What follows belongs to an exercise in optimizing a design on an open flow for small area; a production flow would make more cautious choices.
Where RTL was checked, it was by simulation tests only, not by an equivalence proof against the original.
Not every run is shown, and edits may drop behaviour that the tests do not exercise.
For run 2, only the layout was checked, not whether the RTL still works.
Power and IR drop assume default switching activity.

Figure 1. Nets reached from selected ports (run 1).
Drawn at 1 px/micron.
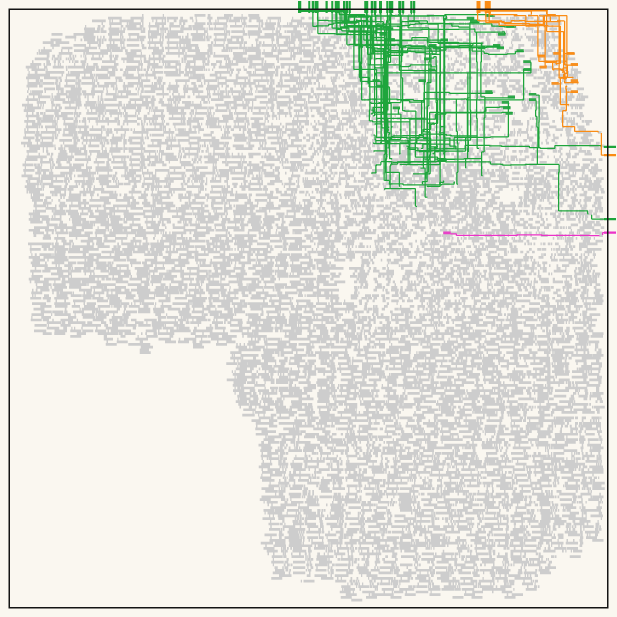
Figure 2. Path with the least slack (run 1).
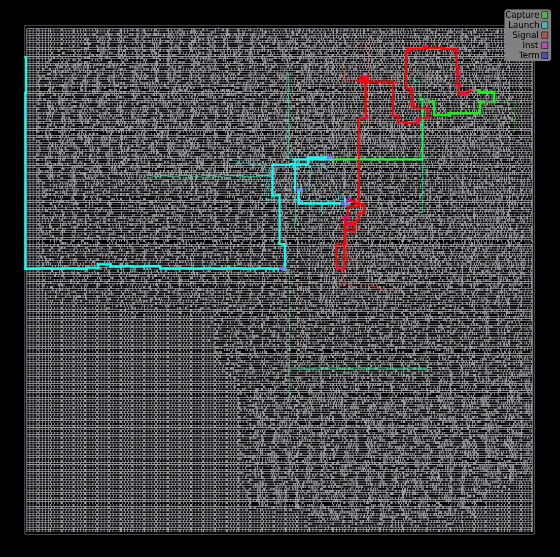
Figure 3. Placement density heat map (run 1).
Drawn at 0.5 px/micron. 30 x 30 tiles, from black (low) to pale yellow (high), 0 to 100% covered.
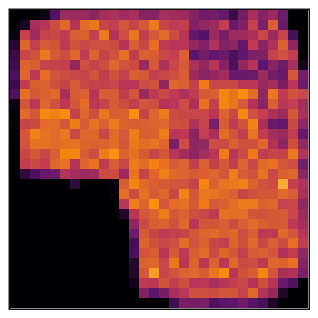
Figure 4. Ports around the boundary (run 1).
Drawn at 0.5 px/micron. Pins as bars across the die edge, other pins in grey.
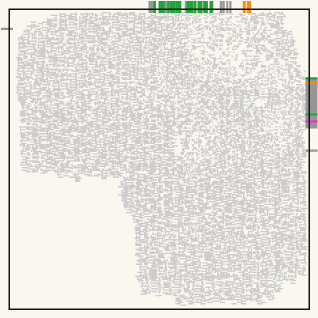
## design.v

```verilog
package definitions;
typedef enum logic {
  ENABLE  = 1'b1,
  DISABLE = 1'b0
} Signal;
parameter MemAddrWidth = 4;
parameter RegAddrWidth = 5;
typedef logic[RegAddrWidth-1:0]  RegAddr;
typedef logic[31:0] Register;
typedef enum logic[5:0]{
  RTYPE = 6'h00,   
  J     = 6'h02,
  BEQ   = 6'h04,
  ADDI  = 6'h08,
  LW    = 6'h23,
  SW    = 6'h2b,
  ADDS  = 6'h11,
  LWC1  = 6'h31,
  SWC1  = 6'h39
} OpCode;
typedef enum logic[1:0]{
  ALU_RTYPE = 2'b00,
  ALU_ADD = 2'b01,
  ALU_SUB = 2'b10,
  ALU_DC = 2'b11
} alu_control_signals;
typedef enum logic[2:0]{
  ALU_O_ADD = 3'b000,
  ALU_O_SUB = 3'b001,
  ALU_O_AND = 3'b010,
  ALU_O_OR = 3'b011,
  ALU_O_XOR = 3'b100
} alu_operation;
typedef enum logic[5:0]{
  ADD = 6'h20,
  SUB = 6'h22,
  AND = 6'h24,
  OR  = 6'h25
} Funct;
typedef logic[7:0]  ProgramCounter;
typedef logic[31:0] Instruction;
typedef logic[4:0]  ShAmt;
typedef logic[15:0] Immediate;
typedef logic[25:0] JumpAddr;
typedef struct packed {
  OpCode  opcode;
  RegAddr rs;
  RegAddr rt;
  RegAddr rd;
  ShAmt   shamt;
  Funct   funct;
} RType;
typedef struct packed {
  OpCode   opcode;
  RegAddr  rs;
  RegAddr  rt;
  Immediate imm;
} IType;
typedef struct packed {
  OpCode   opcode;
  JumpAddr addr;
} JType;
typedef struct packed{
  OpCode opcode;
  ShAmt fmt;
  RegAddr ft;
  RegAddr fs;
  RegAddr fd;
  Funct funct;
} FRType;
typedef struct packed {
  Signal reg_write;
  Signal mem_to_reg;
  Signal fpu_write;
} WB_ctrl;
typedef struct packed {
  Signal read_mem;
  Signal write_mem;
  Signal branch;
  Signal jmp;
  Signal fpu_to_mem;
} M_ctrl;
typedef struct packed {
  WB_ctrl wb;
} MW_ctrl;
typedef struct packed {
  alu_control_signals alu_op;
  Signal  alu_src;
  Signal  reg_dst;
} X_ctrl;
typedef struct packed {
  MW_ctrl mw;
  M_ctrl  m;
} XM_ctrl;
typedef struct packed {
  Signal start;
} FPU_ctrl;
typedef struct packed {
  XM_ctrl  xm;
  X_ctrl   x;
  FPU_ctrl fpu;
} DX_ctrl;
typedef struct packed {
  ProgramCounter pc;
  ProgramCounter pc_jmp;
  RegAddr  rs_a;
  Register rs_d;
  RegAddr  rt_a;
  Register rt_d;
  RegAddr  rd_a;
  RegAddr  fs_a;
  Register fs_d;
  RegAddr  ft_a;
  Register ft_d;
  RegAddr  fd_a;
  Register imm;
} DX_data;
typedef struct packed {
  Signal         stall;
  Signal         branch;
  Signal         alu_zero;
  Signal         jmp;
  ProgramCounter pc_branch;
  ProgramCounter pc_jmp;
} IF_input;
typedef struct packed {
  ProgramCounter pc;
} IF_output;
typedef struct packed {
  Signal write;
  Signal fp_write;
} D_control;
typedef struct packed {
  Register       rd;
  RegAddr        dst;
  Register       fd;
  RegAddr        fpu_dst;
  Instruction    instr;
  ProgramCounter pc;
} D_input;
typedef struct packed {
  Register       rs;
  RegAddr        rs_a;
  Register       rt;
  RegAddr        rt_a;
  RegAddr        rd_a;
  Register       fs;
  RegAddr        fs_a;
  Register       ft;
  RegAddr        ft_a;
  RegAddr        fd_a;
  ProgramCounter pc_jmp;
} D_output;
typedef struct packed {
  X_ctrl          ctrl;
  ProgramCounter  pc;
  Register        imm;
  Register        rs;
  Register        rt;
  RegAddr         rs_addr;
  RegAddr         rt_addr;
  RegAddr         rd_addr;
} X_input;
typedef struct packed {
  Signal          zero;
  ProgramCounter  pc_branch;
  Register        alu;
  Register        rt;
  RegAddr         rt_addr;
  RegAddr         dst_addr;
} X_output;
typedef struct packed{
  Register        fs;
  Register        ft;
  ProgramCounter  pc;
  X_ctrl          ctrl;
  RegAddr 	  fs_addr;
  RegAddr 	  ft_addr;
  RegAddr 	  fd_addr;
} FPU_input;
typedef struct packed{
  Register	  ft;
  RegAddr     dst;
} FPU_output;
typedef struct packed {
  Register addr;
  Register alu_val; 
  Register fpu_val;
  RegAddr  dst;
  RegAddr fpu_dst;
  Signal   alu_zero;
  ProgramCounter pc_branch;
} XM_data;
typedef struct packed {
  Signal read;
  Signal write;
  Register addr;
  Register val;
} M_input;
typedef struct packed {
  Register val;
} M_output;
typedef struct packed {
  Register mem;
  Register alu;
  Register fpu;
  RegAddr  dst;
  RegAddr fpu_dst;
} WB_input;
typedef struct packed {
  Register val;
  RegAddr  dst;
  Register fpu_val;
  RegAddr  fpu_dst;
} WB_output;
typedef struct packed{
  RegAddr Drs;
  RegAddr Drt;
  RegAddr Drd;
  RegAddr Xrs;
  RegAddr Xrt;
  RegAddr Xrd;
  RegAddr Mrs;
  RegAddr Mrt;
  RegAddr Mrd;
  Signal  read_mem;
  RegAddr Dfs;
  RegAddr Dft;
  RegAddr Cfd;
  RegAddr Ofd;
  RegAddr Afd;
} Hazard_input;
typedef struct packed{
  Signal fwdXX_rs;
  Signal fwdXX_rt;
  Signal fwdMX_rs;
  Signal fwdMX_rt;
  Signal fwdMM_rt;
  Signal stallD;
  Signal stallIF;
} Hazard_output;
typedef logic        Sign;
typedef logic [ 7:0] Exponent;
typedef logic [22:0] Mantissa;
typedef logic [23:0] Mantissa_ext;
typedef struct packed {
    Sign     sign;
    Exponent exp;
    Mantissa mnt;
} Float32;
typedef struct packed {
    Sign         sign;
    Exponent     exp;
    Mantissa_ext mnt;
} Float32_ext;
typedef struct packed {
    logic op;
    Float32 a;
    Float32 b;
    RegAddr dst;
} Compare_in;
typedef struct packed {
    logic        op;
    logic        flip;
    Float32 gt;
    Float32 lt;
    Exponent e_dif;
    RegAddr dst;
} Operate_in;
typedef struct packed {
    logic        op;
    logic        flip;
    Sign         sign;
    Exponent     exp;
    logic [24:0] mnt;
    RegAddr dst;
} Align_in;
typedef struct packed {
    Float32 val;
    RegAddr dst;
} Align_out;
endpackage  
module IF(
  input  wire      clk,
  input  definitions::Signal    reset,   
  input  definitions::IF_input  in,
  output definitions::IF_output out
);
wire pc_src;
assign pc_src = in.branch & in.alu_zero;
definitions::ProgramCounter _pc;
assign out.pc = _pc;
always_ff@(posedge clk) begin
  if(reset == definitions::ENABLE)
    _pc <= 0;
  else if (in.jmp == definitions::ENABLE)
    _pc <= in.pc_jmp;
  else if (in.stall == definitions::ENABLE)
    _pc <= _pc;
  else if (pc_src == 1'b1)
    _pc <= in.pc_branch;
  else
    _pc <= out.pc + 1;
end
endmodule
module FD(
	input wire clk,
	input wire rst,
	input definitions::Signal bubble,
	input definitions::Signal stall,
	input definitions::ProgramCounter next_pc_i,
	input definitions::Instruction instr_i,
	output definitions::ProgramCounter next_pc_o,
	output definitions::Instruction instr_o
);
always_ff@(posedge clk) begin
	if(bubble) begin
		next_pc_o <= definitions::ProgramCounter'(0);
		instr_o <= definitions::Instruction'(0);
	end
	else if(stall) begin
		next_pc_o <= next_pc_o;
		instr_o   <= instr_o;
	end
	else begin
		next_pc_o <= next_pc_i;
		instr_o   <= instr_i;
	end
end
endmodule
module D(
    input wire        clk,
    input definitions::Signal      reset,
    input  definitions::D_control  ctrl,
    input  definitions::D_input    in,
    output definitions::D_output   out
);
definitions::RegAddr rs, rt, rd;
definitions::RegAddr fs, ft, fd;
assign out.rs_a = rs;
assign out.rt_a = rt;
assign out.rd_a = rd;
assign out.fs_a = fs;
assign out.ft_a = ft;
assign out.fd_a = fd;
definitions::Register rf_rs, rf_rt;
definitions::Register rf_fs, rf_ft;
assign out.rs   = (in.dst == rs && ctrl.write   ) ? in.rd : rf_rs;
assign out.rt   = (in.dst == rt && ctrl.write   ) ? in.rd : rf_rt;
assign out.fs   = (in.fpu_dst == rs && ctrl.fp_write   ) ? in.fd : rf_fs;
assign out.ft   = (in.fpu_dst == rt && ctrl.fp_write   ) ? in.fd : rf_ft;
definitions::RType instr_r;
assign instr_r = definitions::RType'(in.instr);
definitions::IType instr_i;
assign instr_i = definitions::IType'(in.instr);
definitions::JType instr_j;
assign instr_j = definitions::JType'(in.instr);
definitions::FRType instr_fr;
assign instr_fr = definitions::FRType'(in.instr);
definitions::OpCode opcode;
assign opcode = definitions::OpCode'(in.instr[31:26]);
RegisterFile RF(
    .clk(clk),
    .reset(reset),
    .write(ctrl.write),
    .rd_i(in.rd),
    .rs(rs),
    .rt(rt),
    .rd(in.dst),
    .rs_o(rf_rs),
    .rt_o(rf_rt)
);
RegisterFile FP_RF(
    .clk(clk),
    .reset(reset),
    .write(ctrl.fp_write),
    .rd_i(in.fd),
    .rs(fs),
    .rt(ft),
    .rd(in.fpu_dst),
    .rs_o(rf_fs),
    .rt_o(rf_ft)
);
always_comb begin
    out.pc_jmp <= definitions::ProgramCounter'(in.instr[7:0]);
    case(opcode)
        definitions::RTYPE: begin   
            rs    = instr_r.rs;
            rt    = instr_r.rt;
            rd    = instr_r.rd;
        end
        definitions::ADDI: begin   
            rs    = instr_i.rs;
            rt    = definitions::RegAddr'(0);   
            rd    = instr_i.rt;  
        end
        definitions::BEQ: begin   
            rs    = instr_i.rs;
            rt    = instr_i.rt;
            rd    = definitions::RegAddr'(0);   
        end
        definitions::LW: begin   
            rs    = instr_i.rs;
            rt    = definitions::RegAddr'(0);   
            rd    = instr_i.rt;
        end
        definitions::SW: begin   
            rs    = instr_i.rs;
            rt    = instr_i.rt;
            rd    = definitions::RegAddr'(0);   
        end
        definitions::LWC1: begin
            rs = instr_i.rs;
            rt = definitions::RegAddr'(0);
            rd = definitions::RegAddr'(0);
        end
        definitions::SWC1: begin
            rs = instr_i.rs;
            rt = definitions::RegAddr'(0);
            rd = definitions::RegAddr'(0);
        end
        default: begin  
            rs    = definitions::RegAddr'(0);
            rt    = definitions::RegAddr'(0);
            rd    = definitions::RegAddr'(0);
        end
    endcase
    case( opcode )   
        definitions::LWC1: begin
            fs = definitions::RegAddr'(0);
            ft = definitions::RegAddr'(0);
            fd = instr_i.rt;
        end
        definitions::SWC1: begin
            fs = definitions::RegAddr'(0);
            ft = instr_i.rt;
            fd = definitions::RegAddr'(0);
        end
        definitions::ADDS: begin
            fs = instr_fr.fs;
            ft = instr_fr.ft;
            fd = instr_fr.fd;
        end
        default begin
            fs = definitions::RegAddr'(0);
            ft = definitions::RegAddr'(0);
            fd = definitions::RegAddr'(0);
        end
    endcase
end
endmodule
module RegisterFile(
    input wire      clk,
    input definitions::Signal    reset,  
    input definitions::Signal    write,
    input definitions::Register  rd_i,
    input definitions::RegAddr   rs,
    input definitions::RegAddr   rt,
    input definitions::RegAddr   rd,
    output definitions::Register rs_o,
    output definitions::Register rt_o
);
parameter bus_size = 2**definitions::RegAddrWidth;
definitions::Register regs [(bus_size - 1):0];
assign rs_o = regs[rs];
assign rt_o = regs[rt];
integer i;
always_ff @ (posedge clk) begin
    if (reset == definitions::ENABLE) for (i=0; i<bus_size; i=i+1)
                              regs[i]  <= 0;
    else if (write == definitions::ENABLE) regs[rd] <= rd_i;
    else                      regs[rd] <= regs[rd];
end
endmodule
module Controller(
	input [5:0] opCode,		 
	output definitions::DX_ctrl signals
);
definitions::alu_control_signals ALUop;		 
definitions::Signal aluSrc;
definitions::Signal reg_dst;		 
definitions::Signal reg_write;		 
definitions::Signal read_mem;		 
definitions::Signal write_mem;		 
definitions::Signal memToReg;		 
definitions::Signal jmp;		 
definitions::Signal branch;
definitions::Signal fpu_write; 		 
definitions::Signal fpu_to_mem;		 
definitions::Signal fpu_start;
definitions::WB_ctrl wb_ctrl;
assign wb_ctrl.reg_write  = reg_write;
assign wb_ctrl.mem_to_reg = memToReg;
assign wb_ctrl.fpu_write  = fpu_write;
definitions::M_ctrl m_ctrl;
assign m_ctrl.read_mem = read_mem;
assign m_ctrl.write_mem = write_mem;
assign m_ctrl.branch = branch;
assign m_ctrl.jmp = jmp;
assign m_ctrl.fpu_to_mem = fpu_to_mem;
definitions::MW_ctrl mw_ctrl;
assign mw_ctrl.wb = wb_ctrl;
definitions::X_ctrl x_ctrl;
assign x_ctrl.alu_op = ALUop;
assign x_ctrl.alu_src = aluSrc;
assign x_ctrl.reg_dst = reg_dst;
definitions::XM_ctrl xm_ctrl;
assign xm_ctrl.mw = mw_ctrl;
assign xm_ctrl.m  = m_ctrl;
definitions::FPU_ctrl fpu_ctrl;
assign fpu_ctrl.start = fpu_start;
definitions::DX_ctrl dx_ctrl;
assign dx_ctrl.xm = xm_ctrl;
assign dx_ctrl.x = x_ctrl;
assign dx_ctrl.fpu = fpu_ctrl;
assign signals = dx_ctrl;
always_comb								   
  begin
 	 case (opCode)   			    
		6'b00_0000: begin		 
				ALUop = definitions::ALU_RTYPE;			
				aluSrc = definitions::DISABLE;
				reg_write = definitions::ENABLE;		 
				read_mem = definitions::DISABLE;		 
				write_mem = definitions::DISABLE;
				memToReg = definitions::DISABLE;		 
				jmp = definitions::DISABLE;
				branch = definitions::DISABLE;
				reg_dst = definitions::ENABLE;
				fpu_write = definitions::DISABLE;
				fpu_to_mem = definitions::DISABLE;
				fpu_start = definitions::DISABLE;
			end
		6'b00_1000: begin	
				ALUop = definitions::ALU_ADD;			
				aluSrc = definitions::ENABLE;
				reg_write = definitions::ENABLE;		
				read_mem = definitions::DISABLE;		
				write_mem = definitions::DISABLE;
				memToReg = definitions::DISABLE;		
				jmp = definitions::DISABLE;
				branch = definitions::DISABLE;
				reg_dst = definitions::DISABLE;	
				fpu_write = definitions::DISABLE;
				fpu_to_mem = definitions::DISABLE;
				fpu_start = definitions::DISABLE;	
			end
		6'b00_0100: begin	
				ALUop = definitions::ALU_SUB;				
				aluSrc = definitions::DISABLE;
				reg_write = definitions::DISABLE;		
				read_mem = definitions::DISABLE;		
				write_mem = definitions::DISABLE;
				memToReg = definitions::DISABLE;		
				jmp = definitions::DISABLE;
				branch = definitions::ENABLE;
				reg_dst = definitions::ENABLE;
				fpu_write = definitions::DISABLE;
				fpu_to_mem = definitions::DISABLE;
				fpu_start = definitions::DISABLE;
			end
		6'b10_0011: begin					
				ALUop = definitions::ALU_ADD;		
				aluSrc = definitions::ENABLE;
				reg_write = definitions::ENABLE;		
				read_mem = definitions::ENABLE;		
				write_mem = definitions::DISABLE;
				memToReg = definitions::ENABLE;		
				jmp = definitions::DISABLE;
				branch = definitions::DISABLE;
				reg_dst = definitions::DISABLE;
				fpu_write = definitions::DISABLE;
				fpu_to_mem = definitions::DISABLE;
				fpu_start = definitions::DISABLE;
			end
		6'b10_1011: begin					
				ALUop = definitions::ALU_ADD;		
				aluSrc = definitions::ENABLE;
				reg_write = definitions::DISABLE;		
				read_mem = definitions::DISABLE;		
				write_mem = definitions::ENABLE;
				memToReg = definitions::DISABLE;		
				jmp = definitions::DISABLE;
				branch = definitions::DISABLE;
				reg_dst = definitions::DISABLE;
				fpu_write = definitions::DISABLE;
				fpu_to_mem = definitions::DISABLE;
				fpu_start = definitions::DISABLE;
			end
		6'b00_0010: begin
				ALUop = definitions::ALU_ADD;
				aluSrc = definitions::DISABLE;
				reg_write = definitions::DISABLE;
				read_mem = definitions::DISABLE;
				write_mem = definitions::DISABLE;
				memToReg = definitions::DISABLE;
				jmp = definitions::ENABLE;
				branch = definitions::DISABLE;
				reg_dst = definitions::DISABLE;
				fpu_write = definitions::DISABLE;
				fpu_to_mem = definitions::DISABLE;
				fpu_start = definitions::DISABLE;
		end
		6'b01_0001: begin
				ALUop = definitions::ALU_ADD;
				aluSrc = definitions::DISABLE;
				reg_write = definitions::DISABLE;
				read_mem = definitions::DISABLE;
				write_mem = definitions::DISABLE;
				memToReg = definitions::DISABLE;
				jmp = definitions::DISABLE;
				branch = definitions::DISABLE;
				reg_dst = definitions::ENABLE;
				fpu_write = definitions::ENABLE;
				fpu_to_mem = definitions::DISABLE;
				fpu_start = definitions::ENABLE;
		end
		6'b11_0001: begin
				ALUop = definitions::ALU_ADD;
				aluSrc = definitions::ENABLE;
				reg_write = definitions::DISABLE;
				read_mem = definitions::ENABLE;
				write_mem = definitions::DISABLE;
				memToReg = definitions::ENABLE;
				jmp = definitions::DISABLE;
				branch = definitions::DISABLE;
				reg_dst = definitions::DISABLE;
				fpu_write = definitions::ENABLE;
				fpu_to_mem = definitions::DISABLE;
				fpu_start = definitions::DISABLE;
		end
		6'b11_1001: begin
				ALUop = definitions::ALU_ADD;
				aluSrc = definitions::ENABLE;
				reg_write = definitions::DISABLE;
				read_mem = definitions::DISABLE;
				write_mem = definitions::ENABLE;
				memToReg = definitions::DISABLE;
				jmp = definitions::DISABLE;
				branch = definitions::DISABLE;
				reg_dst = definitions::DISABLE;
				fpu_write = definitions::DISABLE;
				fpu_to_mem = definitions::ENABLE;
				fpu_start = definitions::DISABLE;
		end
		default: begin
				ALUop = definitions::ALU_ADD;
				aluSrc = definitions::DISABLE;
				reg_write = definitions::DISABLE;
				read_mem = definitions::DISABLE;
				write_mem = definitions::DISABLE;
				memToReg = definitions::DISABLE;
				jmp = definitions::DISABLE;
				branch = definitions::DISABLE;
				reg_dst = definitions::DISABLE;
				fpu_write = definitions::DISABLE;
				fpu_to_mem = definitions::DISABLE;
				fpu_start = definitions::DISABLE;
			end
   	 endcase
  end
endmodule 
module DX(
  input  wire clk,
  input  wire rst,
  input  definitions::Signal stall,
  input  definitions::Signal bubble,
  input  definitions::DX_ctrl ctrl,
  input  definitions::DX_data data_i,
  output definitions::ProgramCounter pc_jmp,
  output definitions::XM_ctrl xm_ctrl,
  output definitions::X_input x_data,
  output definitions::Compare_in cmp_in,
  output definitions::Register ft
);
always_ff @(posedge clk) begin
  if(rst | bubble) begin
    pc_jmp  <= definitions::ProgramCounter'(0);
    xm_ctrl <= definitions::XM_ctrl'(0);
    x_data  <= definitions::X_input'(0);
    cmp_in  <= definitions::Compare_in'(0);
    ft      <= definitions::Register'(0);
  end
  else if (stall) begin
    pc_jmp  <= pc_jmp;
    xm_ctrl <= xm_ctrl;
    x_data  <= x_data;
    cmp_in  <= cmp_in;
    ft      <= ft;
  end
  else begin
    pc_jmp         <= data_i.pc_jmp;
    xm_ctrl        <= ctrl.xm;
    x_data.ctrl    <= ctrl.x;
    x_data.pc      <= data_i.pc;
    x_data.rs      <= data_i.rs_d;
    x_data.rt      <= data_i.rt_d;
    x_data.rs_addr <= data_i.rs_a;
    x_data.rt_addr <= data_i.rt_a;
    x_data.rd_addr <= data_i.rd_a;
    x_data.imm     <= data_i.imm;
    cmp_in.op      <= 0;
    cmp_in.a       <= definitions::Float32'(data_i.fs_d);
    cmp_in.b       <= definitions::Float32'(data_i.ft_d);
    cmp_in.dst     <= data_i.fd_a; 
    ft             <= data_i.ft_d;  
  end
end
endmodule
module DXForwarding(
  input  definitions::Signal bubble,
  input  definitions::Signal fwdX_rs,
  input  definitions::Signal fwdX_rt,
  input  definitions::Signal fwdM_rs,
  input  definitions::Signal fwdM_rt,
  input  definitions::Register M_d,
  input  definitions::Register X_d,
  input  definitions::X_input dx_out,
  input  definitions::XM_ctrl dx_xm_ctrl,
  output definitions::X_input x_in,
  output definitions::XM_ctrl xm_ctrl
);
definitions::X_input _x_in;
assign x_in = (bubble) ? definitions::X_input'(0) : _x_in;
assign xm_ctrl = (bubble) ? definitions::XM_ctrl'(0) : dx_xm_ctrl;
assign _x_in.ctrl    = dx_out.ctrl;
assign _x_in.pc      = dx_out.pc;
assign _x_in.rs      = (fwdX_rs) ? X_d : (fwdM_rs) ? M_d : dx_out.rs;
assign _x_in.rt      = (fwdX_rt) ? X_d : (fwdM_rt) ? M_d : dx_out.rt;
assign _x_in.rs_addr = dx_out.rs_addr;
assign _x_in.rt_addr = dx_out.rt_addr;
assign _x_in.rd_addr = dx_out.rd_addr;
assign _x_in.imm     = dx_out.imm;
endmodule
module X(
	input  definitions::X_input  in,
	output definitions::X_output out
);
assign out.pc_branch = in.pc + in.imm + 1;
assign out.dst_addr  = in.rd_addr;
assign out.rt        = in.rt;
assign out.rt_addr   = in.rt_addr;
definitions::alu_operation alu_controller_out;
wire [31:0] alu_b = in.ctrl.alu_src ? in.imm : in.rt;
wire alu_zero;
assign out.zero = definitions::Signal'(alu_zero);
ALU_Controller alu_c(
	.func(in.imm[5:0]), 
	.op(in.ctrl.alu_op),
	.alu_op(alu_controller_out)
);
alu alu_x(
	.rs_i(in.rs),
	.rt_i(alu_b),
	.op_i(alu_controller_out),
	.result_o(out.alu),
	.zero(alu_zero)
);
endmodule
module ALU_Controller(	input [5:0] func,
			input definitions::alu_control_signals op,
			output definitions::alu_operation alu_op);
always_comb
begin
	alu_op = definitions::ALU_O_ADD;	 
	case(op)
		2'b00:		 
		begin
			case(func)
				6'b10_0000: alu_op = definitions::ALU_O_ADD;
				6'b10_0010: alu_op = definitions::ALU_O_SUB;
				6'b10_0100: alu_op = definitions::ALU_O_AND;
				6'b10_0101: alu_op = definitions::ALU_O_OR;
				6'b10_0110: alu_op = definitions::ALU_O_XOR;
			endcase
		end
		2'b01:		 
		begin
			alu_op = definitions::ALU_O_ADD;
		end
		2'b10:		 
		begin
			alu_op = definitions::ALU_O_SUB;
		end
		default:
		begin
		end
	endcase
end
endmodule
module alu (	input  [31:0] rs_i,
            	input  [31:0] rt_i,
            	input  definitions::alu_operation op_i,
           	output logic [31:0] result_o,
		output logic zero);
definitions::alu_operation op3; 	                   
assign op3 = op_i;		 
always_comb							
  begin
	result_o = 'd0;        
  case (op3)   						
	definitions::ALU_O_OR: begin					
		result_o = rs_i | rt_i;
		end
	definitions::ALU_O_AND: begin					
		result_o = rs_i & rt_i;
		end
	definitions::ALU_O_ADD: begin					
		result_o = rs_i + rt_i;
		end
	definitions::ALU_O_SUB: begin
		result_o = rs_i - rt_i;
		end
	definitions::ALU_O_XOR: begin
		result_o = rs_i ^ rt_i;
		end
  endcase
  zero = ~(|result_o);
  end
endmodule 
module XM(	input wire clk,
		input wire rst,
		input definitions::Signal bubble,
		input definitions::XM_ctrl ctrl,
		input definitions::X_output x_out,
		input definitions::Register ft,
		input definitions::ProgramCounter pc_jmp,
		input definitions::Operate_in cmp_out,
		output definitions::MW_ctrl mw_ctrl,
		output definitions::M_ctrl  m_ctrl,
		output definitions::XM_data  xm_data,
		output definitions::RegAddr m_src,
		output definitions::ProgramCounter pc_jmp_o,
		output definitions::Operate_in op_in
);
always_ff @ (posedge clk) begin
if(bubble) begin
	mw_ctrl <= definitions::MW_ctrl'(0);
	m_ctrl <= definitions::M_ctrl'(0);
	xm_data <= definitions::XM_data'(0);
	m_src <= definitions::RegAddr'(0);
	pc_jmp_o <= definitions::ProgramCounter'(0);
    op_in <= definitions::Operate_in'(0);
end
else begin
	mw_ctrl          <= ctrl.mw;
	m_ctrl           <= ctrl.m;
	xm_data.dst       <= (rst) ? definitions::RegAddr'(0) : x_out.dst_addr;
	xm_data.fpu_dst   <= definitions::RegAddr'(0);
	xm_data.addr      <= x_out.alu;
	xm_data.alu_val   <= x_out.rt;
    xm_data.fpu_val   <= ft;
	xm_data.alu_zero  <= x_out.zero;
	xm_data.pc_branch <= x_out.pc_branch;
	m_src            <= x_out.rt_addr;
	pc_jmp_o         <= pc_jmp;
        op_in <= cmp_out;
end
end
endmodule
module XMForwarding(
  input definitions::Signal fwdM_rt,
  input definitions::Register M_d,
  input  definitions::XM_data   xm_data,
  input  definitions::Signal   read_mem,
  input  definitions::Signal   write_mem,
  input  definitions::Signal   fpu_to_mem,
  output definitions::M_input  m_in
);
assign m_in.read  = read_mem;
assign m_in.write = write_mem;
assign m_in.addr = xm_data.addr;
assign m_in.val = (fpu_to_mem) ? xm_data.fpu_val : xm_data.alu_val;
endmodule
module FP_C(
    input  definitions::Compare_in in,
    output definitions::Operate_in out
);
assign out.op  = in.op;
assign out.dst = in.dst;
float_cmp f_cmp(
    .a(in.a),   .b(in.b),
    .gt(out.gt), .lt(out.lt),
    .e_dif(out.e_dif),
    .flip(out.flip)
);
endmodule
module float_cmp(
    input  definitions::Float32   a, b,
    output definitions::Float32   gt, lt,
    output definitions::Exponent  e_dif,
    output           flip
);
wire e_cmp;
assign e_cmp = (a.exp > b.exp);
assign e_dif = (e_cmp) ? (a.exp - b.exp) : (b.exp - a.exp);
wire m_cmp;
assign m_cmp = (a.mnt > b.mnt);
wire m_priority;
assign m_priority = (e_dif == 0) & m_cmp;
assign flip = ~(e_cmp | m_priority);
assign gt = (flip) ? b : a;
assign lt = (flip) ? a : b;
endmodule
module FP_O(
    input  definitions::Operate_in in,
    output definitions::Align_in   out
);
definitions::Mantissa_ext gt_m_ext, lt_m_ext;
operand_align align(
    .gt(in.gt),
    .lt(in.lt),
    .e_dif(in.e_dif),
    .gt_m_ext(gt_m_ext),
    .lt_m_ext(lt_m_ext)
);
wire action;
assign action = in.gt.sign ^ in.lt.sign ^ in.op;
assign out.op   = in.op;
assign out.flip = in.flip;
assign out.dst  = in.dst;
assign out.sign = in.gt.sign;
assign out.exp  = in.gt.exp;
assign out.mnt  = (action) ? (gt_m_ext - lt_m_ext) : (gt_m_ext + lt_m_ext);
endmodule
module operand_align(
    input  definitions::Float32      gt, lt,
    input  definitions::Exponent     e_dif,
    output definitions::Mantissa_ext gt_m_ext, lt_m_ext
);
wire gt_lead, lt_lead;
assign gt_lead = |{gt.exp, gt.mnt};
assign lt_lead = |{lt.exp, lt.mnt};
definitions::Mantissa_ext lt_m_tmp;
assign gt_m_ext = {gt_lead, gt.mnt};
assign lt_m_tmp = {lt_lead, lt.mnt};
mantissa_shifter shifter(
    .e(e_dif),
    .m(lt_m_tmp),
    .o(lt_m_ext)
);
endmodule
module mantissa_shifter(
    input  [7:0]  e,
    input  [23:0] m,
    output [23:0] o
);
wire [23:0] layers [5:0];
assign layers[0] = e[0] ? {0, m[23:1]} : m;
genvar i;
for (i = 1; i < 5; i++) begin
    assign layers[i] = e[i] ? {0, layers[i-1][23:(2**i)]} : layers[i-1];
end
assign layers[5] = (|e[7:5]) ? 24'b0 : layers[4];
assign o = layers[5];
endmodule
module FP_A(
    input  definitions::Align_in  in,
    output definitions::Align_out out
);
wire [4:0]  sh_amt;
mantissa_positioner m_pos(
    .m(in.mnt),
    .r(out.val.mnt),
    .e(sh_amt)
);
wire is_not_zero;
assign is_not_zero = |in.mnt;
assign out.val.exp = (is_not_zero) ? (in.exp - sh_amt + 1) : 8'b0;
assign out.val.sign = in.sign ^ (in.flip & in.op);
assign out.dst = in.dst;
endmodule
module mantissa_positioner(
    input  [24:0] m,
    output [22:0] r,
    output [4:0]  e
);
wire [24:0] layers [5:0];
assign layers[5] = m;
genvar i;
for (i = 4; i >= 0; i--) begin
    parameter width  = 24 - 2**i;
    assign e[i]      = ~(|layers[i+1][24:(width + 1)]);
    assign layers[i] = (e[i]) ? {layers[i+1][width:0], {(2**i){1'b0}}} : layers[i+1] ;
end
assign r = layers[0][23:1];
endmodule
module MW(
	input wire      clk,
	input wire      rst,
	input definitions::MW_ctrl   ctrl,
	input definitions::WB_input  data_i,
        input definitions::Align_in op_out,
	output definitions::WB_ctrl  wb_ctrl,
	output definitions::WB_input wb_data,
	output definitions::Align_in align_in
);
	always_ff @(posedge clk) begin
		if(rst) begin
			wb_ctrl <= definitions::WB_ctrl'(0);
			wb_data <= definitions::WB_input'(0);
			align_in <= definitions::Align_in'(0);
		end
		else begin
			wb_ctrl <= ctrl.wb;
			wb_data <= data_i;
			align_in <= op_out;
		end
	end
endmodule
module WB(
	input  definitions::WB_ctrl   ctrl,
	input  definitions::WB_input  in,
	input  definitions::Align_out align_out,
	output definitions::WB_output out
);
	assign out.val     = ( ctrl.mem_to_reg ) ? in.mem : in.alu;
	assign out.dst     = in.dst;
	assign out.fpu_dst = align_out.dst;
	assign out.fpu_val = ( ctrl.mem_to_reg ) ? in.mem : align_out.val;
endmodule
module Hazard(
	input  definitions::Hazard_input  h_i,
	output definitions::Hazard_output h_o
);
assign h_o.fwdXX_rs = (h_i.Xrd == 5'b0) ? definitions::DISABLE : (h_i.Xrd == h_i.Drs) ? definitions::ENABLE : definitions::DISABLE;
assign h_o.fwdXX_rt = (h_i.Xrd == 5'b0) ? definitions::DISABLE : (h_i.Xrd == h_i.Drt) ? definitions::ENABLE : definitions::DISABLE;
assign h_o.fwdMX_rs = (h_i.Mrd == 5'b0) ? definitions::DISABLE : (h_i.Mrd == h_i.Drs) ? definitions::ENABLE : definitions::DISABLE;
assign h_o.fwdMX_rt = (h_i.Mrd == 5'b0) ? definitions::DISABLE : (h_i.Mrd == h_i.Drt) ? definitions::ENABLE : definitions::DISABLE;
assign h_o.fwdMM_rt = definitions::DISABLE;
definitions::Signal stall_load_use;
assign stall_load_use = (h_i.Xrd == 5'b0) ? definitions::DISABLE : (h_i.read_mem == definitions::DISABLE) ? definitions::DISABLE : (h_i.Xrd == h_i.Drs || h_i.Xrd == h_i.Drt) ? definitions::ENABLE : definitions::DISABLE;
definitions::Signal stall_fpu, stall_fpu_cmp, stall_fpu_op, stall_fpu_align;
assign stall_fpu_cmp   = (h_i.Cfd == 5'b0) ? definitions::DISABLE : (h_i.Cfd == h_i.Dfs | h_i.Cfd == h_i.Dft) ? definitions::ENABLE : definitions::DISABLE;
assign stall_fpu_op    = (h_i.Ofd == 5'b0) ? definitions::DISABLE : (h_i.Ofd == h_i.Dfs | h_i.Ofd == h_i.Dft) ? definitions::ENABLE : definitions::DISABLE;
assign stall_fpu_align = (h_i.Afd == 5'b0) ? definitions::DISABLE : (h_i.Afd == h_i.Dfs | h_i.Afd == h_i.Dft) ? definitions::ENABLE : definitions::DISABLE;
assign stall_fpu   = definitions::Signal'( stall_fpu_cmp | stall_fpu_op | stall_fpu_align );
assign h_o.stallD  = definitions::Signal'( stall_load_use | stall_fpu );
assign h_o.stallIF  = h_o.stallD; 
endmodule
module MIPS_CP1_13(
  input clk,
        rst,
  output [7:0]  imem_addr,
  input  [31:0] imem_rdata,
  output        dmem_re,
  output        dmem_we,
  output [31:0] dmem_addr,
  output [31:0] dmem_wdata,
  input  [31:0] dmem_rdata
);
definitions::Signal reset;
assign reset = definitions::Signal'(rst);
definitions::Signal stall;
wire [5:0] opcode = d_in.instr[31:26];
wire [1:0] x_op;
wire reg_dst;
wire alu_src;
definitions::Signal reg_write;
wire _reg_write;
assign reg_write = definitions::Signal'(_reg_write);
definitions::Signal mem_read;
wire _mem_read;
assign mem_read = definitions::Signal'(_mem_read);
definitions::Signal mem_write;
wire _mem_write;
assign mem_write = definitions::Signal'(_mem_write);
wire mem_to_reg;
wire branch;
wire alu_zero;
wire jmp;
definitions::ProgramCounter _pc_branch, pc_jmp;
definitions::ProgramCounter pc;
definitions::Instruction instr;
definitions::RType instr_r; assign instr_r = definitions::RType'(instr);
definitions::JType instr_j; assign instr_j = definitions::JType'(instr);
definitions::IType instr_i; assign instr_i = definitions::IType'(instr);
definitions::FRType instr_fr; assign instr_fr = definitions::FRType'(instr);
assign pc_jmp = instr_j.addr[7:0];
definitions::IF_input  if_in;
definitions::IF_output if_out;
definitions::D_control d_ctrl;
definitions::D_input   d_in;
definitions::D_output  d_out;
definitions::DX_ctrl dx_ctrl;
definitions::XM_ctrl dx_xm_ctrl;
definitions::DX_data dx_in;
definitions::Signal dx_bubble;
definitions::X_input dx_out;
definitions::ProgramCounter dx_pc_jmp;
definitions::Register dx_xm_ft;
definitions::X_input  x_in;
definitions::X_output x_out;
definitions::X_ctrl   x_ctrl;
definitions::XM_ctrl xm_ctrl;
definitions::M_input  m_in;
definitions::M_output m_out;
definitions::M_ctrl m_ctrl;
definitions::XM_data xm_data;
definitions::ProgramCounter xm_pc_jmp;
definitions::MW_ctrl  mw_ctrl;
definitions::WB_input mw_data;
definitions::WB_input  wb_in;
definitions::WB_output wb_out;
definitions::WB_ctrl   wb_ctrl;
definitions::Hazard_input h_i;
definitions::Hazard_output h_o;
definitions::Compare_in cmp_in;
definitions::Operate_in cmp_out;
definitions::Operate_in op_in;
definitions::Align_in   op_out;
definitions::Align_in   align_in;
definitions::Align_out  align_out;
assign if_in.stall    = h_o.stallIF;
assign if_in.branch   = m_ctrl.branch;
assign if_in.jmp      = m_ctrl.jmp;
assign d_ctrl.write = wb_ctrl.reg_write;
assign d_ctrl.fp_write = wb_ctrl.fpu_write;
assign if_in.alu_zero  = xm_data.alu_zero;
assign if_in.pc_branch = xm_data.pc_branch;
assign if_in.pc_jmp    = xm_pc_jmp;
assign d_in.rd       = wb_out.val;
assign d_in.dst      = wb_out.dst;
assign d_in.fd       = wb_out.fpu_val;
assign d_in.fpu_dst  = wb_out.fpu_dst;
assign mw_data.mem = m_out.val;
assign mw_data.alu = xm_data.addr;
assign mw_data.fpu = xm_data.fpu_val;
assign mw_data.dst = xm_data.dst;
assign mw_data.fpu_dst = xm_data.fpu_dst;
assign dx_bubble = (if_in.jmp | (if_in.branch & if_in.alu_zero)) ? definitions::ENABLE : definitions::DISABLE;
assign dx_in.rs_a   = d_out.rs_a;
assign dx_in.rs_d   = d_out.rs;
assign dx_in.rt_a   = d_out.rt_a;
assign dx_in.rt_d   = d_out.rt;
assign dx_in.rd_a   = d_out.rd_a;
assign dx_in.fs_d   = d_out.fs;
assign dx_in.fs_a   = d_out.fs_a;
assign dx_in.ft_d   = d_out.ft;
assign dx_in.ft_a   = d_out.ft_a;
assign dx_in.fd_a   = d_out.fd_a;
assign dx_in.imm    = {{16{d_in.instr[15]}}, d_in.instr[15:0]};
assign dx_in.pc_jmp = d_out.pc_jmp;
assign h_i.Drs = dx_out.rs_addr;     
assign h_i.Drt = dx_out.rt_addr;     
assign h_i.Xrd = xm_data.dst;   
assign h_i.read_mem = m_ctrl.read_mem;
assign h_i.Mrd = wb_in.dst;     
assign h_i.Dfs = d_out.fs_a;
assign h_i.Dft = d_out.ft_a;
assign h_i.Cfd =   cmp_in.dst;
assign h_i.Ofd =    op_in.dst;
assign h_i.Afd = align_in.dst;
assign imem_addr  = if_out.pc;
assign instr      = imem_rdata;
assign dmem_re    = m_in.read;
assign dmem_we    = m_in.write;
assign dmem_addr  = m_in.addr;
assign dmem_wdata = m_in.val;
assign m_out.val  = dmem_rdata;
IF fetch(
	.clk(clk),
	.reset(reset),
	.in(if_in),
	.out(if_out)
);
FD fetch_decode_buffer(
	.clk(clk),
	.rst(rst),
	.stall(h_o.stallIF),
	.bubble(dx_bubble),
	.next_pc_i(if_out.pc),
	.instr_i(instr),
	.next_pc_o(dx_in.pc),
	.instr_o(d_in.instr)
);
D decode(
	.clk(clk),
	.reset(reset),
	.ctrl(d_ctrl),
	.in(d_in),
	.out(d_out)
);
Controller control(
	.opCode(opcode),
	.signals(dx_ctrl)
);
DX decode_execute_buffer(
	.clk(clk),
	.rst(rst),
	.stall(h_o.stallD),
	.bubble(dx_bubble),
	.ctrl(dx_ctrl),
	.data_i(dx_in),
	.pc_jmp(dx_pc_jmp),
	.xm_ctrl(dx_xm_ctrl),
	.x_data(dx_out),
    .cmp_in(cmp_in),
	.ft(dx_xm_ft)
);
definitions::Register m_d_forward;
assign m_d_forward = (wb_ctrl.mem_to_reg == definitions::ENABLE) ? wb_in.mem : wb_in.alu;
definitions::Signal dxf_bubble;
assign dxf_bubble = definitions::Signal'(dx_bubble | h_o.stallD);
DXForwarding dx_forward(
	.bubble(dxf_bubble),
	.fwdX_rs(h_o.fwdXX_rs),
	.fwdX_rt(h_o.fwdXX_rt),
	.fwdM_rs(h_o.fwdMX_rs),
	.fwdM_rt(h_o.fwdMX_rt),
	.M_d(m_d_forward),
	.X_d(xm_data.addr),
	.dx_out(dx_out),
	.dx_xm_ctrl(dx_xm_ctrl),
	.xm_ctrl(xm_ctrl),
	.x_in(x_in)
);
FP_C fpu_compare(
	.in(cmp_in),
	.out(cmp_out)
);
X execute(
	.in(x_in),
	.out(x_out)
);
XM execute_mem_buffer(
	.clk(clk),
	.rst(rst),
	.bubble(dx_bubble),
	.ctrl(xm_ctrl),
	.x_out(x_out),
	.ft(dx_xm_ft),
	.pc_jmp(dx_pc_jmp),
	.cmp_out(cmp_out),
	.mw_ctrl(mw_ctrl),
	.m_ctrl(m_ctrl),
	.xm_data(xm_data),
	.m_src(h_i.Xrt),
	.pc_jmp_o(xm_pc_jmp),
	.op_in(op_in)
);
XMForwarding xm_forward(
	.fwdM_rt(h_o.fwdMM_rt),
	.M_d(wb_out.val),
	.xm_data(xm_data),
	.read_mem(m_ctrl.read_mem),
	.write_mem(m_ctrl.write_mem),
	.fpu_to_mem(m_ctrl.fpu_to_mem),
	.m_in(m_in)
);
FP_O fpu_operate(
	.in(op_in),
	.out(op_out)
);
MW mem_writeback_buffer(
	.clk(clk),
	.rst(rst),
	.ctrl(mw_ctrl),
	.data_i(mw_data),
	.op_out(op_out),
	.wb_ctrl(wb_ctrl),
	.wb_data(wb_in),
	.align_in(align_in)
);
FP_A fpu_align(
	.in(align_in),
	.out(align_out)
);
WB writeback(
	.ctrl(wb_ctrl),
	.in(wb_in),
	.align_out(align_out),
	.out(wb_out)
);
Hazard hazard(
	.h_i(h_i),
	.h_o(h_o)
);
endmodule
```

## run.sh

```bash
#!/bin/bash
# synth_recipe.tcl (not shown) runs the flow's synth.tcl, then flattens the netlist and writes it again
# the make line also repeats each setting of config.mk as NAME=value (left out here)
make -C /OpenROAD-flow-scripts/flow DESIGN_CONFIG=/design/flow/config.mk WORK_HOME=/design/flow/orfs CLKGATE_MAP_FILE= SYNTH_SCRIPT=/design/flow/synth_recipe.tcl finish
```

## config.mk

```make
export PLATFORM = sky130hd
export DESIGN_NAME = MIPS_CP1_13
export DESIGN_NICKNAME = MIPS_CP1_13
export VERILOG_FILES = /design/flow/design.v
export SDC_FILE = /design/flow/constraint.sdc
export NUM_CORES = 4
export LEC_CHECK = 0
export CAP_MARGIN = 20
export CORE_MARGIN = 2
export CORE_UTILIZATION = 40
export SLEW_MARGIN = 20
```

## constraint.sdc

```tcl
create_clock -name core_clock -period 10.0 [get_ports {clk}]
set_input_delay 2.0000 -clock core_clock [delete_from_list [all_inputs] [get_ports {clk}]]
set_output_delay 2.0000 -clock core_clock [all_outputs]
set_load 0.01 [all_outputs]
```

==> impl_metrics.xml, run 1 <==
<?xml version="1.0" encoding="UTF-8"?>
<metrics>
  <group name="floorplanning">
    <metric name="start_util" unit="">0.402</metric>
    <metric name="ios" unit="">140</metric>
    <metric name="coreArea" unit="sq um">350000</metric>
    <metric name="die_area" unit="sq um">356000</metric>
    <metric name="row_count" unit="">217</metric>
  </group>
  <group name="timing">
    <metric name="final.hold.worst_slack" unit="ns">0.449</metric>
    <metric name="rsz0062_at_grt" unit="">no</metric>
    <metric name="layout_worst_path_cycle_share" unit="">0.840</metric>
    <metric name="number_of_failing_hold_endpoints_at_the_final_stage" unit="">0</metric>
    <metric name="report.final.slew_viol_count" unit="">0</metric>
    <metric name="max_slew.worst_pin.slew" unit="ns">1.34</metric>
    <metric name="fmaxAchievable" unit="GHz">0.119</metric>
    <metric name="report.final.setup_viol" unit="">0</metric>
    <metric name="layout_skew" unit="ns">0.0992</metric>
    <metric name="timing.max_slew.rel_slack" unit="">0.100</metric>
  </group>
  <group name="global_routing">
    <metric name="global_route_wire_length_before_repair" unit="microns">838000</metric>
    <metric name="track_usage" unit="">0.324</metric>
    <metric name="globalRouteMet3Util" unit="">0.0771</metric>
    <metric name="antenna_found_initial" unit="">24</metric>
    <metric name="use_met1" unit="">0.442</metric>
    <metric name="top_usage_layer" unit="">met2</metric>
    <metric name="first_global_vias" unit="">113000</metric>
    <metric name="gr-total-overflow" unit="">0</metric>
    <metric name="global_route.usage.met2" unit="">0.471</metric>
    <metric name="grt_max_degree" unit="">161</metric>
  </group>
  <group name="drt">
    <metric name="drt.antenna.violating_nets" unit="">0</metric>
    <metric name="drt_drc_violations_left" unit="">0</metric>
    <metric name="topRoutingLayerUsed" unit="">met5</metric>
    <metric name="detailedRoute.firstIterationViolations" unit="">19200</metric>
    <metric name="avg_vias_per_cell" unit="">6.30</metric>
    <metric name="via_count" unit="">122000</metric>
    <metric name="detailedRoute.firstPassIterationCount" unit="">10</metric>
    <metric name="met2RoutedLength" unit="microns">251000</metric>
    <metric name="met3WireLength" unit="microns">77800</metric>
    <metric name="wirelength_met1" unit="microns">227000</metric>
    <metric name="route.final.wire_length" unit="microns">595000</metric>
    <metric name="wl_per_cell" unit="microns">30.7</metric>
  </group>
  <group name="min_path">
    <metric name="whs_endpoint" unit="">decode_execute_buffer.x_data[115]$_SDFFE_PP0N_</metric>
    <metric name="min_from" unit="">fetch_decode_buffer.next_pc_o[4]$_SDFFE_PP0N_</metric>
    <metric name="min_path_cells" unit="">2</metric>
    <metric name="timing.hold.worst.class" unit="">reg2reg</metric>
  </group>
  <group name="layout">
    <metric name="fillCellCount" unit="">33000</metric>
    <metric name="finalInstanceArea" unit="sq um">156000</metric>
    <metric name="share_of_post_route_cells_with_drive_strength_above_1" unit="">0.101</metric>
    <metric name="nets" unit="">14800</metric>
    <metric name="syn2layout_area_growth" unit="%">11.0</metric>
    <metric name="layout.cells.most_common_list" unit="">sky130_fd_sc_hd__nor2_1, sky130_fd_sc_hd__nand2_1, sky130_fd_sc_hd__edfxtp_1</metric>
    <metric name="final_common_cell" unit="">sky130_fd_sc_hd__nor2_1</metric>
  </group>
  <group name="setup_path">
    <metric name="reg_to_reg_slack_setup" unit="ns">1.60</metric>
    <metric name="setup.worst_path.end" unit="">execute_mem_buffer.xm_data[8]$_SDFF_PP0_</metric>
    <metric name="timing_worst_setup_path_type" unit="">reg2reg</metric>
    <metric name="critical_path.startpoint_type" unit="">register</metric>
    <metric name="critical_path_required" unit="ns">10.84</metric>
    <metric name="critical_path.startpoint" unit="">fetch_decode_buffer.instr_o[29]$_SDFFE_PP0N_</metric>
    <metric name="critPathMaxFanout" unit="">13</metric>
    <metric name="reg2reg_to" unit="">execute_mem_buffer.xm_data[8]$_SDFF_PP0_</metric>
    <metric name="crit_arrival" unit="ns">9.25</metric>
    <metric name="worst_path_largest_cell_delay" unit="ns">0.64</metric>
    <metric name="critPathMostFrequentCell" unit="">sky130_fd_sc_hd__nand2_1</metric>
    <metric name="reg2regPathDepth" unit="">31</metric>
    <metric name="crit_path_top_delay_cell" unit="">sky130_fd_sc_hd__dfxtp_1</metric>
    <metric name="endpoint_kind" unit="">register</metric>
    <metric name="timing.rr.start" unit="">fetch_decode_buffer.instr_o[29]$_SDFFE_PP0N_</metric>
  </group>
  <group name="clocking">
    <metric name="clock_tree.root_cell" unit="">sky130_fd_sc_hd__clkbuf_16</metric>
    <metric name="cts_resized" unit="">0</metric>
    <metric name="htree_num_levels" unit="">5</metric>
    <metric name="cts_buffers" unit="">300</metric>
    <metric name="post_cts.repair.setup_buffers" unit="">0</metric>
    <metric name="clk-insertion-delay-late" unit="ns">0.95</metric>
    <metric name="clock_sink_count" unit="">2591</metric>
    <metric name="maximum_buffer_depth_of_the_clock_tree" unit="">4</metric>
    <metric name="cts_tree" unit="">built</metric>
    <metric name="clkTransAtPathRegs" unit="ns">0.05</metric>
    <metric name="postCtsHoldBufs" unit="">0</metric>
  </group>
  <group name="pwr">
    <metric name="cellPowerDensity" unit="nW/um^2">338</metric>
    <metric name="power.switching" unit="mW">25.3</metric>
    <metric name="comb_power_share" unit="">0.526</metric>
    <metric name="share_clk_of_total_power" unit="">0.210</metric>
    <metric name="total_power" unit="mW">52.8</metric>
    <metric name="internal_power" unit="mW">27.5</metric>
    <metric name="total_leakage_power" unit="nW">56.2</metric>
    <metric name="sequential_share_of_power" unit="">0.264</metric>
    <metric name="sw_frac_of_total" unit="">0.479</metric>
    <metric name="ir_worst_vdd" unit="uV">439</metric>
  </group>
  <group name="synth">
    <metric name="synth.yosys.seq_area_share" unit="">0.515</metric>
    <metric name="synthesis.area" unit="sq um">141000</metric>
    <metric name="post_synth_most_frequent_cells" unit="">sky130_fd_sc_hd__nand2_1, sky130_fd_sc_hd__nor2_1, sky130_fd_sc_hd__edfxtp_1</metric>
    <metric name="synth.yosys.warnings" unit="">12</metric>
    <metric name="number_of_synthesized_flops_with_an_enable_pin" unit="">2048</metric>
    <metric name="synth-async-reset-ratio" unit="">0</metric>
    <metric name="leading_cell_types_by_total_area_after_synthesis" unit="">sky130_fd_sc_hd__edfxtp_1, sky130_fd_sc_hd__dfxtp_1, sky130_fd_sc_hd__nand2_1</metric>
    <metric name="synth_top_area_frac" unit="">0.437</metric>
    <metric name="synth.net_count" unit="">15400</metric>
    <metric name="yosys.cell_types.count" unit="">104</metric>
    <metric name="post_synth.cell_area_avg" unit="sq um">9.29</metric>
    <metric name="synth_top_flop_cell" unit="">sky130_fd_sc_hd__edfxtp_1</metric>
    <metric name="yosysTopAreaCell" unit="">sky130_fd_sc_hd__edfxtp_1</metric>
    <metric name="synth_register_bits" unit="">2591</metric>
    <metric name="synth_cells" unit="">15100</metric>
    <metric name="post-synth-top-count-cell" unit="">sky130_fd_sc_hd__nand2_1</metric>
  </group>
  <group name="flow_run">
    <metric name="max-cap-violations" unit="">0</metric>
  </group>
  <group name="place">
    <metric name="dp_hpwl" unit="microns">366000</metric>
    <metric name="gp_congestion" unit="">0.974</metric>
    <metric name="postPlaceCellArea" unit="sq um">146000</metric>
    <metric name="total_placed_cells_including_tap_cells" unit="">18800</metric>
  </group>
  <group name="outcome">
    <metric name="status" unit="">complete, no violations</metric>
  </group>
</metrics>
-- Figure 1 (at the start) --
orange -> imem_addr  # bits 8, direction output, end cells 8, wire 1340 microns
green -> dmem_addr  # bits 32, direction output, end cells 32, wire 10200 microns
magenta -> dmem_we  # bits 1, direction output, end cells 1, wire 158 microns

-- Figure 2 (at the start) --
time the worst path needs with I/O delays and setup: 8.40 ns
number of standard cells in the layout, taps in and fillers out: 19400
Worst Setup Slack, final: 1.60 ns
Sum Neg Setup Slack: 0 ns

-- Figure 3 (at the start) --
fullest tile = 82%
mean over tiles = 42%
emptiest ninth of the die = bottom left
nearly empty tiles = 20%
tiles over 75% full = 0.60%

-- Figure 4 (at the start) --
magenta -> dmem_we  # pins 1, direction output, edge right
green -> dmem_addr  # pins 32, direction output, edge 30 top, 2 right
orange -> imem_addr  # pins 8, direction output, edge 7 top, 1 right
buffers added on ports: 139
Die Width: 597 microns

[run 1: per-stage QoR]
step	util	worst slack, ns
floorplan	-	3.30
CTS	0.446	1.73
finish	0.446	1.60
global placement	0.419	1.71
global route	0.446	0.974
detailed placement	0.419	1.78
[run 1: sequential cells by signal (all words and copies together) (netlist names)]
name                           flops
execute_mem_buffer.mw_ctrl         3
mem_writeback_buffer.wb_data      69
decode.RF.regs                  1024
decode_execute_buffer.cmp_in      38
fetch_decode_buffer.instr_o       32
fetch_decode_buffer.next_pc_o      8
decode_execute_buffer.x_data     106
execute_mem_buffer.m_ctrl          4
execute_mem_buffer.pc_jmp_o        8
fetch._pc                          8
mem_writeback_buffer.wb_ctrl       3
decode_execute_buffer.ft          31
execute_mem_buffer.op_in          77
execute_mem_buffer.xm_data       110
decode.FP_RF.regs               1024
mem_writeback_buffer.align_in     39
decode_execute_buffer.xm_ctrl      7
[run 1: worst max-delay path: cells and delay by family (launching register included)]
kind,cells,cell delay [ns]
AOI/OAI and AO/OA,12,3.13
xor gates and xnor gates,3,0.66
adders and majority gates,2,0.63
buffers and inverters,1,0.17
DFF,1,0.64
and+or+nand+nor,13,3.05
[run 1: cells by family (layout without fill, tap and decap cells)]
kind of cell | after synthesis | in the layout | share of synthesized area
other | 0 | 9 | 0
buffers and inverters | 1617 | 1226 | 0.0449
AND/OR/NAND/NOR | 7443 | 7443 | 0.223
XOR/XNOR | 165 | 165 | 0.0103
flip-flops | 2591 | 2591 | 0.515
multiplexers | 755 | 755 | 0.0801
adder cells (fa/ha/maj) | 184 | 184 | 0.0167
AO/OA/AOI/OAI | 2387 | 2387 | 0.110
[run 1: power by group through the flow]
stage | Combinational [mW] | Clock [mW] | Sequential [mW]
global route | 29.2 | 11.5 | 14.0
floorplan | 17.3 | 0 | 13.3
finish | 27.8 | 11.1 | 14.0
global placement | 26.9 | 0 | 14.1
CTS | 26.9 | 11.1 | 13.9
detailed placement | 26.8 | 0 | 14.1
[run 1: area by class of cell]
| class | instances | area [sq um] | share of cell area |
|---|---|---|---|
| timing repair buffer | 526 | 4500 | 0.0288 |
| antenna | 9 | 22.5 | 0.000144 |
| sequential | 2591 | 72400 | 0.464 |
| multi-input combinational | 10900 | 63200 | 0.405 |
| tap | 4599 | 5750 | 0.0369 |
| clock buffer | 397 | 8300 | 0.0532 |
| clock inverter | 140 | 1310 | 0.00840 |
| inverter | 163 | 614 | 0.00393 |
--- run 2 (changed files replaced; the others as in run 1) ---
==> design.v <==
module MIPS_CP1_13(
  input clk,
        rst,
  output [7:0]  imem_addr,
  input  [31:0] imem_rdata,
  output        dmem_re,
  output        dmem_we,
  output [31:0] dmem_addr,
  output [31:0] dmem_wdata,
  input  [31:0] dmem_rdata
);
reg  [7:0]  pc;
reg  [31:0] fd_instr;
reg         fd_at_pc;
reg         dx_rtype, dx_beq, dx_alusrc, dx_regw, dx_read, dx_write, dx_jmp, dx_fpw;
reg  [4:0]  dx_rs, dx_rt, dx_rd, dx_fd;
reg  [31:0] dx_a, dx_b;
reg  [15:0] dx_imm;
reg  [7:0]  dx_target;
reg         xm_regw, xm_read, xm_write, xm_fpw, xm_jmp, xm_brt;
reg  [4:0]  xm_dst, xm_fd;
reg  [31:0] xm_addr, xm_sdata;
reg  [7:0]  xm_target;
reg         xm_flip;
reg         mw_regw, mw_fpw;
reg  [4:0]  mw_dst, mw_fd;
reg  [31:0] mw_val;
wire bubble = xm_jmp | xm_brt;
wire [5:0] op = fd_instr[31:26];
wire is_r    = (op == 6'h00);
wire is_j    = (op == 6'h02);
wire is_beq  = (op == 6'h04);
wire is_addi = (op == 6'h08);
wire is_adds = (op == 6'h11);
wire is_lw   = (op == 6'h23);
wire is_sw   = (op == 6'h2b);
wire is_lwc1 = (op == 6'h31);
wire is_swc1 = (op == 6'h39);
wire [4:0] f_rs = fd_instr[25:21];
wire [4:0] f_rt = fd_instr[20:16];
wire [4:0] f_rd = fd_instr[15:11];
wire [4:0] f_sh = fd_instr[10:6];
wire use_rs = is_r | is_addi | is_beq | is_lw | is_sw | is_lwc1 | is_swc1;
wire use_rt = is_r | is_beq | is_sw;
wire [4:0] d_rs = use_rs ? f_rs : 5'd0;
wire [4:0] d_rt = use_rt ? f_rt : 5'd0;
wire [4:0] d_rd = is_r ? f_rd : (is_addi | is_lw) ? f_rt : 5'd0;
wire [4:0] d_fd = is_lwc1 ? f_rt : is_adds ? f_sh : 5'd0;
wire [4:0] d_fs = is_adds ? f_rd : 5'd0;
wire [4:0] d_ft = (is_adds | is_swc1) ? f_rt : 5'd0;
wire load_use = (xm_dst != 5'd0) & xm_read & ((xm_dst == dx_rs) | (xm_dst == dx_rt));
wire st_c = (dx_fd != 5'd0) & ((dx_fd == d_fs) | (dx_fd == d_ft));
wire st_o = (xm_fd != 5'd0) & ((xm_fd == d_fs) | (xm_fd == d_ft));
wire st_a = (mw_fd != 5'd0) & ((mw_fd == d_fs) | (mw_fd == d_ft));
wire stall = load_use | st_c | st_o | st_a;
assign imem_addr = pc;
always @(posedge clk) begin
  if (rst)         pc <= 8'd0;
  else if (xm_jmp) pc <= xm_target;
  else if (stall)  pc <= pc;
  else if (xm_brt) pc <= xm_target;
  else             pc <= pc + 8'd1;
end
always @(posedge clk) begin
  if (bubble)      fd_instr <= 32'd0;
  else if (!stall) fd_instr <= imem_rdata;
  fd_at_pc <= rst | (fd_at_pc & stall);
end
wire        wb_fp0 = mw_fpw & (mw_fd == 5'd0);
wire        fileA  = is_adds;
wire [4:0]  idxA   = is_adds ? f_rd : f_rs;
wire        bypA   = is_adds ? wb_fp0 : (mw_regw & (mw_dst == f_rs));
wire        fileB  = is_adds | is_swc1;
wire        bypB   = fileB ? wb_fp0 : (mw_regw & (mw_dst == f_rt));
wire [63:0] selA = ({63'd0, ~bypA} << {fileA, idxA});
wire [63:0] selB = ({63'd0, ~bypB} << {fileB, f_rt});
wire [63:0] wsel = ({63'd0, mw_regw} << {1'b0, mw_dst}) | ({63'd0, mw_fpw} << {1'b1, mw_fd});
wire [31:0] wdata = rst ? 32'd0 : mw_val;
wire [2047:0] rfq;
wire [31:0] rd_a, rd_b;
genvar g, b;
generate
  for (b = 0; b < 32; b = b + 1) begin : rbit
    wire [20:0] ya, yb;
    for (g = 0; g < 21; g = g + 1) begin : grp
      rf_aoi3 ua(.a1(selA[3*g]),   .b1(rfq[(3*g)*32+b]),
                 .a2(selA[3*g+1]), .b2(rfq[(3*g+1)*32+b]),
                 .a3(selA[3*g+2]), .b3(rfq[(3*g+2)*32+b]), .y(ya[g]));
      rf_aoi3 ub(.a1(selB[3*g]),   .b1(rfq[(3*g)*32+b]),
                 .a2(selB[3*g+1]), .b2(rfq[(3*g+1)*32+b]),
                 .a3(selB[3*g+2]), .b3(rfq[(3*g+2)*32+b]), .y(yb[g]));
    end
    assign rd_a[b] = ~(&ya) | (selA[63] & rfq[63*32+b]) | (bypA & mw_val[b]);
    assign rd_b[b] = ~(&yb) | (selB[63] & rfq[63*32+b]) | (bypB & mw_val[b]);
  end
endgenerate
generate
  for (g = 0; g < 64; g = g + 1) begin : row
    reg [31:0] q;
    always @(posedge clk)
      if (rst | wsel[g]) q <= wdata;
    assign rfq[g*32 +: 32] = q;
  end
endgenerate
always @(posedge clk) begin
  if (rst | bubble) begin
    dx_rtype <= 1'b0; dx_beq <= 1'b0; dx_alusrc <= 1'b0; dx_regw <= 1'b0;
    dx_read  <= 1'b0; dx_write <= 1'b0; dx_jmp <= 1'b0; dx_fpw <= 1'b0;
    dx_rs <= 5'd0; dx_rt <= 5'd0; dx_rd <= 5'd0; dx_fd <= 5'd0;
  end else if (!stall) begin
    dx_rtype  <= is_r;
    dx_beq    <= is_beq;
    dx_alusrc <= is_addi | is_lw | is_sw | is_lwc1 | is_swc1 | is_adds;
    dx_regw   <= is_r | is_addi | is_lw;
    dx_read   <= is_lw | is_lwc1;
    dx_write  <= is_sw | is_swc1;
    dx_jmp    <= is_j;
    dx_fpw    <= is_adds | is_lwc1;
    dx_rs <= d_rs; dx_rt <= d_rt; dx_rd <= d_rd; dx_fd <= d_fd;
  end
end
always @(posedge clk) begin
  if (!stall) begin
    dx_a   <= rd_a;
    dx_b   <= rd_b;
    dx_imm <= is_adds ? 16'd0 : fd_instr[15:0];
    dx_target <= is_j ? fd_instr[7:0] : pc + fd_instr[7:0] + {7'd0, fd_at_pc};
  end
end
wire xbub = bubble | stall;
wire fwdX_rs = (xm_dst != 5'd0) & (xm_dst == dx_rs);
wire fwdX_rt = (xm_dst != 5'd0) & (xm_dst == dx_rt);
wire fwdM_rs = (mw_dst != 5'd0) & (mw_dst == dx_rs);
wire fwdM_rt = (mw_dst != 5'd0) & (mw_dst == dx_rt);
wire [31:0] x_a = fwdX_rs ? xm_addr : fwdM_rs ? mw_val : dx_a;
wire [31:0] x_b = fwdX_rt ? xm_addr : fwdM_rt ? mw_val : dx_b;
wire [31:0] imm32 = {{16{dx_imm[15]}}, dx_imm};
wire [31:0] alu_b = dx_alusrc ? imm32 : x_b;
wire [5:0]  funct = dx_imm[5:0];
wire alu_sub = dx_beq | (dx_rtype & (funct == 6'h22));
wire [31:0] alu_sum = x_a + (alu_b ^ {32{alu_sub}}) + {31'd0, alu_sub};
reg [31:0] alu;
always @* begin
  alu = alu_sum;
  if (dx_rtype & ~dx_beq) begin
    case (funct)
      6'h24:   alu = x_a & alu_b;
      6'h25:   alu = x_a | alu_b;
      6'h26:   alu = x_a ^ alu_b;
      default: alu = alu_sum;
    endcase
  end
end
wire alu_zero = (alu == 32'd0);
wire fcmp = ~(dx_a[30:0] > dx_b[30:0]);
always @(posedge clk) begin
  if (bubble) begin
    xm_regw <= 1'b0; xm_read <= 1'b0; xm_write <= 1'b0; xm_fpw <= 1'b0;
    xm_jmp <= 1'b0; xm_brt <= 1'b0;
    xm_dst <= 5'd0; xm_fd <= 5'd0;
  end else begin
    xm_regw  <= dx_regw  & ~xbub;
    xm_read  <= dx_read  & ~xbub;
    xm_write <= dx_write & ~xbub;
    xm_fpw   <= dx_fpw   & ~xbub;
    xm_jmp   <= dx_jmp   & ~xbub;
    xm_brt   <= dx_beq   & ~xbub & alu_zero;
    xm_dst   <= (rst | xbub) ? 5'd0 : dx_rd;
    xm_fd    <= dx_fd;
  end
  xm_addr   <= alu;
  xm_sdata  <= x_b;
  xm_flip   <= fcmp;
  xm_target <= dx_target;
end
assign dmem_re    = xm_read;
assign dmem_we    = xm_write;
assign dmem_addr  = xm_addr;
assign dmem_wdata = xm_sdata;
wire [31:0] fgt   = xm_flip ? xm_sdata : xm_addr;
wire [31:0] flt   = xm_flip ? xm_addr : xm_sdata;
wire [7:0]  e_dif = fgt[30:23] - flt[30:23];
wire [23:0] lt_m  = {|flt[30:0], flt[22:0]};
wire [23:0] lt_sh = lt_m >> e_dif;
wire        action = xm_addr[31] ^ xm_sdata[31];
wire [23:0] gt_m = {|fgt[30:0], fgt[22:0]};
wire [24:0] f_mnt = {1'b0, gt_m} + ({1'b0, lt_sh} ^ {25{action}}) + {24'd0, action};
wire [24:0] ly5 = f_mnt;
wire        s4  = ~(|ly5[24:9]);
wire [24:0] ly4 = s4 ? {ly5[8:0], 16'd0} : ly5;
wire        s3  = ~(|ly4[24:17]);
wire [24:0] ly3 = s3 ? {ly4[16:0], 8'd0} : ly4;
wire        s2  = ~(|ly3[24:21]);
wire [24:0] ly2 = s2 ? {ly3[20:0], 4'd0} : ly3;
wire        s1  = ~(|ly2[24:23]);
wire [24:0] ly1 = s1 ? {ly2[22:0], 2'd0} : ly2;
wire        s0  = ~ly1[24];
wire [24:0] ly0 = s0 ? {ly1[23:0], 1'd0} : ly1;
wire [4:0]  sh  = {s4, s3, s2, s1, s0};
wire [7:0]  f_exp = (|f_mnt) ? (fgt[30:23] - {3'd0, sh} + 8'd1) : 8'd0;
wire [31:0] fres  = {fgt[31], f_exp, ly0[23:1]};
wire xm_adds = xm_fpw & ~xm_read;
always @(posedge clk) begin
  if (rst) begin
    mw_regw <= 1'b0; mw_fpw <= 1'b0; mw_dst <= 5'd0; mw_fd <= 5'd0;
  end else begin
    mw_regw <= xm_regw; mw_fpw <= xm_fpw; mw_dst <= xm_dst; mw_fd <= xm_fd;
  end
  mw_val <= xm_read ? dmem_rdata : xm_adds ? fres : xm_addr;
end
endmodule
module rf_aoi3(
  input  a1, b1, a2, b2, a3, b3,
  output y
);
assign y = ~((a1 & b1) | (a2 & b2) | (a3 & b3));
endmodule
==> config.mk <==
export PLATFORM = sky130hd
export DESIGN_NAME = MIPS_CP1_13
export DESIGN_NICKNAME = MIPS_CP1_13
export VERILOG_FILES = /design/flow/design.v
export SDC_FILE = /design/flow/constraint.sdc
export NUM_CORES = 4
export LEC_CHECK = 0
export CAP_MARGIN = 20
export CELL_PAD_IN_SITES_DETAIL_PLACEMENT = 1
export CELL_PAD_IN_SITES_GLOBAL_PLACEMENT = 1
export CORE_MARGIN = 2
export CORE_UTILIZATION = 35
export CTS_BUF_LIST = sky130_fd_sc_hd__clkbuf_8 sky130_fd_sc_hd__clkbuf_16
export CTS_CLUSTER_DIAMETER = 100
export CTS_CLUSTER_SIZE = 25
export PLACE_DENSITY = 0.5
export SLEW_MARGIN = 20
export SYNTH_HIERARCHICAL = 1
export SYNTH_MINIMUM_KEEP_SIZE = 0
==> impl_metrics.xml, run 2 <==
<?xml version="1.0" encoding="UTF-8"?>
<metrics>
  <group name="layout">
    <metric name="layout.cells.most_common_list" unit="">sky130_fd_sc_hd__edfxtp_1, sky130_fd_sc_hd__a222oi_1, sky130_fd_sc_hd__nand2_1</metric>
    <metric name="nets" unit="">7731</metric>
    <metric name="regArea" unit="sq um">68200</metric>
    <metric name="number_of_flip_flops_under_the_largest_register_name" unit="">2048</metric>
    <metric name="fillCellCount" unit="">29600</metric>
    <metric name="finalInstanceArea" unit="sq um">117000</metric>
    <metric name="final_common_cell" unit="">sky130_fd_sc_hd__edfxtp_1</metric>
  </group>
  <group name="timing">
    <metric name="final.hold.worst_slack" unit="ns">0.346</metric>
    <metric name="report.final.slew_viol_count" unit="">0</metric>
    <metric name="timing.setup.tns" unit="ns">0</metric>
    <metric name="number_of_failing_hold_endpoints_at_the_final_stage" unit="">0</metric>
    <metric name="layout_worst_path_cycle_share" unit="">0.931</metric>
    <metric name="layout_skew" unit="ns">0.108</metric>
    <metric name="timing.max_slew.rel_slack" unit="">0.0828</metric>
    <metric name="max_slew.worst_pin.slew" unit="ns">1.37</metric>
  </group>
  <group name="pwr">
    <metric name="sw_frac_of_total" unit="">0.484</metric>
    <metric name="total_power" unit="mW">48.4</metric>
    <metric name="total_leakage_power" unit="nW">39.8</metric>
    <metric name="ir_worst_vdd" unit="uV">351</metric>
    <metric name="cellPowerDensity" unit="nW/um^2">414</metric>
    <metric name="share_clk_of_total_power" unit="">0.117</metric>
    <metric name="sequential_share_of_power" unit="">0.318</metric>
    <metric name="power.switching" unit="mW">23.4</metric>
  </group>
  <group name="synth">
    <metric name="synth.yosys.seq_area_share" unit="">0.662</metric>
    <metric name="yosysTopAreaCell" unit="">sky130_fd_sc_hd__edfxtp_1</metric>
    <metric name="synth_simple_gate_area_frac" unit="">0.0773</metric>
    <metric name="synth_register_bits" unit="">2338</metric>
    <metric name="synth_top_flop_cell" unit="">sky130_fd_sc_hd__edfxtp_1</metric>
    <metric name="synth_xor_area_frac" unit="">0.0154</metric>
    <metric name="synth.net_count" unit="">7285</metric>
    <metric name="synth.yosys.warnings" unit="">7</metric>
    <metric name="yosys.cell_types.count" unit="">101</metric>
    <metric name="leading_cell_types_by_total_area_after_synthesis" unit="">sky130_fd_sc_hd__edfxtp_1, sky130_fd_sc_hd__a222oi_1, sky130_fd_sc_hd__dfxtp_1</metric>
    <metric name="synth_top_area_frac" unit="">0.622</metric>
    <metric name="synth.mux.area_fraction" unit="">0.0261</metric>
    <metric name="post-synth-top-count-cell" unit="">sky130_fd_sc_hd__edfxtp_1</metric>
    <metric name="post_synth.cell_area_avg" unit="sq um">14.6</metric>
    <metric name="post_synth_fa_ha_maj_area_fraction" unit="">0.0222</metric>
  </group>
  <group name="clocking">
    <metric name="clk-insertion-delay-late" unit="ns">0.97</metric>
    <metric name="maximum_buffer_depth_of_the_clock_tree" unit="">4</metric>
    <metric name="cts_resized" unit="">1</metric>
    <metric name="cts_tree" unit="">built</metric>
    <metric name="postCtsHoldBufs" unit="">0</metric>
    <metric name="clkTransAtPathRegs" unit="ns">0.10</metric>
    <metric name="htree_num_levels" unit="">3</metric>
    <metric name="clock_tree.root_cell" unit="">sky130_fd_sc_hd__clkbuf_16</metric>
    <metric name="clock_sink_count" unit="">2338</metric>
  </group>
  <group name="min_path">
    <metric name="timing.hold.worst.class" unit="">reg2reg</metric>
  </group>
  <group name="setup_path">
    <metric name="endpoint_kind" unit="">register</metric>
    <metric name="critical_path_required" unit="ns">10.72</metric>
    <metric name="timing_worst_setup_path_type" unit="">reg2reg</metric>
    <metric name="critPathMostFrequentCell" unit="">sky130_fd_sc_hd__ha_1</metric>
    <metric name="crit_path_top_delay_cell" unit="">sky130_fd_sc_hd__fa_1</metric>
    <metric name="critical_path.startpoint_type" unit="">register</metric>
    <metric name="worst_path_largest_cell_delay" unit="ns">0.48</metric>
  </group>
  <group name="drt">
    <metric name="via_count" unit="">80200</metric>
    <metric name="route.final.wire_length" unit="microns">501000</metric>
    <metric name="detailedRoute.firstPassIterationCount" unit="">12</metric>
    <metric name="drt_drc_violations_left" unit="">0</metric>
    <metric name="drt.antenna.violating_nets" unit="">0</metric>
    <metric name="detailedRoute.firstIterationViolations" unit="">17600</metric>
  </group>
  <group name="outcome">
    <metric name="status" unit="">complete, no violations</metric>
  </group>
  <group name="place">
    <metric name="postPlaceCellArea" unit="sq um">113000</metric>
    <metric name="gp_congestion" unit="">0.953</metric>
    <metric name="total_placed_cells_including_tap_cells" unit="">11300</metric>
  </group>
  <group name="global_routing">
    <metric name="global_route_wire_length_before_repair" unit="microns">670000</metric>
    <metric name="track_usage" unit="">0.322</metric>
    <metric name="first_global_vias" unit="">77300</metric>
    <metric name="grt_max_degree" unit="">70</metric>
  </group>
  <group name="flow_run">
    <metric name="max-cap-violations" unit="">0</metric>
  </group>
  <group name="floorplanning">
    <metric name="start_util" unit="">0.351</metric>
    <metric name="coreArea" unit="sq um">294000</metric>
  </group>
</metrics>
-- run 2: cell types whose count changed in the layout (fill, tap and decap cells not counted), moves of 258 or more --
cell                       delta
sky130_fd_sc_hd__nor2_1    -2526
sky130_fd_sc_hd__nand2_1   -2336
sky130_fd_sc_hd__a222oi_1  +1333
sky130_fd_sc_hd__nand3_1    -847
sky130_fd_sc_hd__a21oi_1    -468
sky130_fd_sc_hd__o221ai_1   -335
sky130_fd_sc_hd__dfxtp_1    -329
sky130_fd_sc_hd__o21ai_0    -273
sky130_fd_sc_hd__and3_1     -260
sky130_fd_sc_hd__mux4_2     -260
sky130_fd_sc_hd__nand4_1    +258
-- run 2: worst paths after layout --
kind	from	to	slack, ns	cells after the start
setup / recovery	xm_flip$_DFF_P_	mw_val[30]$_DFF_P_	0.69	46
hold / removal	dx_target[4]$_DFFE_PP_	xm_target[4]$_DFF_P_	0.35	0
setup reg to reg	xm_flip$_DFF_P_	mw_val[30]$_DFF_P_	0.69	46
hold reg to reg	dx_target[4]$_DFFE_PP_	xm_target[4]$_DFF_P_	0.35	0
-- run 2: worst max-delay path, delay by kind of cell, from the launching register on --
family / cells / cell delay [ns]
adder cells (fa/ha/maj): 6 / 1.95
AO/OA/AOI/OAI: 20 / 4.06
multiplexers: 1 / 0.29
XOR/XNOR: 4 / 0.61
AND/OR/NAND/NOR: 10 / 1.37
buffers and inverters: 5 / 0.44
flip-flops: 1 / 0.43
-- run 2: routing by layer --
metal  GRT usage  part of all wire
met5           0           0.00054
met4       0.133             0.049
met3      0.0649              0.11
met2       0.505              0.45
met1       0.434              0.39
-- run 2: modules after synthesis (local to each module, per instance) --
module	cell area, sq um	cells inside	flip-flops and latches	times used
MIPS_CP1_13	89600	5696	2338	1
rf_aoi3	10.0	1	0	1344
-- run 2: layout make-up --
class | instances | area share
Multi-Input combinational cell | 4358 | 0.303
Inverter | 145 | 0.00466
Tap cell | 3919 | 0.0420
Sequential cell | 2338 | 0.584
Timing Repair Buffer | 525 | 0.0370
Antenna cell | 20 | 0.000428
Clock inverter | 43 | 0.00399
Clock buffer | 120 | 0.0257
-- run 2: power groups by stage --
stage               Sequential [mW]  Combinational [mW]  Clock (mW)
CTS                            15.3                26.7        5.75
global placement               15.4                26.4           0
global route                   15.6                28.9        6.03
finish                         15.4                27.3        5.67
detailed placement             15.6                26.6           0
floorplan                      14.9                15.1           0
Figure 5. Ports around the boundary (run 2).
Pins as bars across the die edge, other pins in grey.
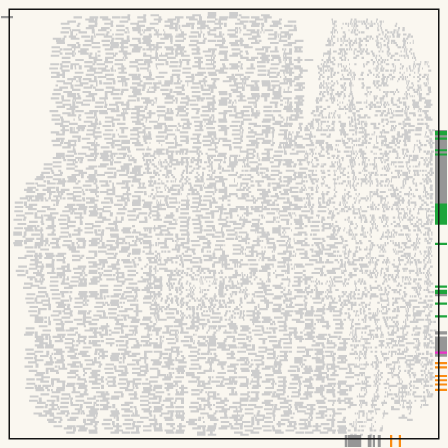
green -> dmem_addr  # pins 32, direction output, edge right
magenta -> dmem_we  # pins 1, direction output, edge right
orange -> imem_addr  # pins 8, direction output, edge 6 right, 2 bottom
all pins by edge = 120 right, 19 bottom, 1 left
Die Width: 547 microns
height of the die: 547 microns

Figure 6. Path with the least slack (run 2).
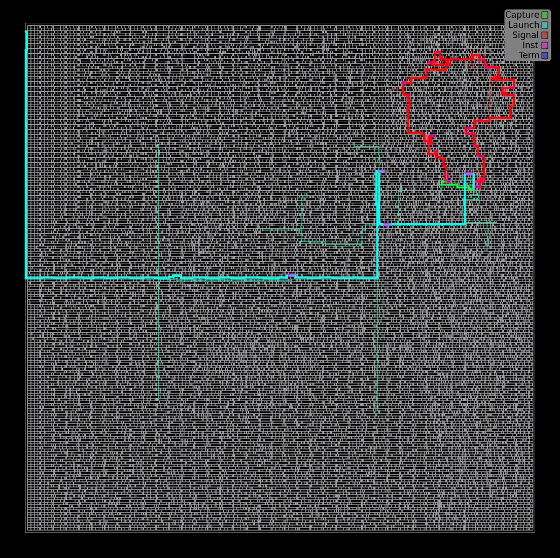
Final Core Density: 0.398
time the worst path needs with I/O delays and setup: 9.31 ns
number of standard cells in the layout, taps in and fillers out: 11500
Worst Setup Slack, final: 0.691 ns

Figure 7. Placement density heat map (run 2).
27 x 27 tiles, from black (low) to pale yellow (high), 0 to 100% covered.
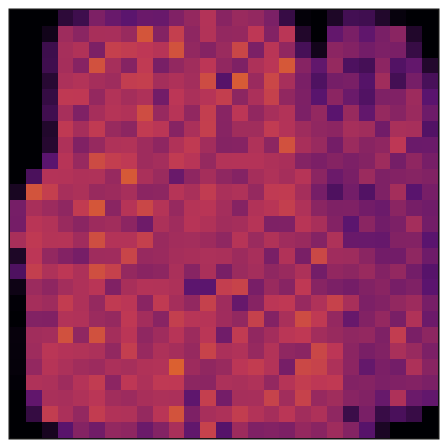
nearly empty tiles = 5.9%
fullest tile = 62%
mean over tiles = 37%

## Run 3: what changed since run 2
--- a/design.v
+++ b/design.v
@@ -24,2 +24,3 @@
 reg         xm_flip;
+reg  [7:0]  xm_edif;
 reg         mw_regw, mw_fpw;
@@ -140,3 +141,4 @@
 wire alu_sub = dx_beq | (dx_rtype & (funct == 6'h22));
-wire [31:0] alu_sum = x_a + (alu_b ^ {32{alu_sub}}) + {31'd0, alu_sub};
+wire [31:0] alu_sum;
+add32 u_alu_add(.a(x_a), .b(alu_b ^ {32{alu_sub}}), .cin(alu_sub), .s(alu_sum));
 reg [31:0] alu;
@@ -155,2 +157,3 @@
 wire fcmp = ~(dx_a[30:0] > dx_b[30:0]);
+wire [7:0] fdif = fcmp ? (dx_b[30:23] - dx_a[30:23]) : (dx_a[30:23] - dx_b[30:23]);
 always @(posedge clk) begin
@@ -173,2 +176,3 @@
   xm_flip   <= fcmp;
+  xm_edif   <= fdif;
   xm_target <= dx_target;
@@ -181,8 +185,8 @@
 wire [31:0] flt   = xm_flip ? xm_addr : xm_sdata;
-wire [7:0]  e_dif = fgt[30:23] - flt[30:23];
 wire [23:0] lt_m  = {|flt[30:0], flt[22:0]};
-wire [23:0] lt_sh = lt_m >> e_dif;
+wire [23:0] lt_sh = lt_m >> xm_edif;
 wire        action = xm_addr[31] ^ xm_sdata[31];
 wire [23:0] gt_m = {|fgt[30:0], fgt[22:0]};
-wire [24:0] f_mnt = {1'b0, gt_m} + ({1'b0, lt_sh} ^ {25{action}}) + {24'd0, action};
+wire [24:0] f_mnt;
+add25 u_fp_add(.a({1'b0, gt_m}), .b({1'b0, lt_sh} ^ {25{action}}), .cin(action), .s(f_mnt));
 wire [24:0] ly5 = f_mnt;
@@ -217 +221,43 @@
 endmodule
+module add32(
+  input  [31:0] a, b,
+  input         cin,
+  output [31:0] s
+);
+reg [31:0] G, P;
+integer l, i;
+always @* begin
+  G = a & b; P = a ^ b;
+  G[0] = G[0] | (P[0] & cin);
+  for (l = 1; l < 32; l = l * 2)
+    for (i = 2*l - 1; i < 32; i = i + 2*l) begin
+      G[i] = G[i] | (P[i] & G[i-l]); P[i] = P[i] & P[i-l];
+    end
+  for (l = 8; l >= 1; l = l / 2)
+    for (i = 3*l - 1; i < 32; i = i + 2*l) begin
+      G[i] = G[i] | (P[i] & G[i-l]); P[i] = P[i] & P[i-l];
+    end
+end
+assign s = (a ^ b) ^ {G[30:0], cin};
+endmodule
+module add25(
+  input  [24:0] a, b,
+  input         cin,
+  output [24:0] s
+);
+reg [24:0] G, P;
+integer l, i;
+always @* begin
+  G = a & b; P = a ^ b;
+  G[0] = G[0] | (P[0] & cin);
+  for (l = 1; l < 25; l = l * 2)
+    for (i = 2*l - 1; i < 25; i = i + 2*l) begin
+      G[i] = G[i] | (P[i] & G[i-l]); P[i] = P[i] & P[i-l];
+    end
+  for (l = 8; l >= 1; l = l / 2)
+    for (i = 3*l - 1; i < 25; i = i + 2*l) begin
+      G[i] = G[i] | (P[i] & G[i-l]); P[i] = P[i] & P[i-l];
+    end
+end
+assign s = (a ^ b) ^ {G[23:0], cin};
+endmodule
==> impl_metrics.xml, run 3 <==
<?xml version="1.0" encoding="UTF-8"?>
<metrics>
  <group name="synth">
    <metric name="post_synth.cell_area_avg" unit="sq um">14.8</metric>
    <metric name="synth.yosys.warnings" unit="">9</metric>
    <metric name="synth_top_area_frac" unit="">0.623</metric>
    <metric name="yosys.cell_types.count" unit="">93</metric>
    <metric name="leading_cell_types_by_total_area_after_synthesis" unit="">sky130_fd_sc_hd__edfxtp_1, sky130_fd_sc_hd__a222oi_1, sky130_fd_sc_hd__dfxtp_1</metric>
    <metric name="number_of_synthesized_flops_with_an_enable_pin" unit="">2136</metric>
    <metric name="synthesis.area" unit="sq um">103000</metric>
    <metric name="synth_register_bits" unit="">2346</metric>
    <metric name="post_synth_most_frequent_cells" unit="">sky130_fd_sc_hd__edfxtp_1, sky130_fd_sc_hd__a222oi_1, sky130_fd_sc_hd__nor2_1</metric>
    <metric name="synth-async-reset-ratio" unit="">0</metric>
    <metric name="synth.yosys.seq_area_share" unit="">0.664</metric>
    <metric name="post-synth-top-count-cell" unit="">sky130_fd_sc_hd__edfxtp_1</metric>
    <metric name="synth.net_count" unit="">7221</metric>
    <metric name="synth_top_flop_cell" unit="">sky130_fd_sc_hd__edfxtp_1</metric>
    <metric name="yosysTopAreaCell" unit="">sky130_fd_sc_hd__edfxtp_1</metric>
    <metric name="synth_cells" unit="">6950</metric>
  </group>
  <group name="timing">
    <metric name="final.hold.worst_slack" unit="ns">0.350</metric>
    <metric name="fmaxAchievable" unit="GHz">0.107</metric>
    <metric name="max_slew.worst_pin.slew" unit="ns">1.25</metric>
    <metric name="layout_worst_path_cycle_share" unit="">0.937</metric>
    <metric name="rsz0062_at_grt" unit="">no</metric>
    <metric name="number_of_failing_hold_endpoints_at_the_final_stage" unit="">0</metric>
    <metric name="report.final.setup_viol" unit="">0</metric>
    <metric name="timing.max_slew.rel_slack" unit="">0.166</metric>
    <metric name="report.final.slew_viol_count" unit="">0</metric>
    <metric name="timing.setup.tns" unit="ns">0</metric>
    <metric name="layout_skew" unit="ns">0.115</metric>
  </group>
  <group name="global_routing">
    <metric name="top_usage_layer" unit="">met2</metric>
    <metric name="first_global_vias" unit="">76000</metric>
    <metric name="track_usage" unit="">0.321</metric>
    <metric name="gr-total-overflow" unit="">0</metric>
    <metric name="grt_max_degree" unit="">69</metric>
    <metric name="global_route.usage.met2" unit="">0.504</metric>
    <metric name="use_met1" unit="">0.428</metric>
    <metric name="globalRouteMet3Util" unit="">0.0732</metric>
    <metric name="antenna_found_initial" unit="">29</metric>
    <metric name="global_route_wire_length_before_repair" unit="microns">667000</metric>
  </group>
  <group name="clocking">
    <metric name="clock_tree.root_cell" unit="">sky130_fd_sc_hd__clkbuf_16</metric>
    <metric name="maximum_buffer_depth_of_the_clock_tree" unit="">4</metric>
    <metric name="cts_tree" unit="">built</metric>
    <metric name="cts_resized" unit="">0</metric>
    <metric name="clk-insertion-delay-late" unit="ns">0.99</metric>
    <metric name="htree_num_levels" unit="">3</metric>
    <metric name="clock_sink_count" unit="">2346</metric>
    <metric name="clkTransAtPathRegs" unit="ns">0.10</metric>
    <metric name="post_cts.repair.setup_buffers" unit="">0</metric>
    <metric name="postCtsHoldBufs" unit="">0</metric>
    <metric name="cts_buffers" unit="">119</metric>
  </group>
  <group name="floorplanning">
    <metric name="fp.dieW" unit="microns">546</metric>
    <metric name="die_area" unit="sq um">298000</metric>
    <metric name="row_count" unit="">199</metric>
    <metric name="die_h" unit="microns">546</metric>
    <metric name="ios" unit="">140</metric>
  </group>
  <group name="layout">
    <metric name="area_of_the_multi_input_gates" unit="sq um">34800</metric>
    <metric name="fillCellCount" unit="">29700</metric>
    <metric name="finalInstanceArea" unit="sq um">116000</metric>
    <metric name="layout.cells.most_common_list" unit="">sky130_fd_sc_hd__edfxtp_1, sky130_fd_sc_hd__a222oi_1, sky130_fd_sc_hd__nand2_1</metric>
    <metric name="syn2layout_area_growth" unit="%">13.1</metric>
    <metric name="share_of_post_route_cells_with_drive_strength_above_1" unit="">0.116</metric>
    <metric name="regArea" unit="sq um">68400</metric>
    <metric name="number_of_flip_flops_under_the_largest_register_name" unit="">2048</metric>
    <metric name="largest-register" unit="">row.q</metric>
    <metric name="final_common_cell" unit="">sky130_fd_sc_hd__edfxtp_1</metric>
    <metric name="nets" unit="">7618</metric>
  </group>
  <group name="pwr">
    <metric name="ir_worst_vdd" unit="uV">350</metric>
    <metric name="total_power" unit="mW">38.6</metric>
    <metric name="cellPowerDensity" unit="nW/um^2">331</metric>
    <metric name="total_leakage_power" unit="nW">39.8</metric>
  </group>
  <group name="setup_path">
    <metric name="crit_path_top_delay_cell" unit="">sky130_fd_sc_hd__fa_1</metric>
    <metric name="critical_path.startpoint" unit="">xm_addr[11]$_DFF_P_</metric>
    <metric name="endpoint_kind" unit="">register</metric>
    <metric name="crit_arrival" unit="ns">10.15</metric>
    <metric name="critical_path_required" unit="ns">10.78</metric>
    <metric name="worst_path_largest_cell_delay" unit="ns">0.48</metric>
    <metric name="timing_worst_setup_path_type" unit="">reg2reg</metric>
    <metric name="critPathMaxFanout" unit="">7</metric>
    <metric name="critical_path.startpoint_type" unit="">register</metric>
    <metric name="timing.rr.start" unit="">xm_addr[11]$_DFF_P_</metric>
  </group>
  <group name="place">
    <metric name="io_buffers" unit="">139</metric>
    <metric name="dp_hpwl" unit="microns">312000</metric>
    <metric name="gp_congestion" unit="">0.950</metric>
    <metric name="total_placed_cells_including_tap_cells" unit="">11100</metric>
    <metric name="preCtsSetupSlack" unit="ns">0.626</metric>
    <metric name="postPlaceCellArea" unit="sq um">113000</metric>
  </group>
  <group name="drt">
    <metric name="drt.antenna.violating_nets" unit="">0</metric>
    <metric name="detailedRoute.firstIterationViolations" unit="">17300</metric>
    <metric name="wl_per_cell" unit="microns">44.1</metric>
    <metric name="avg_vias_per_cell" unit="">6.93</metric>
    <metric name="detailedRoute.firstPassIterationCount" unit="">13</metric>
    <metric name="route.final.wire_length" unit="microns">500000</metric>
    <metric name="drt_drc_violations_left" unit="">0</metric>
    <metric name="via_count" unit="">78500</metric>
  </group>
  <group name="min_path">
    <metric name="timing.hold.worst.class" unit="">reg2reg</metric>
    <metric name="min_from" unit="">dx_target[6]$_DFFE_PP_</metric>
  </group>
  <group name="flow_run">
    <metric name="max-cap-violations" unit="">0</metric>
  </group>
  <group name="outcome">
    <metric name="status" unit="">complete, no violations</metric>
  </group>
</metrics>
==> run 3: worst max-delay path, delay by kind of cell (launching register included) <==
| family | cells | cell delay [ns] |
|---|---|---|
| AOI/OAI and AO/OA | 19 | 4.16 |
| xor gates and xnor gates | 2 | 0.34 |
| adders and majority gates | 6 | 1.88 |
| buffers and inverters | 5 | 0.50 |
| DFF | 1 | 0.42 |
| and+or+nand+nor | 8 | 1.89 |
==> run 3: layer usage <==
layer	up-vias	part of all wire
li1	31600	-
met1	41500	0.39
met2	4653	0.45
met3	703	0.11
met4	26	0.047
met5	-	0.00039
==> run 3: cells by family after synthesis <==
logic type / Yosys count / share of synthesized area
flip-flops: 2346 / 0.664
AO/OA/AOI/OAI: 2111 / 0.183
AND/OR/NAND/NOR: 1512 / 0.0738
buffers and inverters: 393 / 0.0151
multiplexers: 237 / 0.0241
adder cells (fa/ha/maj): 205 / 0.0275
XOR/XNOR: 145 / 0.0123
other: 1 / 0.0000364
==> run 3: layout make-up <==
cell class              instances  share of cell area
multi-input cells            4211               0.299
repair buffers                479              0.0339
well taps                    3919              0.0421
clock buffers                 122              0.0261
clock inverters                54             0.00539
flip-flops and latches       2346               0.587
diodes                         11            0.000236
inverters                     190             0.00613
==> run 3: power breakdown <==
| group | internal, mW | switching (mW) |
|---|---|---|
| clock network | 2.45 | 3.42 |
| registers | 13.6 | 1.45 |
| logic | 5.60 | 12.0 |
| total | 21.7 | 16.9 |
==> run 3: per-module statistics from Yosys, one instance, submodules excluded <==
module,cell area [sq um],flip-flops and latches,copies in the design
MIPS_CP1_13,87100,2346,1
add32,1390,0,1
add25,1030,0,1
rf_aoi3,10.0,0,1344
==> run 3: path summary, 6_finish.rpt <==
| check | cells after the start | to | slack (ns) |
|---|---|---|---|
| worst max-delay path | 40 | mw_val[30]$_DFF_P_ | 0.63 |
| worst min-delay path | 0 | xm_target[6]$_DFF_P_ | 0.35 |
| worst max register to register | 40 | mw_val[30]$_DFF_P_ | 0.63 |
| worst min register to register | 0 | xm_target[6]$_DFF_P_ | 0.35 |
Figure 8. Path with the least slack (run 3).
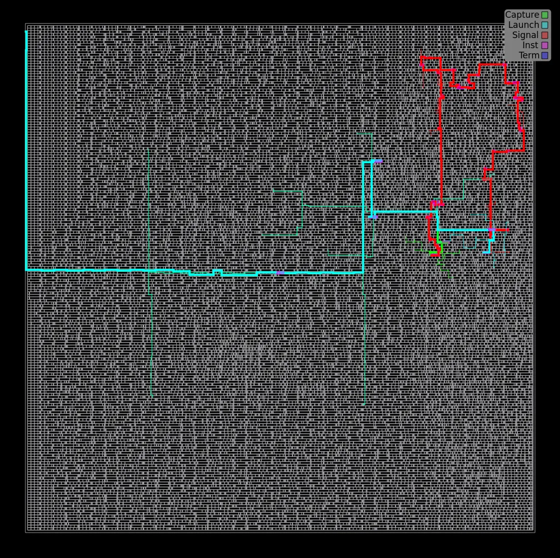
number of standard cells in the layout, taps in and fillers out: 11300
time the worst path needs with I/O delays and setup: 9.37 ns
Final Core Density: 0.397
Worst Setup Slack, final: 0.634 ns

Figure 9. Nets reached from selected ports (run 3).
Drawn at 1 px/micron.
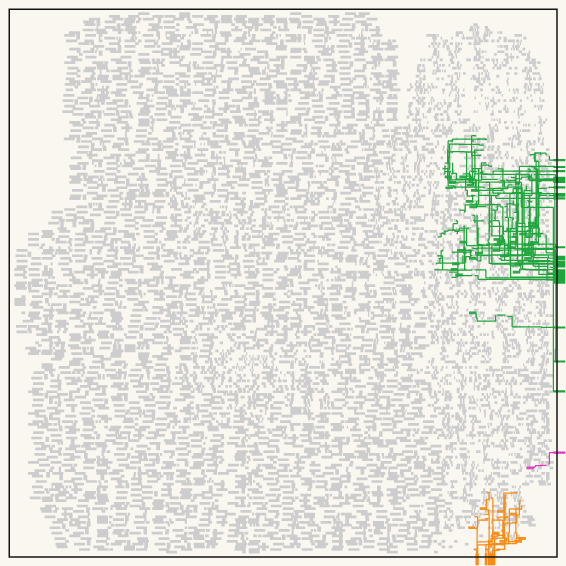
green -> dmem_addr  # bits 32, direction output, end cells 32, wire 5540 microns
magenta -> dmem_we  # bits 1, direction output, end cells 1, wire 32.5 microns
orange -> imem_addr  # bits 8, direction output, end cells 8, wire 723 microns

Figure 10. Placement density heat map (run 3).
27 x 27 tiles, from black (low) to pale yellow (high), 0 to 100% covered.
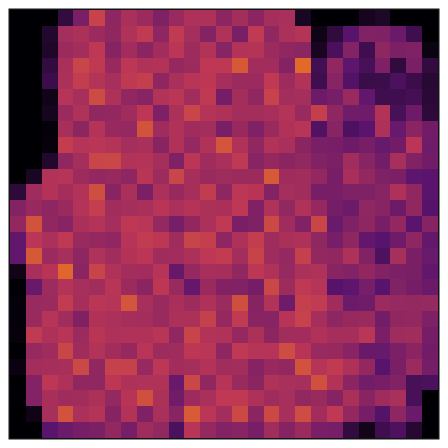
nearly empty tiles = 6.0%
emptiest ninth of the die = top right
mean over tiles = 37%
fullest tile = 65%
placeable core area: 293000 sq um
effective utilization at floorplan: 0.351

## Run 4: what changed since run 3
--- a/design.v
+++ b/design.v
@@ -141,4 +141,4 @@
 wire alu_sub = dx_beq | (dx_rtype & (funct == 6'h22));
-wire [31:0] alu_sum;
-add32 u_alu_add(.a(x_a), .b(alu_b ^ {32{alu_sub}}), .cin(alu_sub), .s(alu_sum));
+wire [31:0] alu_sum, alu_p, alu_g;
+add32 u_alu_add(.a(x_a), .b(alu_b ^ {32{alu_sub}}), .cin(alu_sub), .s(alu_sum), .p(alu_p), .g(alu_g));
 reg [31:0] alu;
@@ -148,5 +148,5 @@
     case (funct)
-      6'h24:   alu = x_a & alu_b;
-      6'h25:   alu = x_a | alu_b;
-      6'h26:   alu = x_a ^ alu_b;
+      6'h24:   alu = alu_g;
+      6'h25:   alu = alu_g | alu_p;
+      6'h26:   alu = alu_p;
       default: alu = alu_sum;
@@ -155,3 +155,3 @@
 end
-wire alu_zero = (alu == 32'd0);
+wire alu_zero = &alu_p;
 wire fcmp = ~(dx_a[30:0] > dx_b[30:0]);
@@ -224,4 +224,8 @@
   input         cin,
-  output [31:0] s
-);
+  output [31:0] s,
+  output [31:0] p,    
+  output [31:0] g     
+);
+assign p = a ^ b;
+assign g = a & b;
 reg [31:0] G, P;
==> flow/run.sh (new file) <==
#!/bin/bash
# Layout flow: the standard ORFS flow (standard.sh, unchanged synthesis,
# floorplan, power grid, placement, routing), with two placement/CTS options:
#  - port buffers use the smallest buffer cell (sky130_fd_sc_hd__buf_1)
#  - clock tree synthesis without dummy balancing loads, with the same
#    sink clustering as config.mk asks for
# The full make/ORFS output goes to flow_standard.log in the work folder;
# ORFS's per-step logs stay under orfs/logs/.
set -euo pipefail
LOG="$PWD/flow_standard.log"
if ! bash standard.sh \
    "BUFFER_PORTS_ARGS=-buffer_cell sky130_fd_sc_hd__buf_1" \
    "CTS_ARGS=-sink_clustering_enable -repair_clock_nets -dont_use_dummy_load -sink_clustering_size 25 -sink_clustering_max_diameter 100 -buf_list {sky130_fd_sc_hd__clkbuf_8 sky130_fd_sc_hd__clkbuf_16}" \
    finish > "$LOG" 2>&1; then
  tail -50 "$LOG"
  exit 1
fi
tail -5 "$LOG"
==> standard.sh (new file) <==
#!/bin/bash
# synth_recipe.tcl (not shown) runs the flow's synth.tcl, then flattens the netlist and writes it again
# the make line also repeats each setting of config.mk as NAME=value (left out here)
make -C /OpenROAD-flow-scripts/flow DESIGN_CONFIG=/design/flow/config.mk WORK_HOME=/design/flow/orfs CLKGATE_MAP_FILE= SYNTH_SCRIPT=/design/flow/synth_recipe.tcl "${@:-finish}"
removed: run.sh
==> impl_metrics.xml, run 4 <==
<?xml version="1.0" encoding="UTF-8"?>
<metrics>
  <group name="synth">
    <metric name="post-synth-top-count-cell" unit="">sky130_fd_sc_hd__edfxtp_1</metric>
    <metric name="synth-async-reset-ratio" unit="">0</metric>
    <metric name="largest_family_of_logic_cells_by_synthesized_area" unit="">compound AO/OA/AOI/OAI gates</metric>
    <metric name="synth.net_count" unit="">6967</metric>
    <metric name="yosys.cell_types.count" unit="">97</metric>
    <metric name="synth-compound-area-share" unit="">0.181</metric>
    <metric name="synth_simple_gate_area_frac" unit="">0.0737</metric>
    <metric name="synth_register_bits" unit="">2346</metric>
    <metric name="post_synth_fa_ha_maj_area_fraction" unit="">0.0205</metric>
    <metric name="post_synth.cell_area_avg" unit="sq um">15.0</metric>
    <metric name="synth.yosys.seq_area_share" unit="">0.673</metric>
    <metric name="synth_top_flop_cell" unit="">sky130_fd_sc_hd__edfxtp_1</metric>
    <metric name="synthesis.area" unit="sq um">101000</metric>
    <metric name="synth.yosys.warnings" unit="">9</metric>
    <metric name="post_synth_most_frequent_cells" unit="">sky130_fd_sc_hd__edfxtp_1, sky130_fd_sc_hd__a222oi_1, sky130_fd_sc_hd__nand2_1</metric>
    <metric name="yosysTopAreaCell" unit="">sky130_fd_sc_hd__edfxtp_1</metric>
    <metric name="leading_cell_types_by_total_area_after_synthesis" unit="">sky130_fd_sc_hd__edfxtp_1, sky130_fd_sc_hd__a222oi_1, sky130_fd_sc_hd__dfxtp_1</metric>
    <metric name="synth_xor_area_frac" unit="">0.0130</metric>
    <metric name="synth.mux.area_fraction" unit="">0.0256</metric>
    <metric name="number_of_synthesized_flops_with_an_enable_pin" unit="">2136</metric>
    <metric name="synth_top_area_frac" unit="">0.632</metric>
    <metric name="synth_cells" unit="">6756</metric>
  </group>
  <group name="drt">
    <metric name="route.final.wire_length" unit="microns">496000</metric>
    <metric name="detailedRoute.firstIterationViolations" unit="">18500</metric>
    <metric name="via_count" unit="">78000</metric>
    <metric name="drt_drc_violations_left" unit="">0</metric>
    <metric name="avg_vias_per_cell" unit="">7.12</metric>
    <metric name="detailedRoute.firstPassIterationCount" unit="">10</metric>
    <metric name="drt.antenna.violating_nets" unit="">0</metric>
    <metric name="wl_per_cell" unit="microns">45.2</metric>
  </group>
  <group name="clocking">
    <metric name="htree_num_levels" unit="">3</metric>
    <metric name="postCtsHoldBufs" unit="">0</metric>
    <metric name="cts_tree" unit="">built</metric>
    <metric name="post_cts.repair.setup_buffers" unit="">0</metric>
    <metric name="clk-insertion-delay-late" unit="ns">0.94</metric>
    <metric name="cts_buffers" unit="">120</metric>
    <metric name="clock_tree.root_cell" unit="">sky130_fd_sc_hd__clkbuf_16</metric>
    <metric name="clock_sink_count" unit="">2346</metric>
    <metric name="cts_resized" unit="">0</metric>
    <metric name="clkTransAtPathRegs" unit="ns">0.09</metric>
    <metric name="maximum_buffer_depth_of_the_clock_tree" unit="">4</metric>
  </group>
  <group name="layout">
    <metric name="final_common_cell" unit="">sky130_fd_sc_hd__edfxtp_1</metric>
    <metric name="largest-register" unit="">row.q</metric>
    <metric name="fillCellCount" unit="">29000</metric>
    <metric name="syn2layout_area_growth" unit="%">11.8</metric>
    <metric name="layout.cells.most_common_list" unit="">sky130_fd_sc_hd__edfxtp_1, sky130_fd_sc_hd__a222oi_1, sky130_fd_sc_hd__nand2_1</metric>
    <metric name="number_of_flip_flops_under_the_largest_register_name" unit="">2048</metric>
    <metric name="nets" unit="">7375</metric>
    <metric name="share_of_post_route_cells_with_drive_strength_above_1" unit="">0.123</metric>
  </group>
  <group name="pwr">
    <metric name="total_power" unit="mW">43.8</metric>
    <metric name="cellPowerDensity" unit="nW/um^2">386</metric>
    <metric name="total_leakage_power" unit="nW">37.9</metric>
    <metric name="ir_worst_vdd" unit="uV">475</metric>
  </group>
  <group name="timing">
    <metric name="report.final.setup_viol" unit="">0</metric>
    <metric name="layout_setup_ws" unit="ns">0.476</metric>
    <metric name="layout_worst_path_cycle_share" unit="">0.952</metric>
    <metric name="timing.max_slew.rel_slack" unit="">0.0445</metric>
    <metric name="report.final.slew_viol_count" unit="">0</metric>
    <metric name="timing.setup.tns" unit="ns">0</metric>
    <metric name="layout_skew" unit="ns">0.0879</metric>
    <metric name="max_slew.worst_pin.slew" unit="ns">1.42</metric>
    <metric name="fmaxAchievable" unit="GHz">0.105</metric>
    <metric name="number_of_failing_hold_endpoints_at_the_final_stage" unit="">0</metric>
  </group>
  <group name="setup_path">
    <metric name="reg2regPathDepth" unit="">39</metric>
    <metric name="reg_to_reg_slack_setup" unit="ns">0.48</metric>
    <metric name="critPathMaxFanout" unit="">10</metric>
    <metric name="setup.worst_path.end" unit="">mw_val[30]$_DFF_P_</metric>
    <metric name="reg2reg_to" unit="">mw_val[30]$_DFF_P_</metric>
    <metric name="worstPathBufferInverterCount" unit="">6</metric>
    <metric name="critical_path.startpoint" unit="">xm_addr[5]$_DFF_P_</metric>
    <metric name="critical_path_required" unit="ns">10.79</metric>
    <metric name="worst_path_largest_cell_delay" unit="ns">0.60</metric>
    <metric name="timing.rr.start" unit="">xm_addr[5]$_DFF_P_</metric>
    <metric name="critical_path.startpoint_type" unit="">register</metric>
    <metric name="timing_worst_setup_path_type" unit="">reg2reg</metric>
    <metric name="endpoint_kind" unit="">register</metric>
    <metric name="crit_arrival" unit="ns">10.32</metric>
    <metric name="critical_path.top_delay_family" unit="">compound AO/OA/AOI/OAI gates</metric>
    <metric name="path_depth" unit="">39</metric>
    <metric name="crit_path_top_delay_cell" unit="">sky130_fd_sc_hd__or4_1</metric>
  </group>
  <group name="place">
    <metric name="gp_congestion" unit="">0.936</metric>
    <metric name="dp_hpwl" unit="microns">308000</metric>
    <metric name="io_buffers" unit="">139</metric>
    <metric name="preCtsSetupSlack" unit="ns">0.270</metric>
  </group>
  <group name="min_path">
    <metric name="min_from" unit="">dx_target[5]$_DFFE_PP_</metric>
    <metric name="timing.hold.worst.class" unit="">reg2reg</metric>
  </group>
  <group name="flow_run">
    <metric name="max-cap-violations" unit="">0</metric>
  </group>
  <group name="global_routing">
    <metric name="first_global_vias" unit="">74700</metric>
    <metric name="global_route_wire_length_before_repair" unit="microns">660000</metric>
    <metric name="gr-total-overflow" unit="">0</metric>
    <metric name="track_usage" unit="">0.324</metric>
    <metric name="grt_max_degree" unit="">98</metric>
    <metric name="antenna_found_initial" unit="">47</metric>
  </group>
  <group name="floorplanning">
    <metric name="start_util" unit="">0.352</metric>
    <metric name="row_count" unit="">197</metric>
    <metric name="coreArea" unit="sq um">288000</metric>
    <metric name="die_area" unit="sq um">294000</metric>
  </group>
  <group name="outcome">
    <metric name="status" unit="">complete, no violations</metric>
  </group>
</metrics>
[run 4: modules after synthesis, one instance, submodules excluded]
module	times used	cells inside	area (sq um)
add25	1	132	1140
rf_aoi3	1344	1	10.0
add32	1	153	1400
MIPS_CP1_13	1	5127	85500
[run 4: power by group]
part           internal [mW]  total [mW]  switching, mW
clock                   2.13        5.31           3.18
combinational           7.02        23.1           16.1
sequential              13.8        15.4           1.52
total                   23.0        43.8           20.8
[run 4: final cells by class]
type	count	area, sq um	area share
timing repair buffer	486	3170	0.0279
multi-input combinational	4081	33700	0.297
sequential	2346	68300	0.602
tap	3781	4730	0.0417
antenna	14	35.0	0.000309
clock buffer	120	3000	0.0265
inverter	129	484	0.00427
[run 4: worst min path at each step]
stage               depth (start not counted)                   end  slack (ns)
floorplan                                   0  xm_target[0]$_DFF_P_        0.32
global placement                            0  xm_target[0]$_DFF_P_        0.32
detailed placement                          0  xm_target[1]$_DFF_P_        0.33
CTS                                         0  xm_target[3]$_DFF_P_        0.35
global route                                0  xm_target[2]$_DFF_P_        0.35
finish                                      0  xm_target[5]$_DFF_P_        0.35
[run 4: routing by layer]
layer,track usage,routed length [microns]
met1,0.436,194000
met5,0,273
met4,0.131,23500
met3,0.0716,54900
met2,0.507,223000
[run 4: worst register-to-register path, delay by kind of cell, from the launching register on]
kind                       cells  cell delay (ns)
DFF                            1             0.34
buffers and inverters          6             0.86
and+or+nand+nor                8             2.19
xor gates and xnor gates       3             0.54
AOI/OAI and AO/OA             17             3.64
adders and majority gates      5             1.84
[run 4: logic make-up after synthesis]
| logic type | after synthesis |
|---|---|
| adders and majority gates | 145 |
| muxes | 226 |
| xor gates and xnor gates | 149 |
| AOI/OAI and AO/OA | 2058 |
| and+or+nand+nor | 1502 |
| DFF | 2346 |
| buffers and inverters | 329 |
| other | 1 |
[run 4: stage by stage]
stage / util / instance area, sq um / hold WS (ns) / std cells
floorplan: - / 101000 / 0.323 / 6756
global placement: 0.383 / 110000 / 0.325 / 10800
detailed placement: 0.383 / 110000 / 0.328 / 10800
CTS: 0.393 / 113000 / 0.348 / 10900
global route: 0.393 / 113000 / 0.354 / 10900
finish: 0.394 / 113000 / 0.346 / 11000
Figure 11. Nets reached from selected ports (run 4).
Drawn at 1 px/micron.
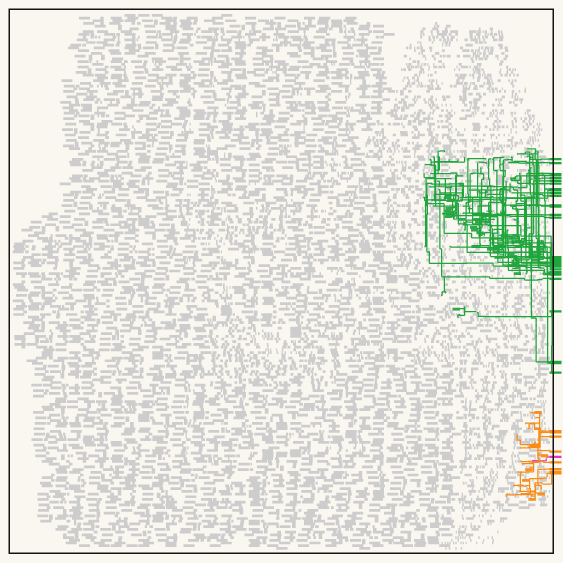
orange -> imem_addr  # bits 8, direction output, end cells 8, wire 619 microns
magenta -> dmem_we  # bits 1, direction output, end cells 1, wire 15.9 microns
green -> dmem_addr  # bits 32, direction output, end cells 32, wire 6740 microns
boundary pin count: 140

Figure 12. Ports around the boundary (run 4).
Pins as bars across the die edge, other pins in grey.
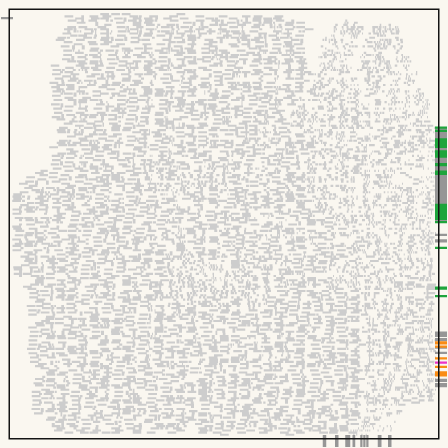
magenta -> dmem_we  # pins 1, direction output, edge right
green -> dmem_addr  # pins 32, direction output, edge right
orange -> imem_addr  # pins 8, direction output, edge right
all pins by edge = 118 right, 21 bottom, 1 left
height of the die: 543 microns
Die Width: 543 microns

Figure 13. Path with the least slack (run 4).
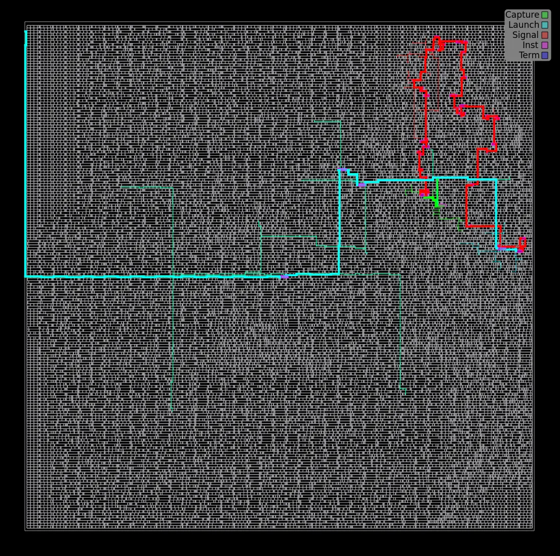
number of standard cells in the layout, taps in and fillers out: 11000
time the worst path needs with I/O delays and setup: 9.52 ns
Final Core Density: 0.394

## Run 5: what changed since run 4
--- a/flow/run.sh
+++ b/flow/run.sh
@@ -12,3 +12,3 @@
     "BUFFER_PORTS_ARGS=-buffer_cell sky130_fd_sc_hd__buf_1" \
-    "CTS_ARGS=-sink_clustering_enable -repair_clock_nets -dont_use_dummy_load -sink_clustering_size 25 -sink_clustering_max_diameter 100 -buf_list {sky130_fd_sc_hd__clkbuf_8 sky130_fd_sc_hd__clkbuf_16}" \
+    "CTS_ARGS=-sink_clustering_enable -repair_clock_nets -dont_use_dummy_load -sink_clustering_size 15 -sink_clustering_max_diameter 80 -buf_list {sky130_fd_sc_hd__clkbuf_8}" \
     finish > "$LOG" 2>&1; then
--- a/config.mk
+++ b/config.mk
@@ -12,5 +12,5 @@
 export CORE_UTILIZATION = 35
-export CTS_BUF_LIST = sky130_fd_sc_hd__clkbuf_8 sky130_fd_sc_hd__clkbuf_16
-export CTS_CLUSTER_DIAMETER = 100
-export CTS_CLUSTER_SIZE = 25
+export CTS_BUF_LIST = sky130_fd_sc_hd__clkbuf_8
+export CTS_CLUSTER_DIAMETER = 80
+export CTS_CLUSTER_SIZE = 15
 export PLACE_DENSITY = 0.5
==> impl_metrics.xml, run 5 <==
<?xml version="1.0" encoding="UTF-8"?>
<metrics>
  <group name="synth">
    <metric name="synthesis.area" unit="sq um">101000</metric>
    <metric name="yosysTopAreaCell" unit="">sky130_fd_sc_hd__edfxtp_1</metric>
    <metric name="synth-async-reset-ratio" unit="">0</metric>
    <metric name="leading_cell_types_by_total_area_after_synthesis" unit="">sky130_fd_sc_hd__edfxtp_1, sky130_fd_sc_hd__a222oi_1, sky130_fd_sc_hd__dfxtp_1</metric>
    <metric name="post_synth.cell_area_avg" unit="sq um">15.0</metric>
    <metric name="post_synth_most_frequent_cells" unit="">sky130_fd_sc_hd__edfxtp_1, sky130_fd_sc_hd__a222oi_1, sky130_fd_sc_hd__nand2_1</metric>
    <metric name="synth.yosys.seq_area_share" unit="">0.673</metric>
    <metric name="synth_top_area_frac" unit="">0.632</metric>
    <metric name="synth_register_bits" unit="">2346</metric>
    <metric name="synth.yosys.warnings" unit="">9</metric>
    <metric name="synth_top_flop_cell" unit="">sky130_fd_sc_hd__edfxtp_1</metric>
    <metric name="yosys.cell_types.count" unit="">97</metric>
    <metric name="post-synth-top-count-cell" unit="">sky130_fd_sc_hd__edfxtp_1</metric>
    <metric name="synth_cells" unit="">6756</metric>
    <metric name="number_of_synthesized_flops_with_an_enable_pin" unit="">2136</metric>
    <metric name="synth.net_count" unit="">6967</metric>
  </group>
  <group name="drt">
    <metric name="avg_vias_per_cell" unit="">7.08</metric>
    <metric name="detailedRoute.firstPassIterationCount" unit="">13</metric>
    <metric name="drt_drc_violations_left" unit="">0</metric>
    <metric name="route.final.wire_length" unit="microns">498000</metric>
    <metric name="detailedRoute.firstIterationViolations" unit="">18100</metric>
    <metric name="wl_per_cell" unit="microns">45.1</metric>
    <metric name="via_count" unit="">78000</metric>
    <metric name="drt.antenna.violating_nets" unit="">0</metric>
  </group>
  <group name="floorplanning">
    <metric name="ios" unit="">140</metric>
    <metric name="fp.dieW" unit="microns">543</metric>
    <metric name="coreArea" unit="sq um">288000</metric>
    <metric name="start_util" unit="">0.352</metric>
    <metric name="die_area" unit="sq um">294000</metric>
    <metric name="die_h" unit="microns">543</metric>
    <metric name="row_count" unit="">197</metric>
  </group>
  <group name="layout">
    <metric name="share_of_post_route_cells_with_drive_strength_above_1" unit="">0.131</metric>
    <metric name="fillCellCount" unit="">29100</metric>
    <metric name="largest-register" unit="">row.q</metric>
    <metric name="layout.cells.most_common_list" unit="">sky130_fd_sc_hd__edfxtp_1, sky130_fd_sc_hd__a222oi_1, sky130_fd_sc_hd__nand2_1</metric>
    <metric name="number_of_flip_flops_under_the_largest_register_name" unit="">2048</metric>
    <metric name="area_of_the_multi_input_gates" unit="sq um">33700</metric>
    <metric name="syn2layout_area_growth" unit="%">11.4</metric>
    <metric name="final_common_cell" unit="">sky130_fd_sc_hd__edfxtp_1</metric>
    <metric name="finalInstanceArea" unit="sq um">113000</metric>
    <metric name="regArea" unit="sq um">68300</metric>
    <metric name="nets" unit="">7442</metric>
  </group>
  <group name="setup_path">
    <metric name="critical_path.startpoint_type" unit="">register</metric>
    <metric name="worst_path_largest_cell_delay" unit="ns">0.59</metric>
    <metric name="critical_path.top_delay_family" unit="">compound AO/OA/AOI/OAI gates</metric>
    <metric name="endpoint_kind" unit="">register</metric>
    <metric name="worstPathBufferInverterCount" unit="">6</metric>
    <metric name="timing_worst_setup_path_type" unit="">reg2reg</metric>
    <metric name="critPathMaxFanout" unit="">10</metric>
    <metric name="critical_path_required" unit="ns">10.85</metric>
    <metric name="crit_path_top_delay_cell" unit="">sky130_fd_sc_hd__or4_1</metric>
    <metric name="timing.rr.start" unit="">xm_addr[5]$_DFF_P_</metric>
    <metric name="path_depth" unit="">39</metric>
    <metric name="reg_to_reg_slack_setup" unit="ns">0.44</metric>
    <metric name="reg2regPathDepth" unit="">39</metric>
    <metric name="reg2reg_to" unit="">mw_val[30]$_DFF_P_</metric>
    <metric name="crit_arrival" unit="ns">10.41</metric>
  </group>
  <group name="global_routing">
    <metric name="first_global_vias" unit="">75300</metric>
    <metric name="gr-total-overflow" unit="">0</metric>
    <metric name="grt_max_degree" unit="">98</metric>
    <metric name="track_usage" unit="">0.326</metric>
    <metric name="global_route_wire_length_before_repair" unit="microns">663000</metric>
    <metric name="antenna_found_initial" unit="">48</metric>
  </group>
  <group name="timing">
    <metric name="number_of_failing_hold_endpoints_at_the_final_stage" unit="">0</metric>
    <metric name="timing.max_slew.rel_slack" unit="">0.0490</metric>
    <metric name="report.final.setup_viol" unit="">0</metric>
    <metric name="layout_worst_path_cycle_share" unit="">0.956</metric>
    <metric name="timing.setup.tns" unit="ns">0</metric>
    <metric name="layout_skew" unit="ns">0.144</metric>
    <metric name="report.final.slew_viol_count" unit="">0</metric>
    <metric name="fmaxAchievable" unit="GHz">0.105</metric>
    <metric name="max_slew.worst_pin.slew" unit="ns">1.41</metric>
  </group>
  <group name="pwr">
    <metric name="ir_worst_vdd" unit="uV">482</metric>
    <metric name="total_leakage_power" unit="nW">37.8</metric>
    <metric name="cellPowerDensity" unit="nW/um^2">384</metric>
  </group>
  <group name="clocking">
    <metric name="clkTransAtPathRegs" unit="ns">0.09</metric>
    <metric name="maximum_buffer_depth_of_the_clock_tree" unit="">4</metric>
    <metric name="clk-insertion-delay-late" unit="ns">1.08</metric>
    <metric name="clock_sink_count" unit="">2346</metric>
    <metric name="cts_tree" unit="">built</metric>
    <metric name="cts_buffers" unit="">187</metric>
    <metric name="clock_tree.root_cell" unit="">sky130_fd_sc_hd__clkbuf_8</metric>
    <metric name="htree_num_levels" unit="">4</metric>
    <metric name="post_cts.repair.setup_buffers" unit="">0</metric>
  </group>
  <group name="flow_run">
    <metric name="max-cap-violations" unit="">0</metric>
  </group>
  <group name="place">
    <metric name="dp_hpwl" unit="microns">308000</metric>
    <metric name="io_buffers" unit="">139</metric>
    <metric name="postPlaceCellArea" unit="sq um">110000</metric>
    <metric name="gp_congestion" unit="">0.936</metric>
  </group>
  <group name="min_path">
    <metric name="whs_endpoint" unit="">xm_target[5]$_DFF_P_</metric>
    <metric name="min_from" unit="">dx_target[5]$_DFFE_PP_</metric>
    <metric name="min_path_cells" unit="">0</metric>
    <metric name="timing.hold.worst.class" unit="">reg2reg</metric>
  </group>
  <group name="outcome">
    <metric name="status" unit="">complete, no violations</metric>
  </group>
</metrics>
## run 5: cell counts after synthesis
Identical to the previous run, type by type.
## run 5: metrics by stage
stage | cells | total power, mW | setup WS, ns | hold slack, ns
5_1_grt | 11000 | 45.1 | -0.0480 | 0.357
4_1_cts | 11000 | 43.0 | 0.213 | 0.347
6_report | 11000 | 43.4 | 0.439 | 0.345
3_5_place_dp | 10800 | 38.1 | 0.270 | 0.328
2_1_floorplan | 6756 | 27.4 | 0.701 | 0.323
3_3_place_gp | 10800 | 37.8 | 0.392 | 0.325
## run 5: where the power goes
group | internal [mW] | switching [mW]
Sequential | 13.8 | 1.52
Clock | 1.67 | 3.25
Combinational | 7.02 | 16.1
Total | 22.5 | 20.9
## run 5: area by class of cell
class                           count  area share
Antenna cell                       11    0.000243
Sequential cell                  2346       0.605
Multi-Input combinational cell   4081       0.298
Clock buffer                      187      0.0228
Inverter                          129     0.00428
Tap cell                         3781      0.0418
Timing Repair Buffer              486      0.0280
## run 5: worst max-delay path by stage
stage | from | endpoint
2_1_floorplan | xm_edif[0]$_DFF_P_ | mw_val[30]$_DFF_P_
3_3_place_gp | xm_addr[5]$_DFF_P_ | mw_val[30]$_DFF_P_
3_5_place_dp | xm_addr[5]$_DFF_P_ | mw_val[30]$_DFF_P_
4_1_cts | xm_addr[5]$_DFF_P_ | mw_val[30]$_DFF_P_
5_1_grt | xm_addr[2]$_DFF_P_ | mw_val[30]$_DFF_P_
6_report | xm_addr[5]$_DFF_P_ | mw_val[30]$_DFF_P_
## run 5: per-layer routing
layer | share of wire | GRT usage | vias to the layer above
met5 | 0.00042 | 0 | -
met4 | 0.048 | 0.133 | 32
met3 | 0.11 | 0.0767 | 823
met2 | 0.45 | 0.507 | 5079
met1 | 0.39 | 0.436 | 41000
li1 | - | - | 31100
## run 5: repair_timing
action	CTS	global route
setup endpoints to repair	0	1
hold buffers	0	0
gates resized for setup	0	9
## run 5: Yosys stat by module, one instance, submodules excluded
module,cells,times used
MIPS_CP1_13,5127,1
add32,153,1
add25,132,1
rf_aoi3,1,1344
## run 5: cell families after synthesis
logic type | count (synthesis) | share of synthesized area
AOI/OAI and AO/OA | 2058 | 0.181
muxes | 226 | 0.0256
buffers and inverters | 329 | 0.0126
adders and majority gates | 145 | 0.0205
DFF | 2346 | 0.673
other | 1 | 0.0000369
xor gates and xnor gates | 149 | 0.0130
and+or+nand+nor | 1502 | 0.0737
Figure 14. Path with the least slack (run 5).
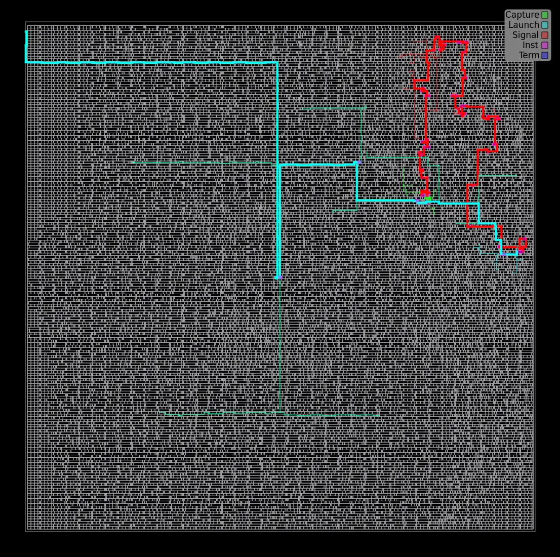
time the worst path needs with I/O delays and setup: 9.56 ns
Final Core Density: 0.392
number of standard cells in the layout, taps in and fillers out: 11000
Worst Setup Slack, final: 0.439 ns

Figure 15. Ports around the boundary (run 5).
Pins as bars across the die edge, other pins in grey.
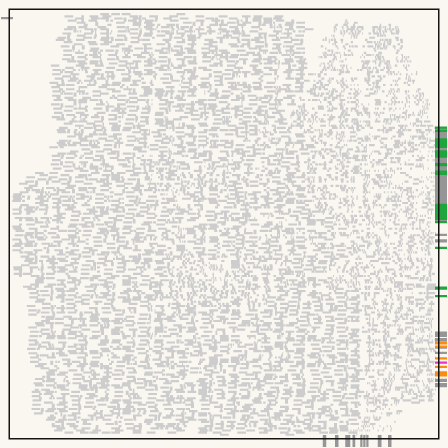
green -> dmem_addr  # pins 32, direction output, edge right
magenta -> dmem_we  # pins 1, direction output, edge right
orange -> imem_addr  # pins 8, direction output, edge right
all pins by edge = 118 right, 21 bottom, 1 left

Figure 16. Nets reached from selected ports (run 5).
Drawn at 1 px/micron.
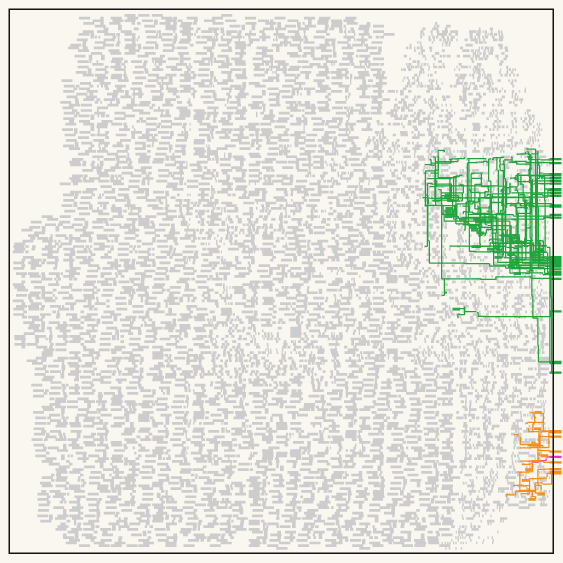
magenta -> dmem_we  # bits 1, direction output, end cells 1, wire 15.5 microns
green -> dmem_addr  # bits 32, direction output, end cells 32, wire 6710 microns
orange -> imem_addr  # bits 8, direction output, end cells 8, wire 627 microns

-- port drivers added, routing unchanged --
The results above use ideal ports. As a check the final layouts listed here were re-extracted and re-timed, cells and wires unchanged.
Step 1 assumes that a clkbuf_16 drives the clock port and a buf_2 every other input.
Step 2 moves the port delays by t, midway between the first and last clock arrival at a register: inputs arrive t later, outputs are due t later. That takes back most of the time a late clock gives input paths.
Slacks: ideal ports / drivers / drivers and shift; pairs: ideal ports / drivers.
run | shift t [ns] | setup WS [ns] | hold WS [ns] | worst register clock-pin slew, ns | worst slew at a driven data input, ns
run 1 | 1.015 | 1.595 / 1.595 / 1.595 | 0.449 / 0.449 / 0.449 | 0.07 / 0.07 | 0.13
run 2 | 1.010 | 0.691 / 0.691 / 0.691 | 0.346 / 0.346 / 0.346 | 0.11 / 0.11 | 0.08
run 3 | 1.015 | 0.634 / 0.634 / 0.634 | 0.350 / 0.350 / 0.350 | 0.12 / 0.12 | 0.05
run 4 | 0.998 | 0.476 / 0.476 / 0.476 | 0.346 / 0.346 / 0.346 | 0.11 / 0.11 | 0.07
run 5 | 1.121 | 0.439 / 0.439 / 0.439 | 0.345 / 0.345 / 0.345 | 0.11 / 0.11 | 0.07
After both steps every run listed still meets setup and hold.
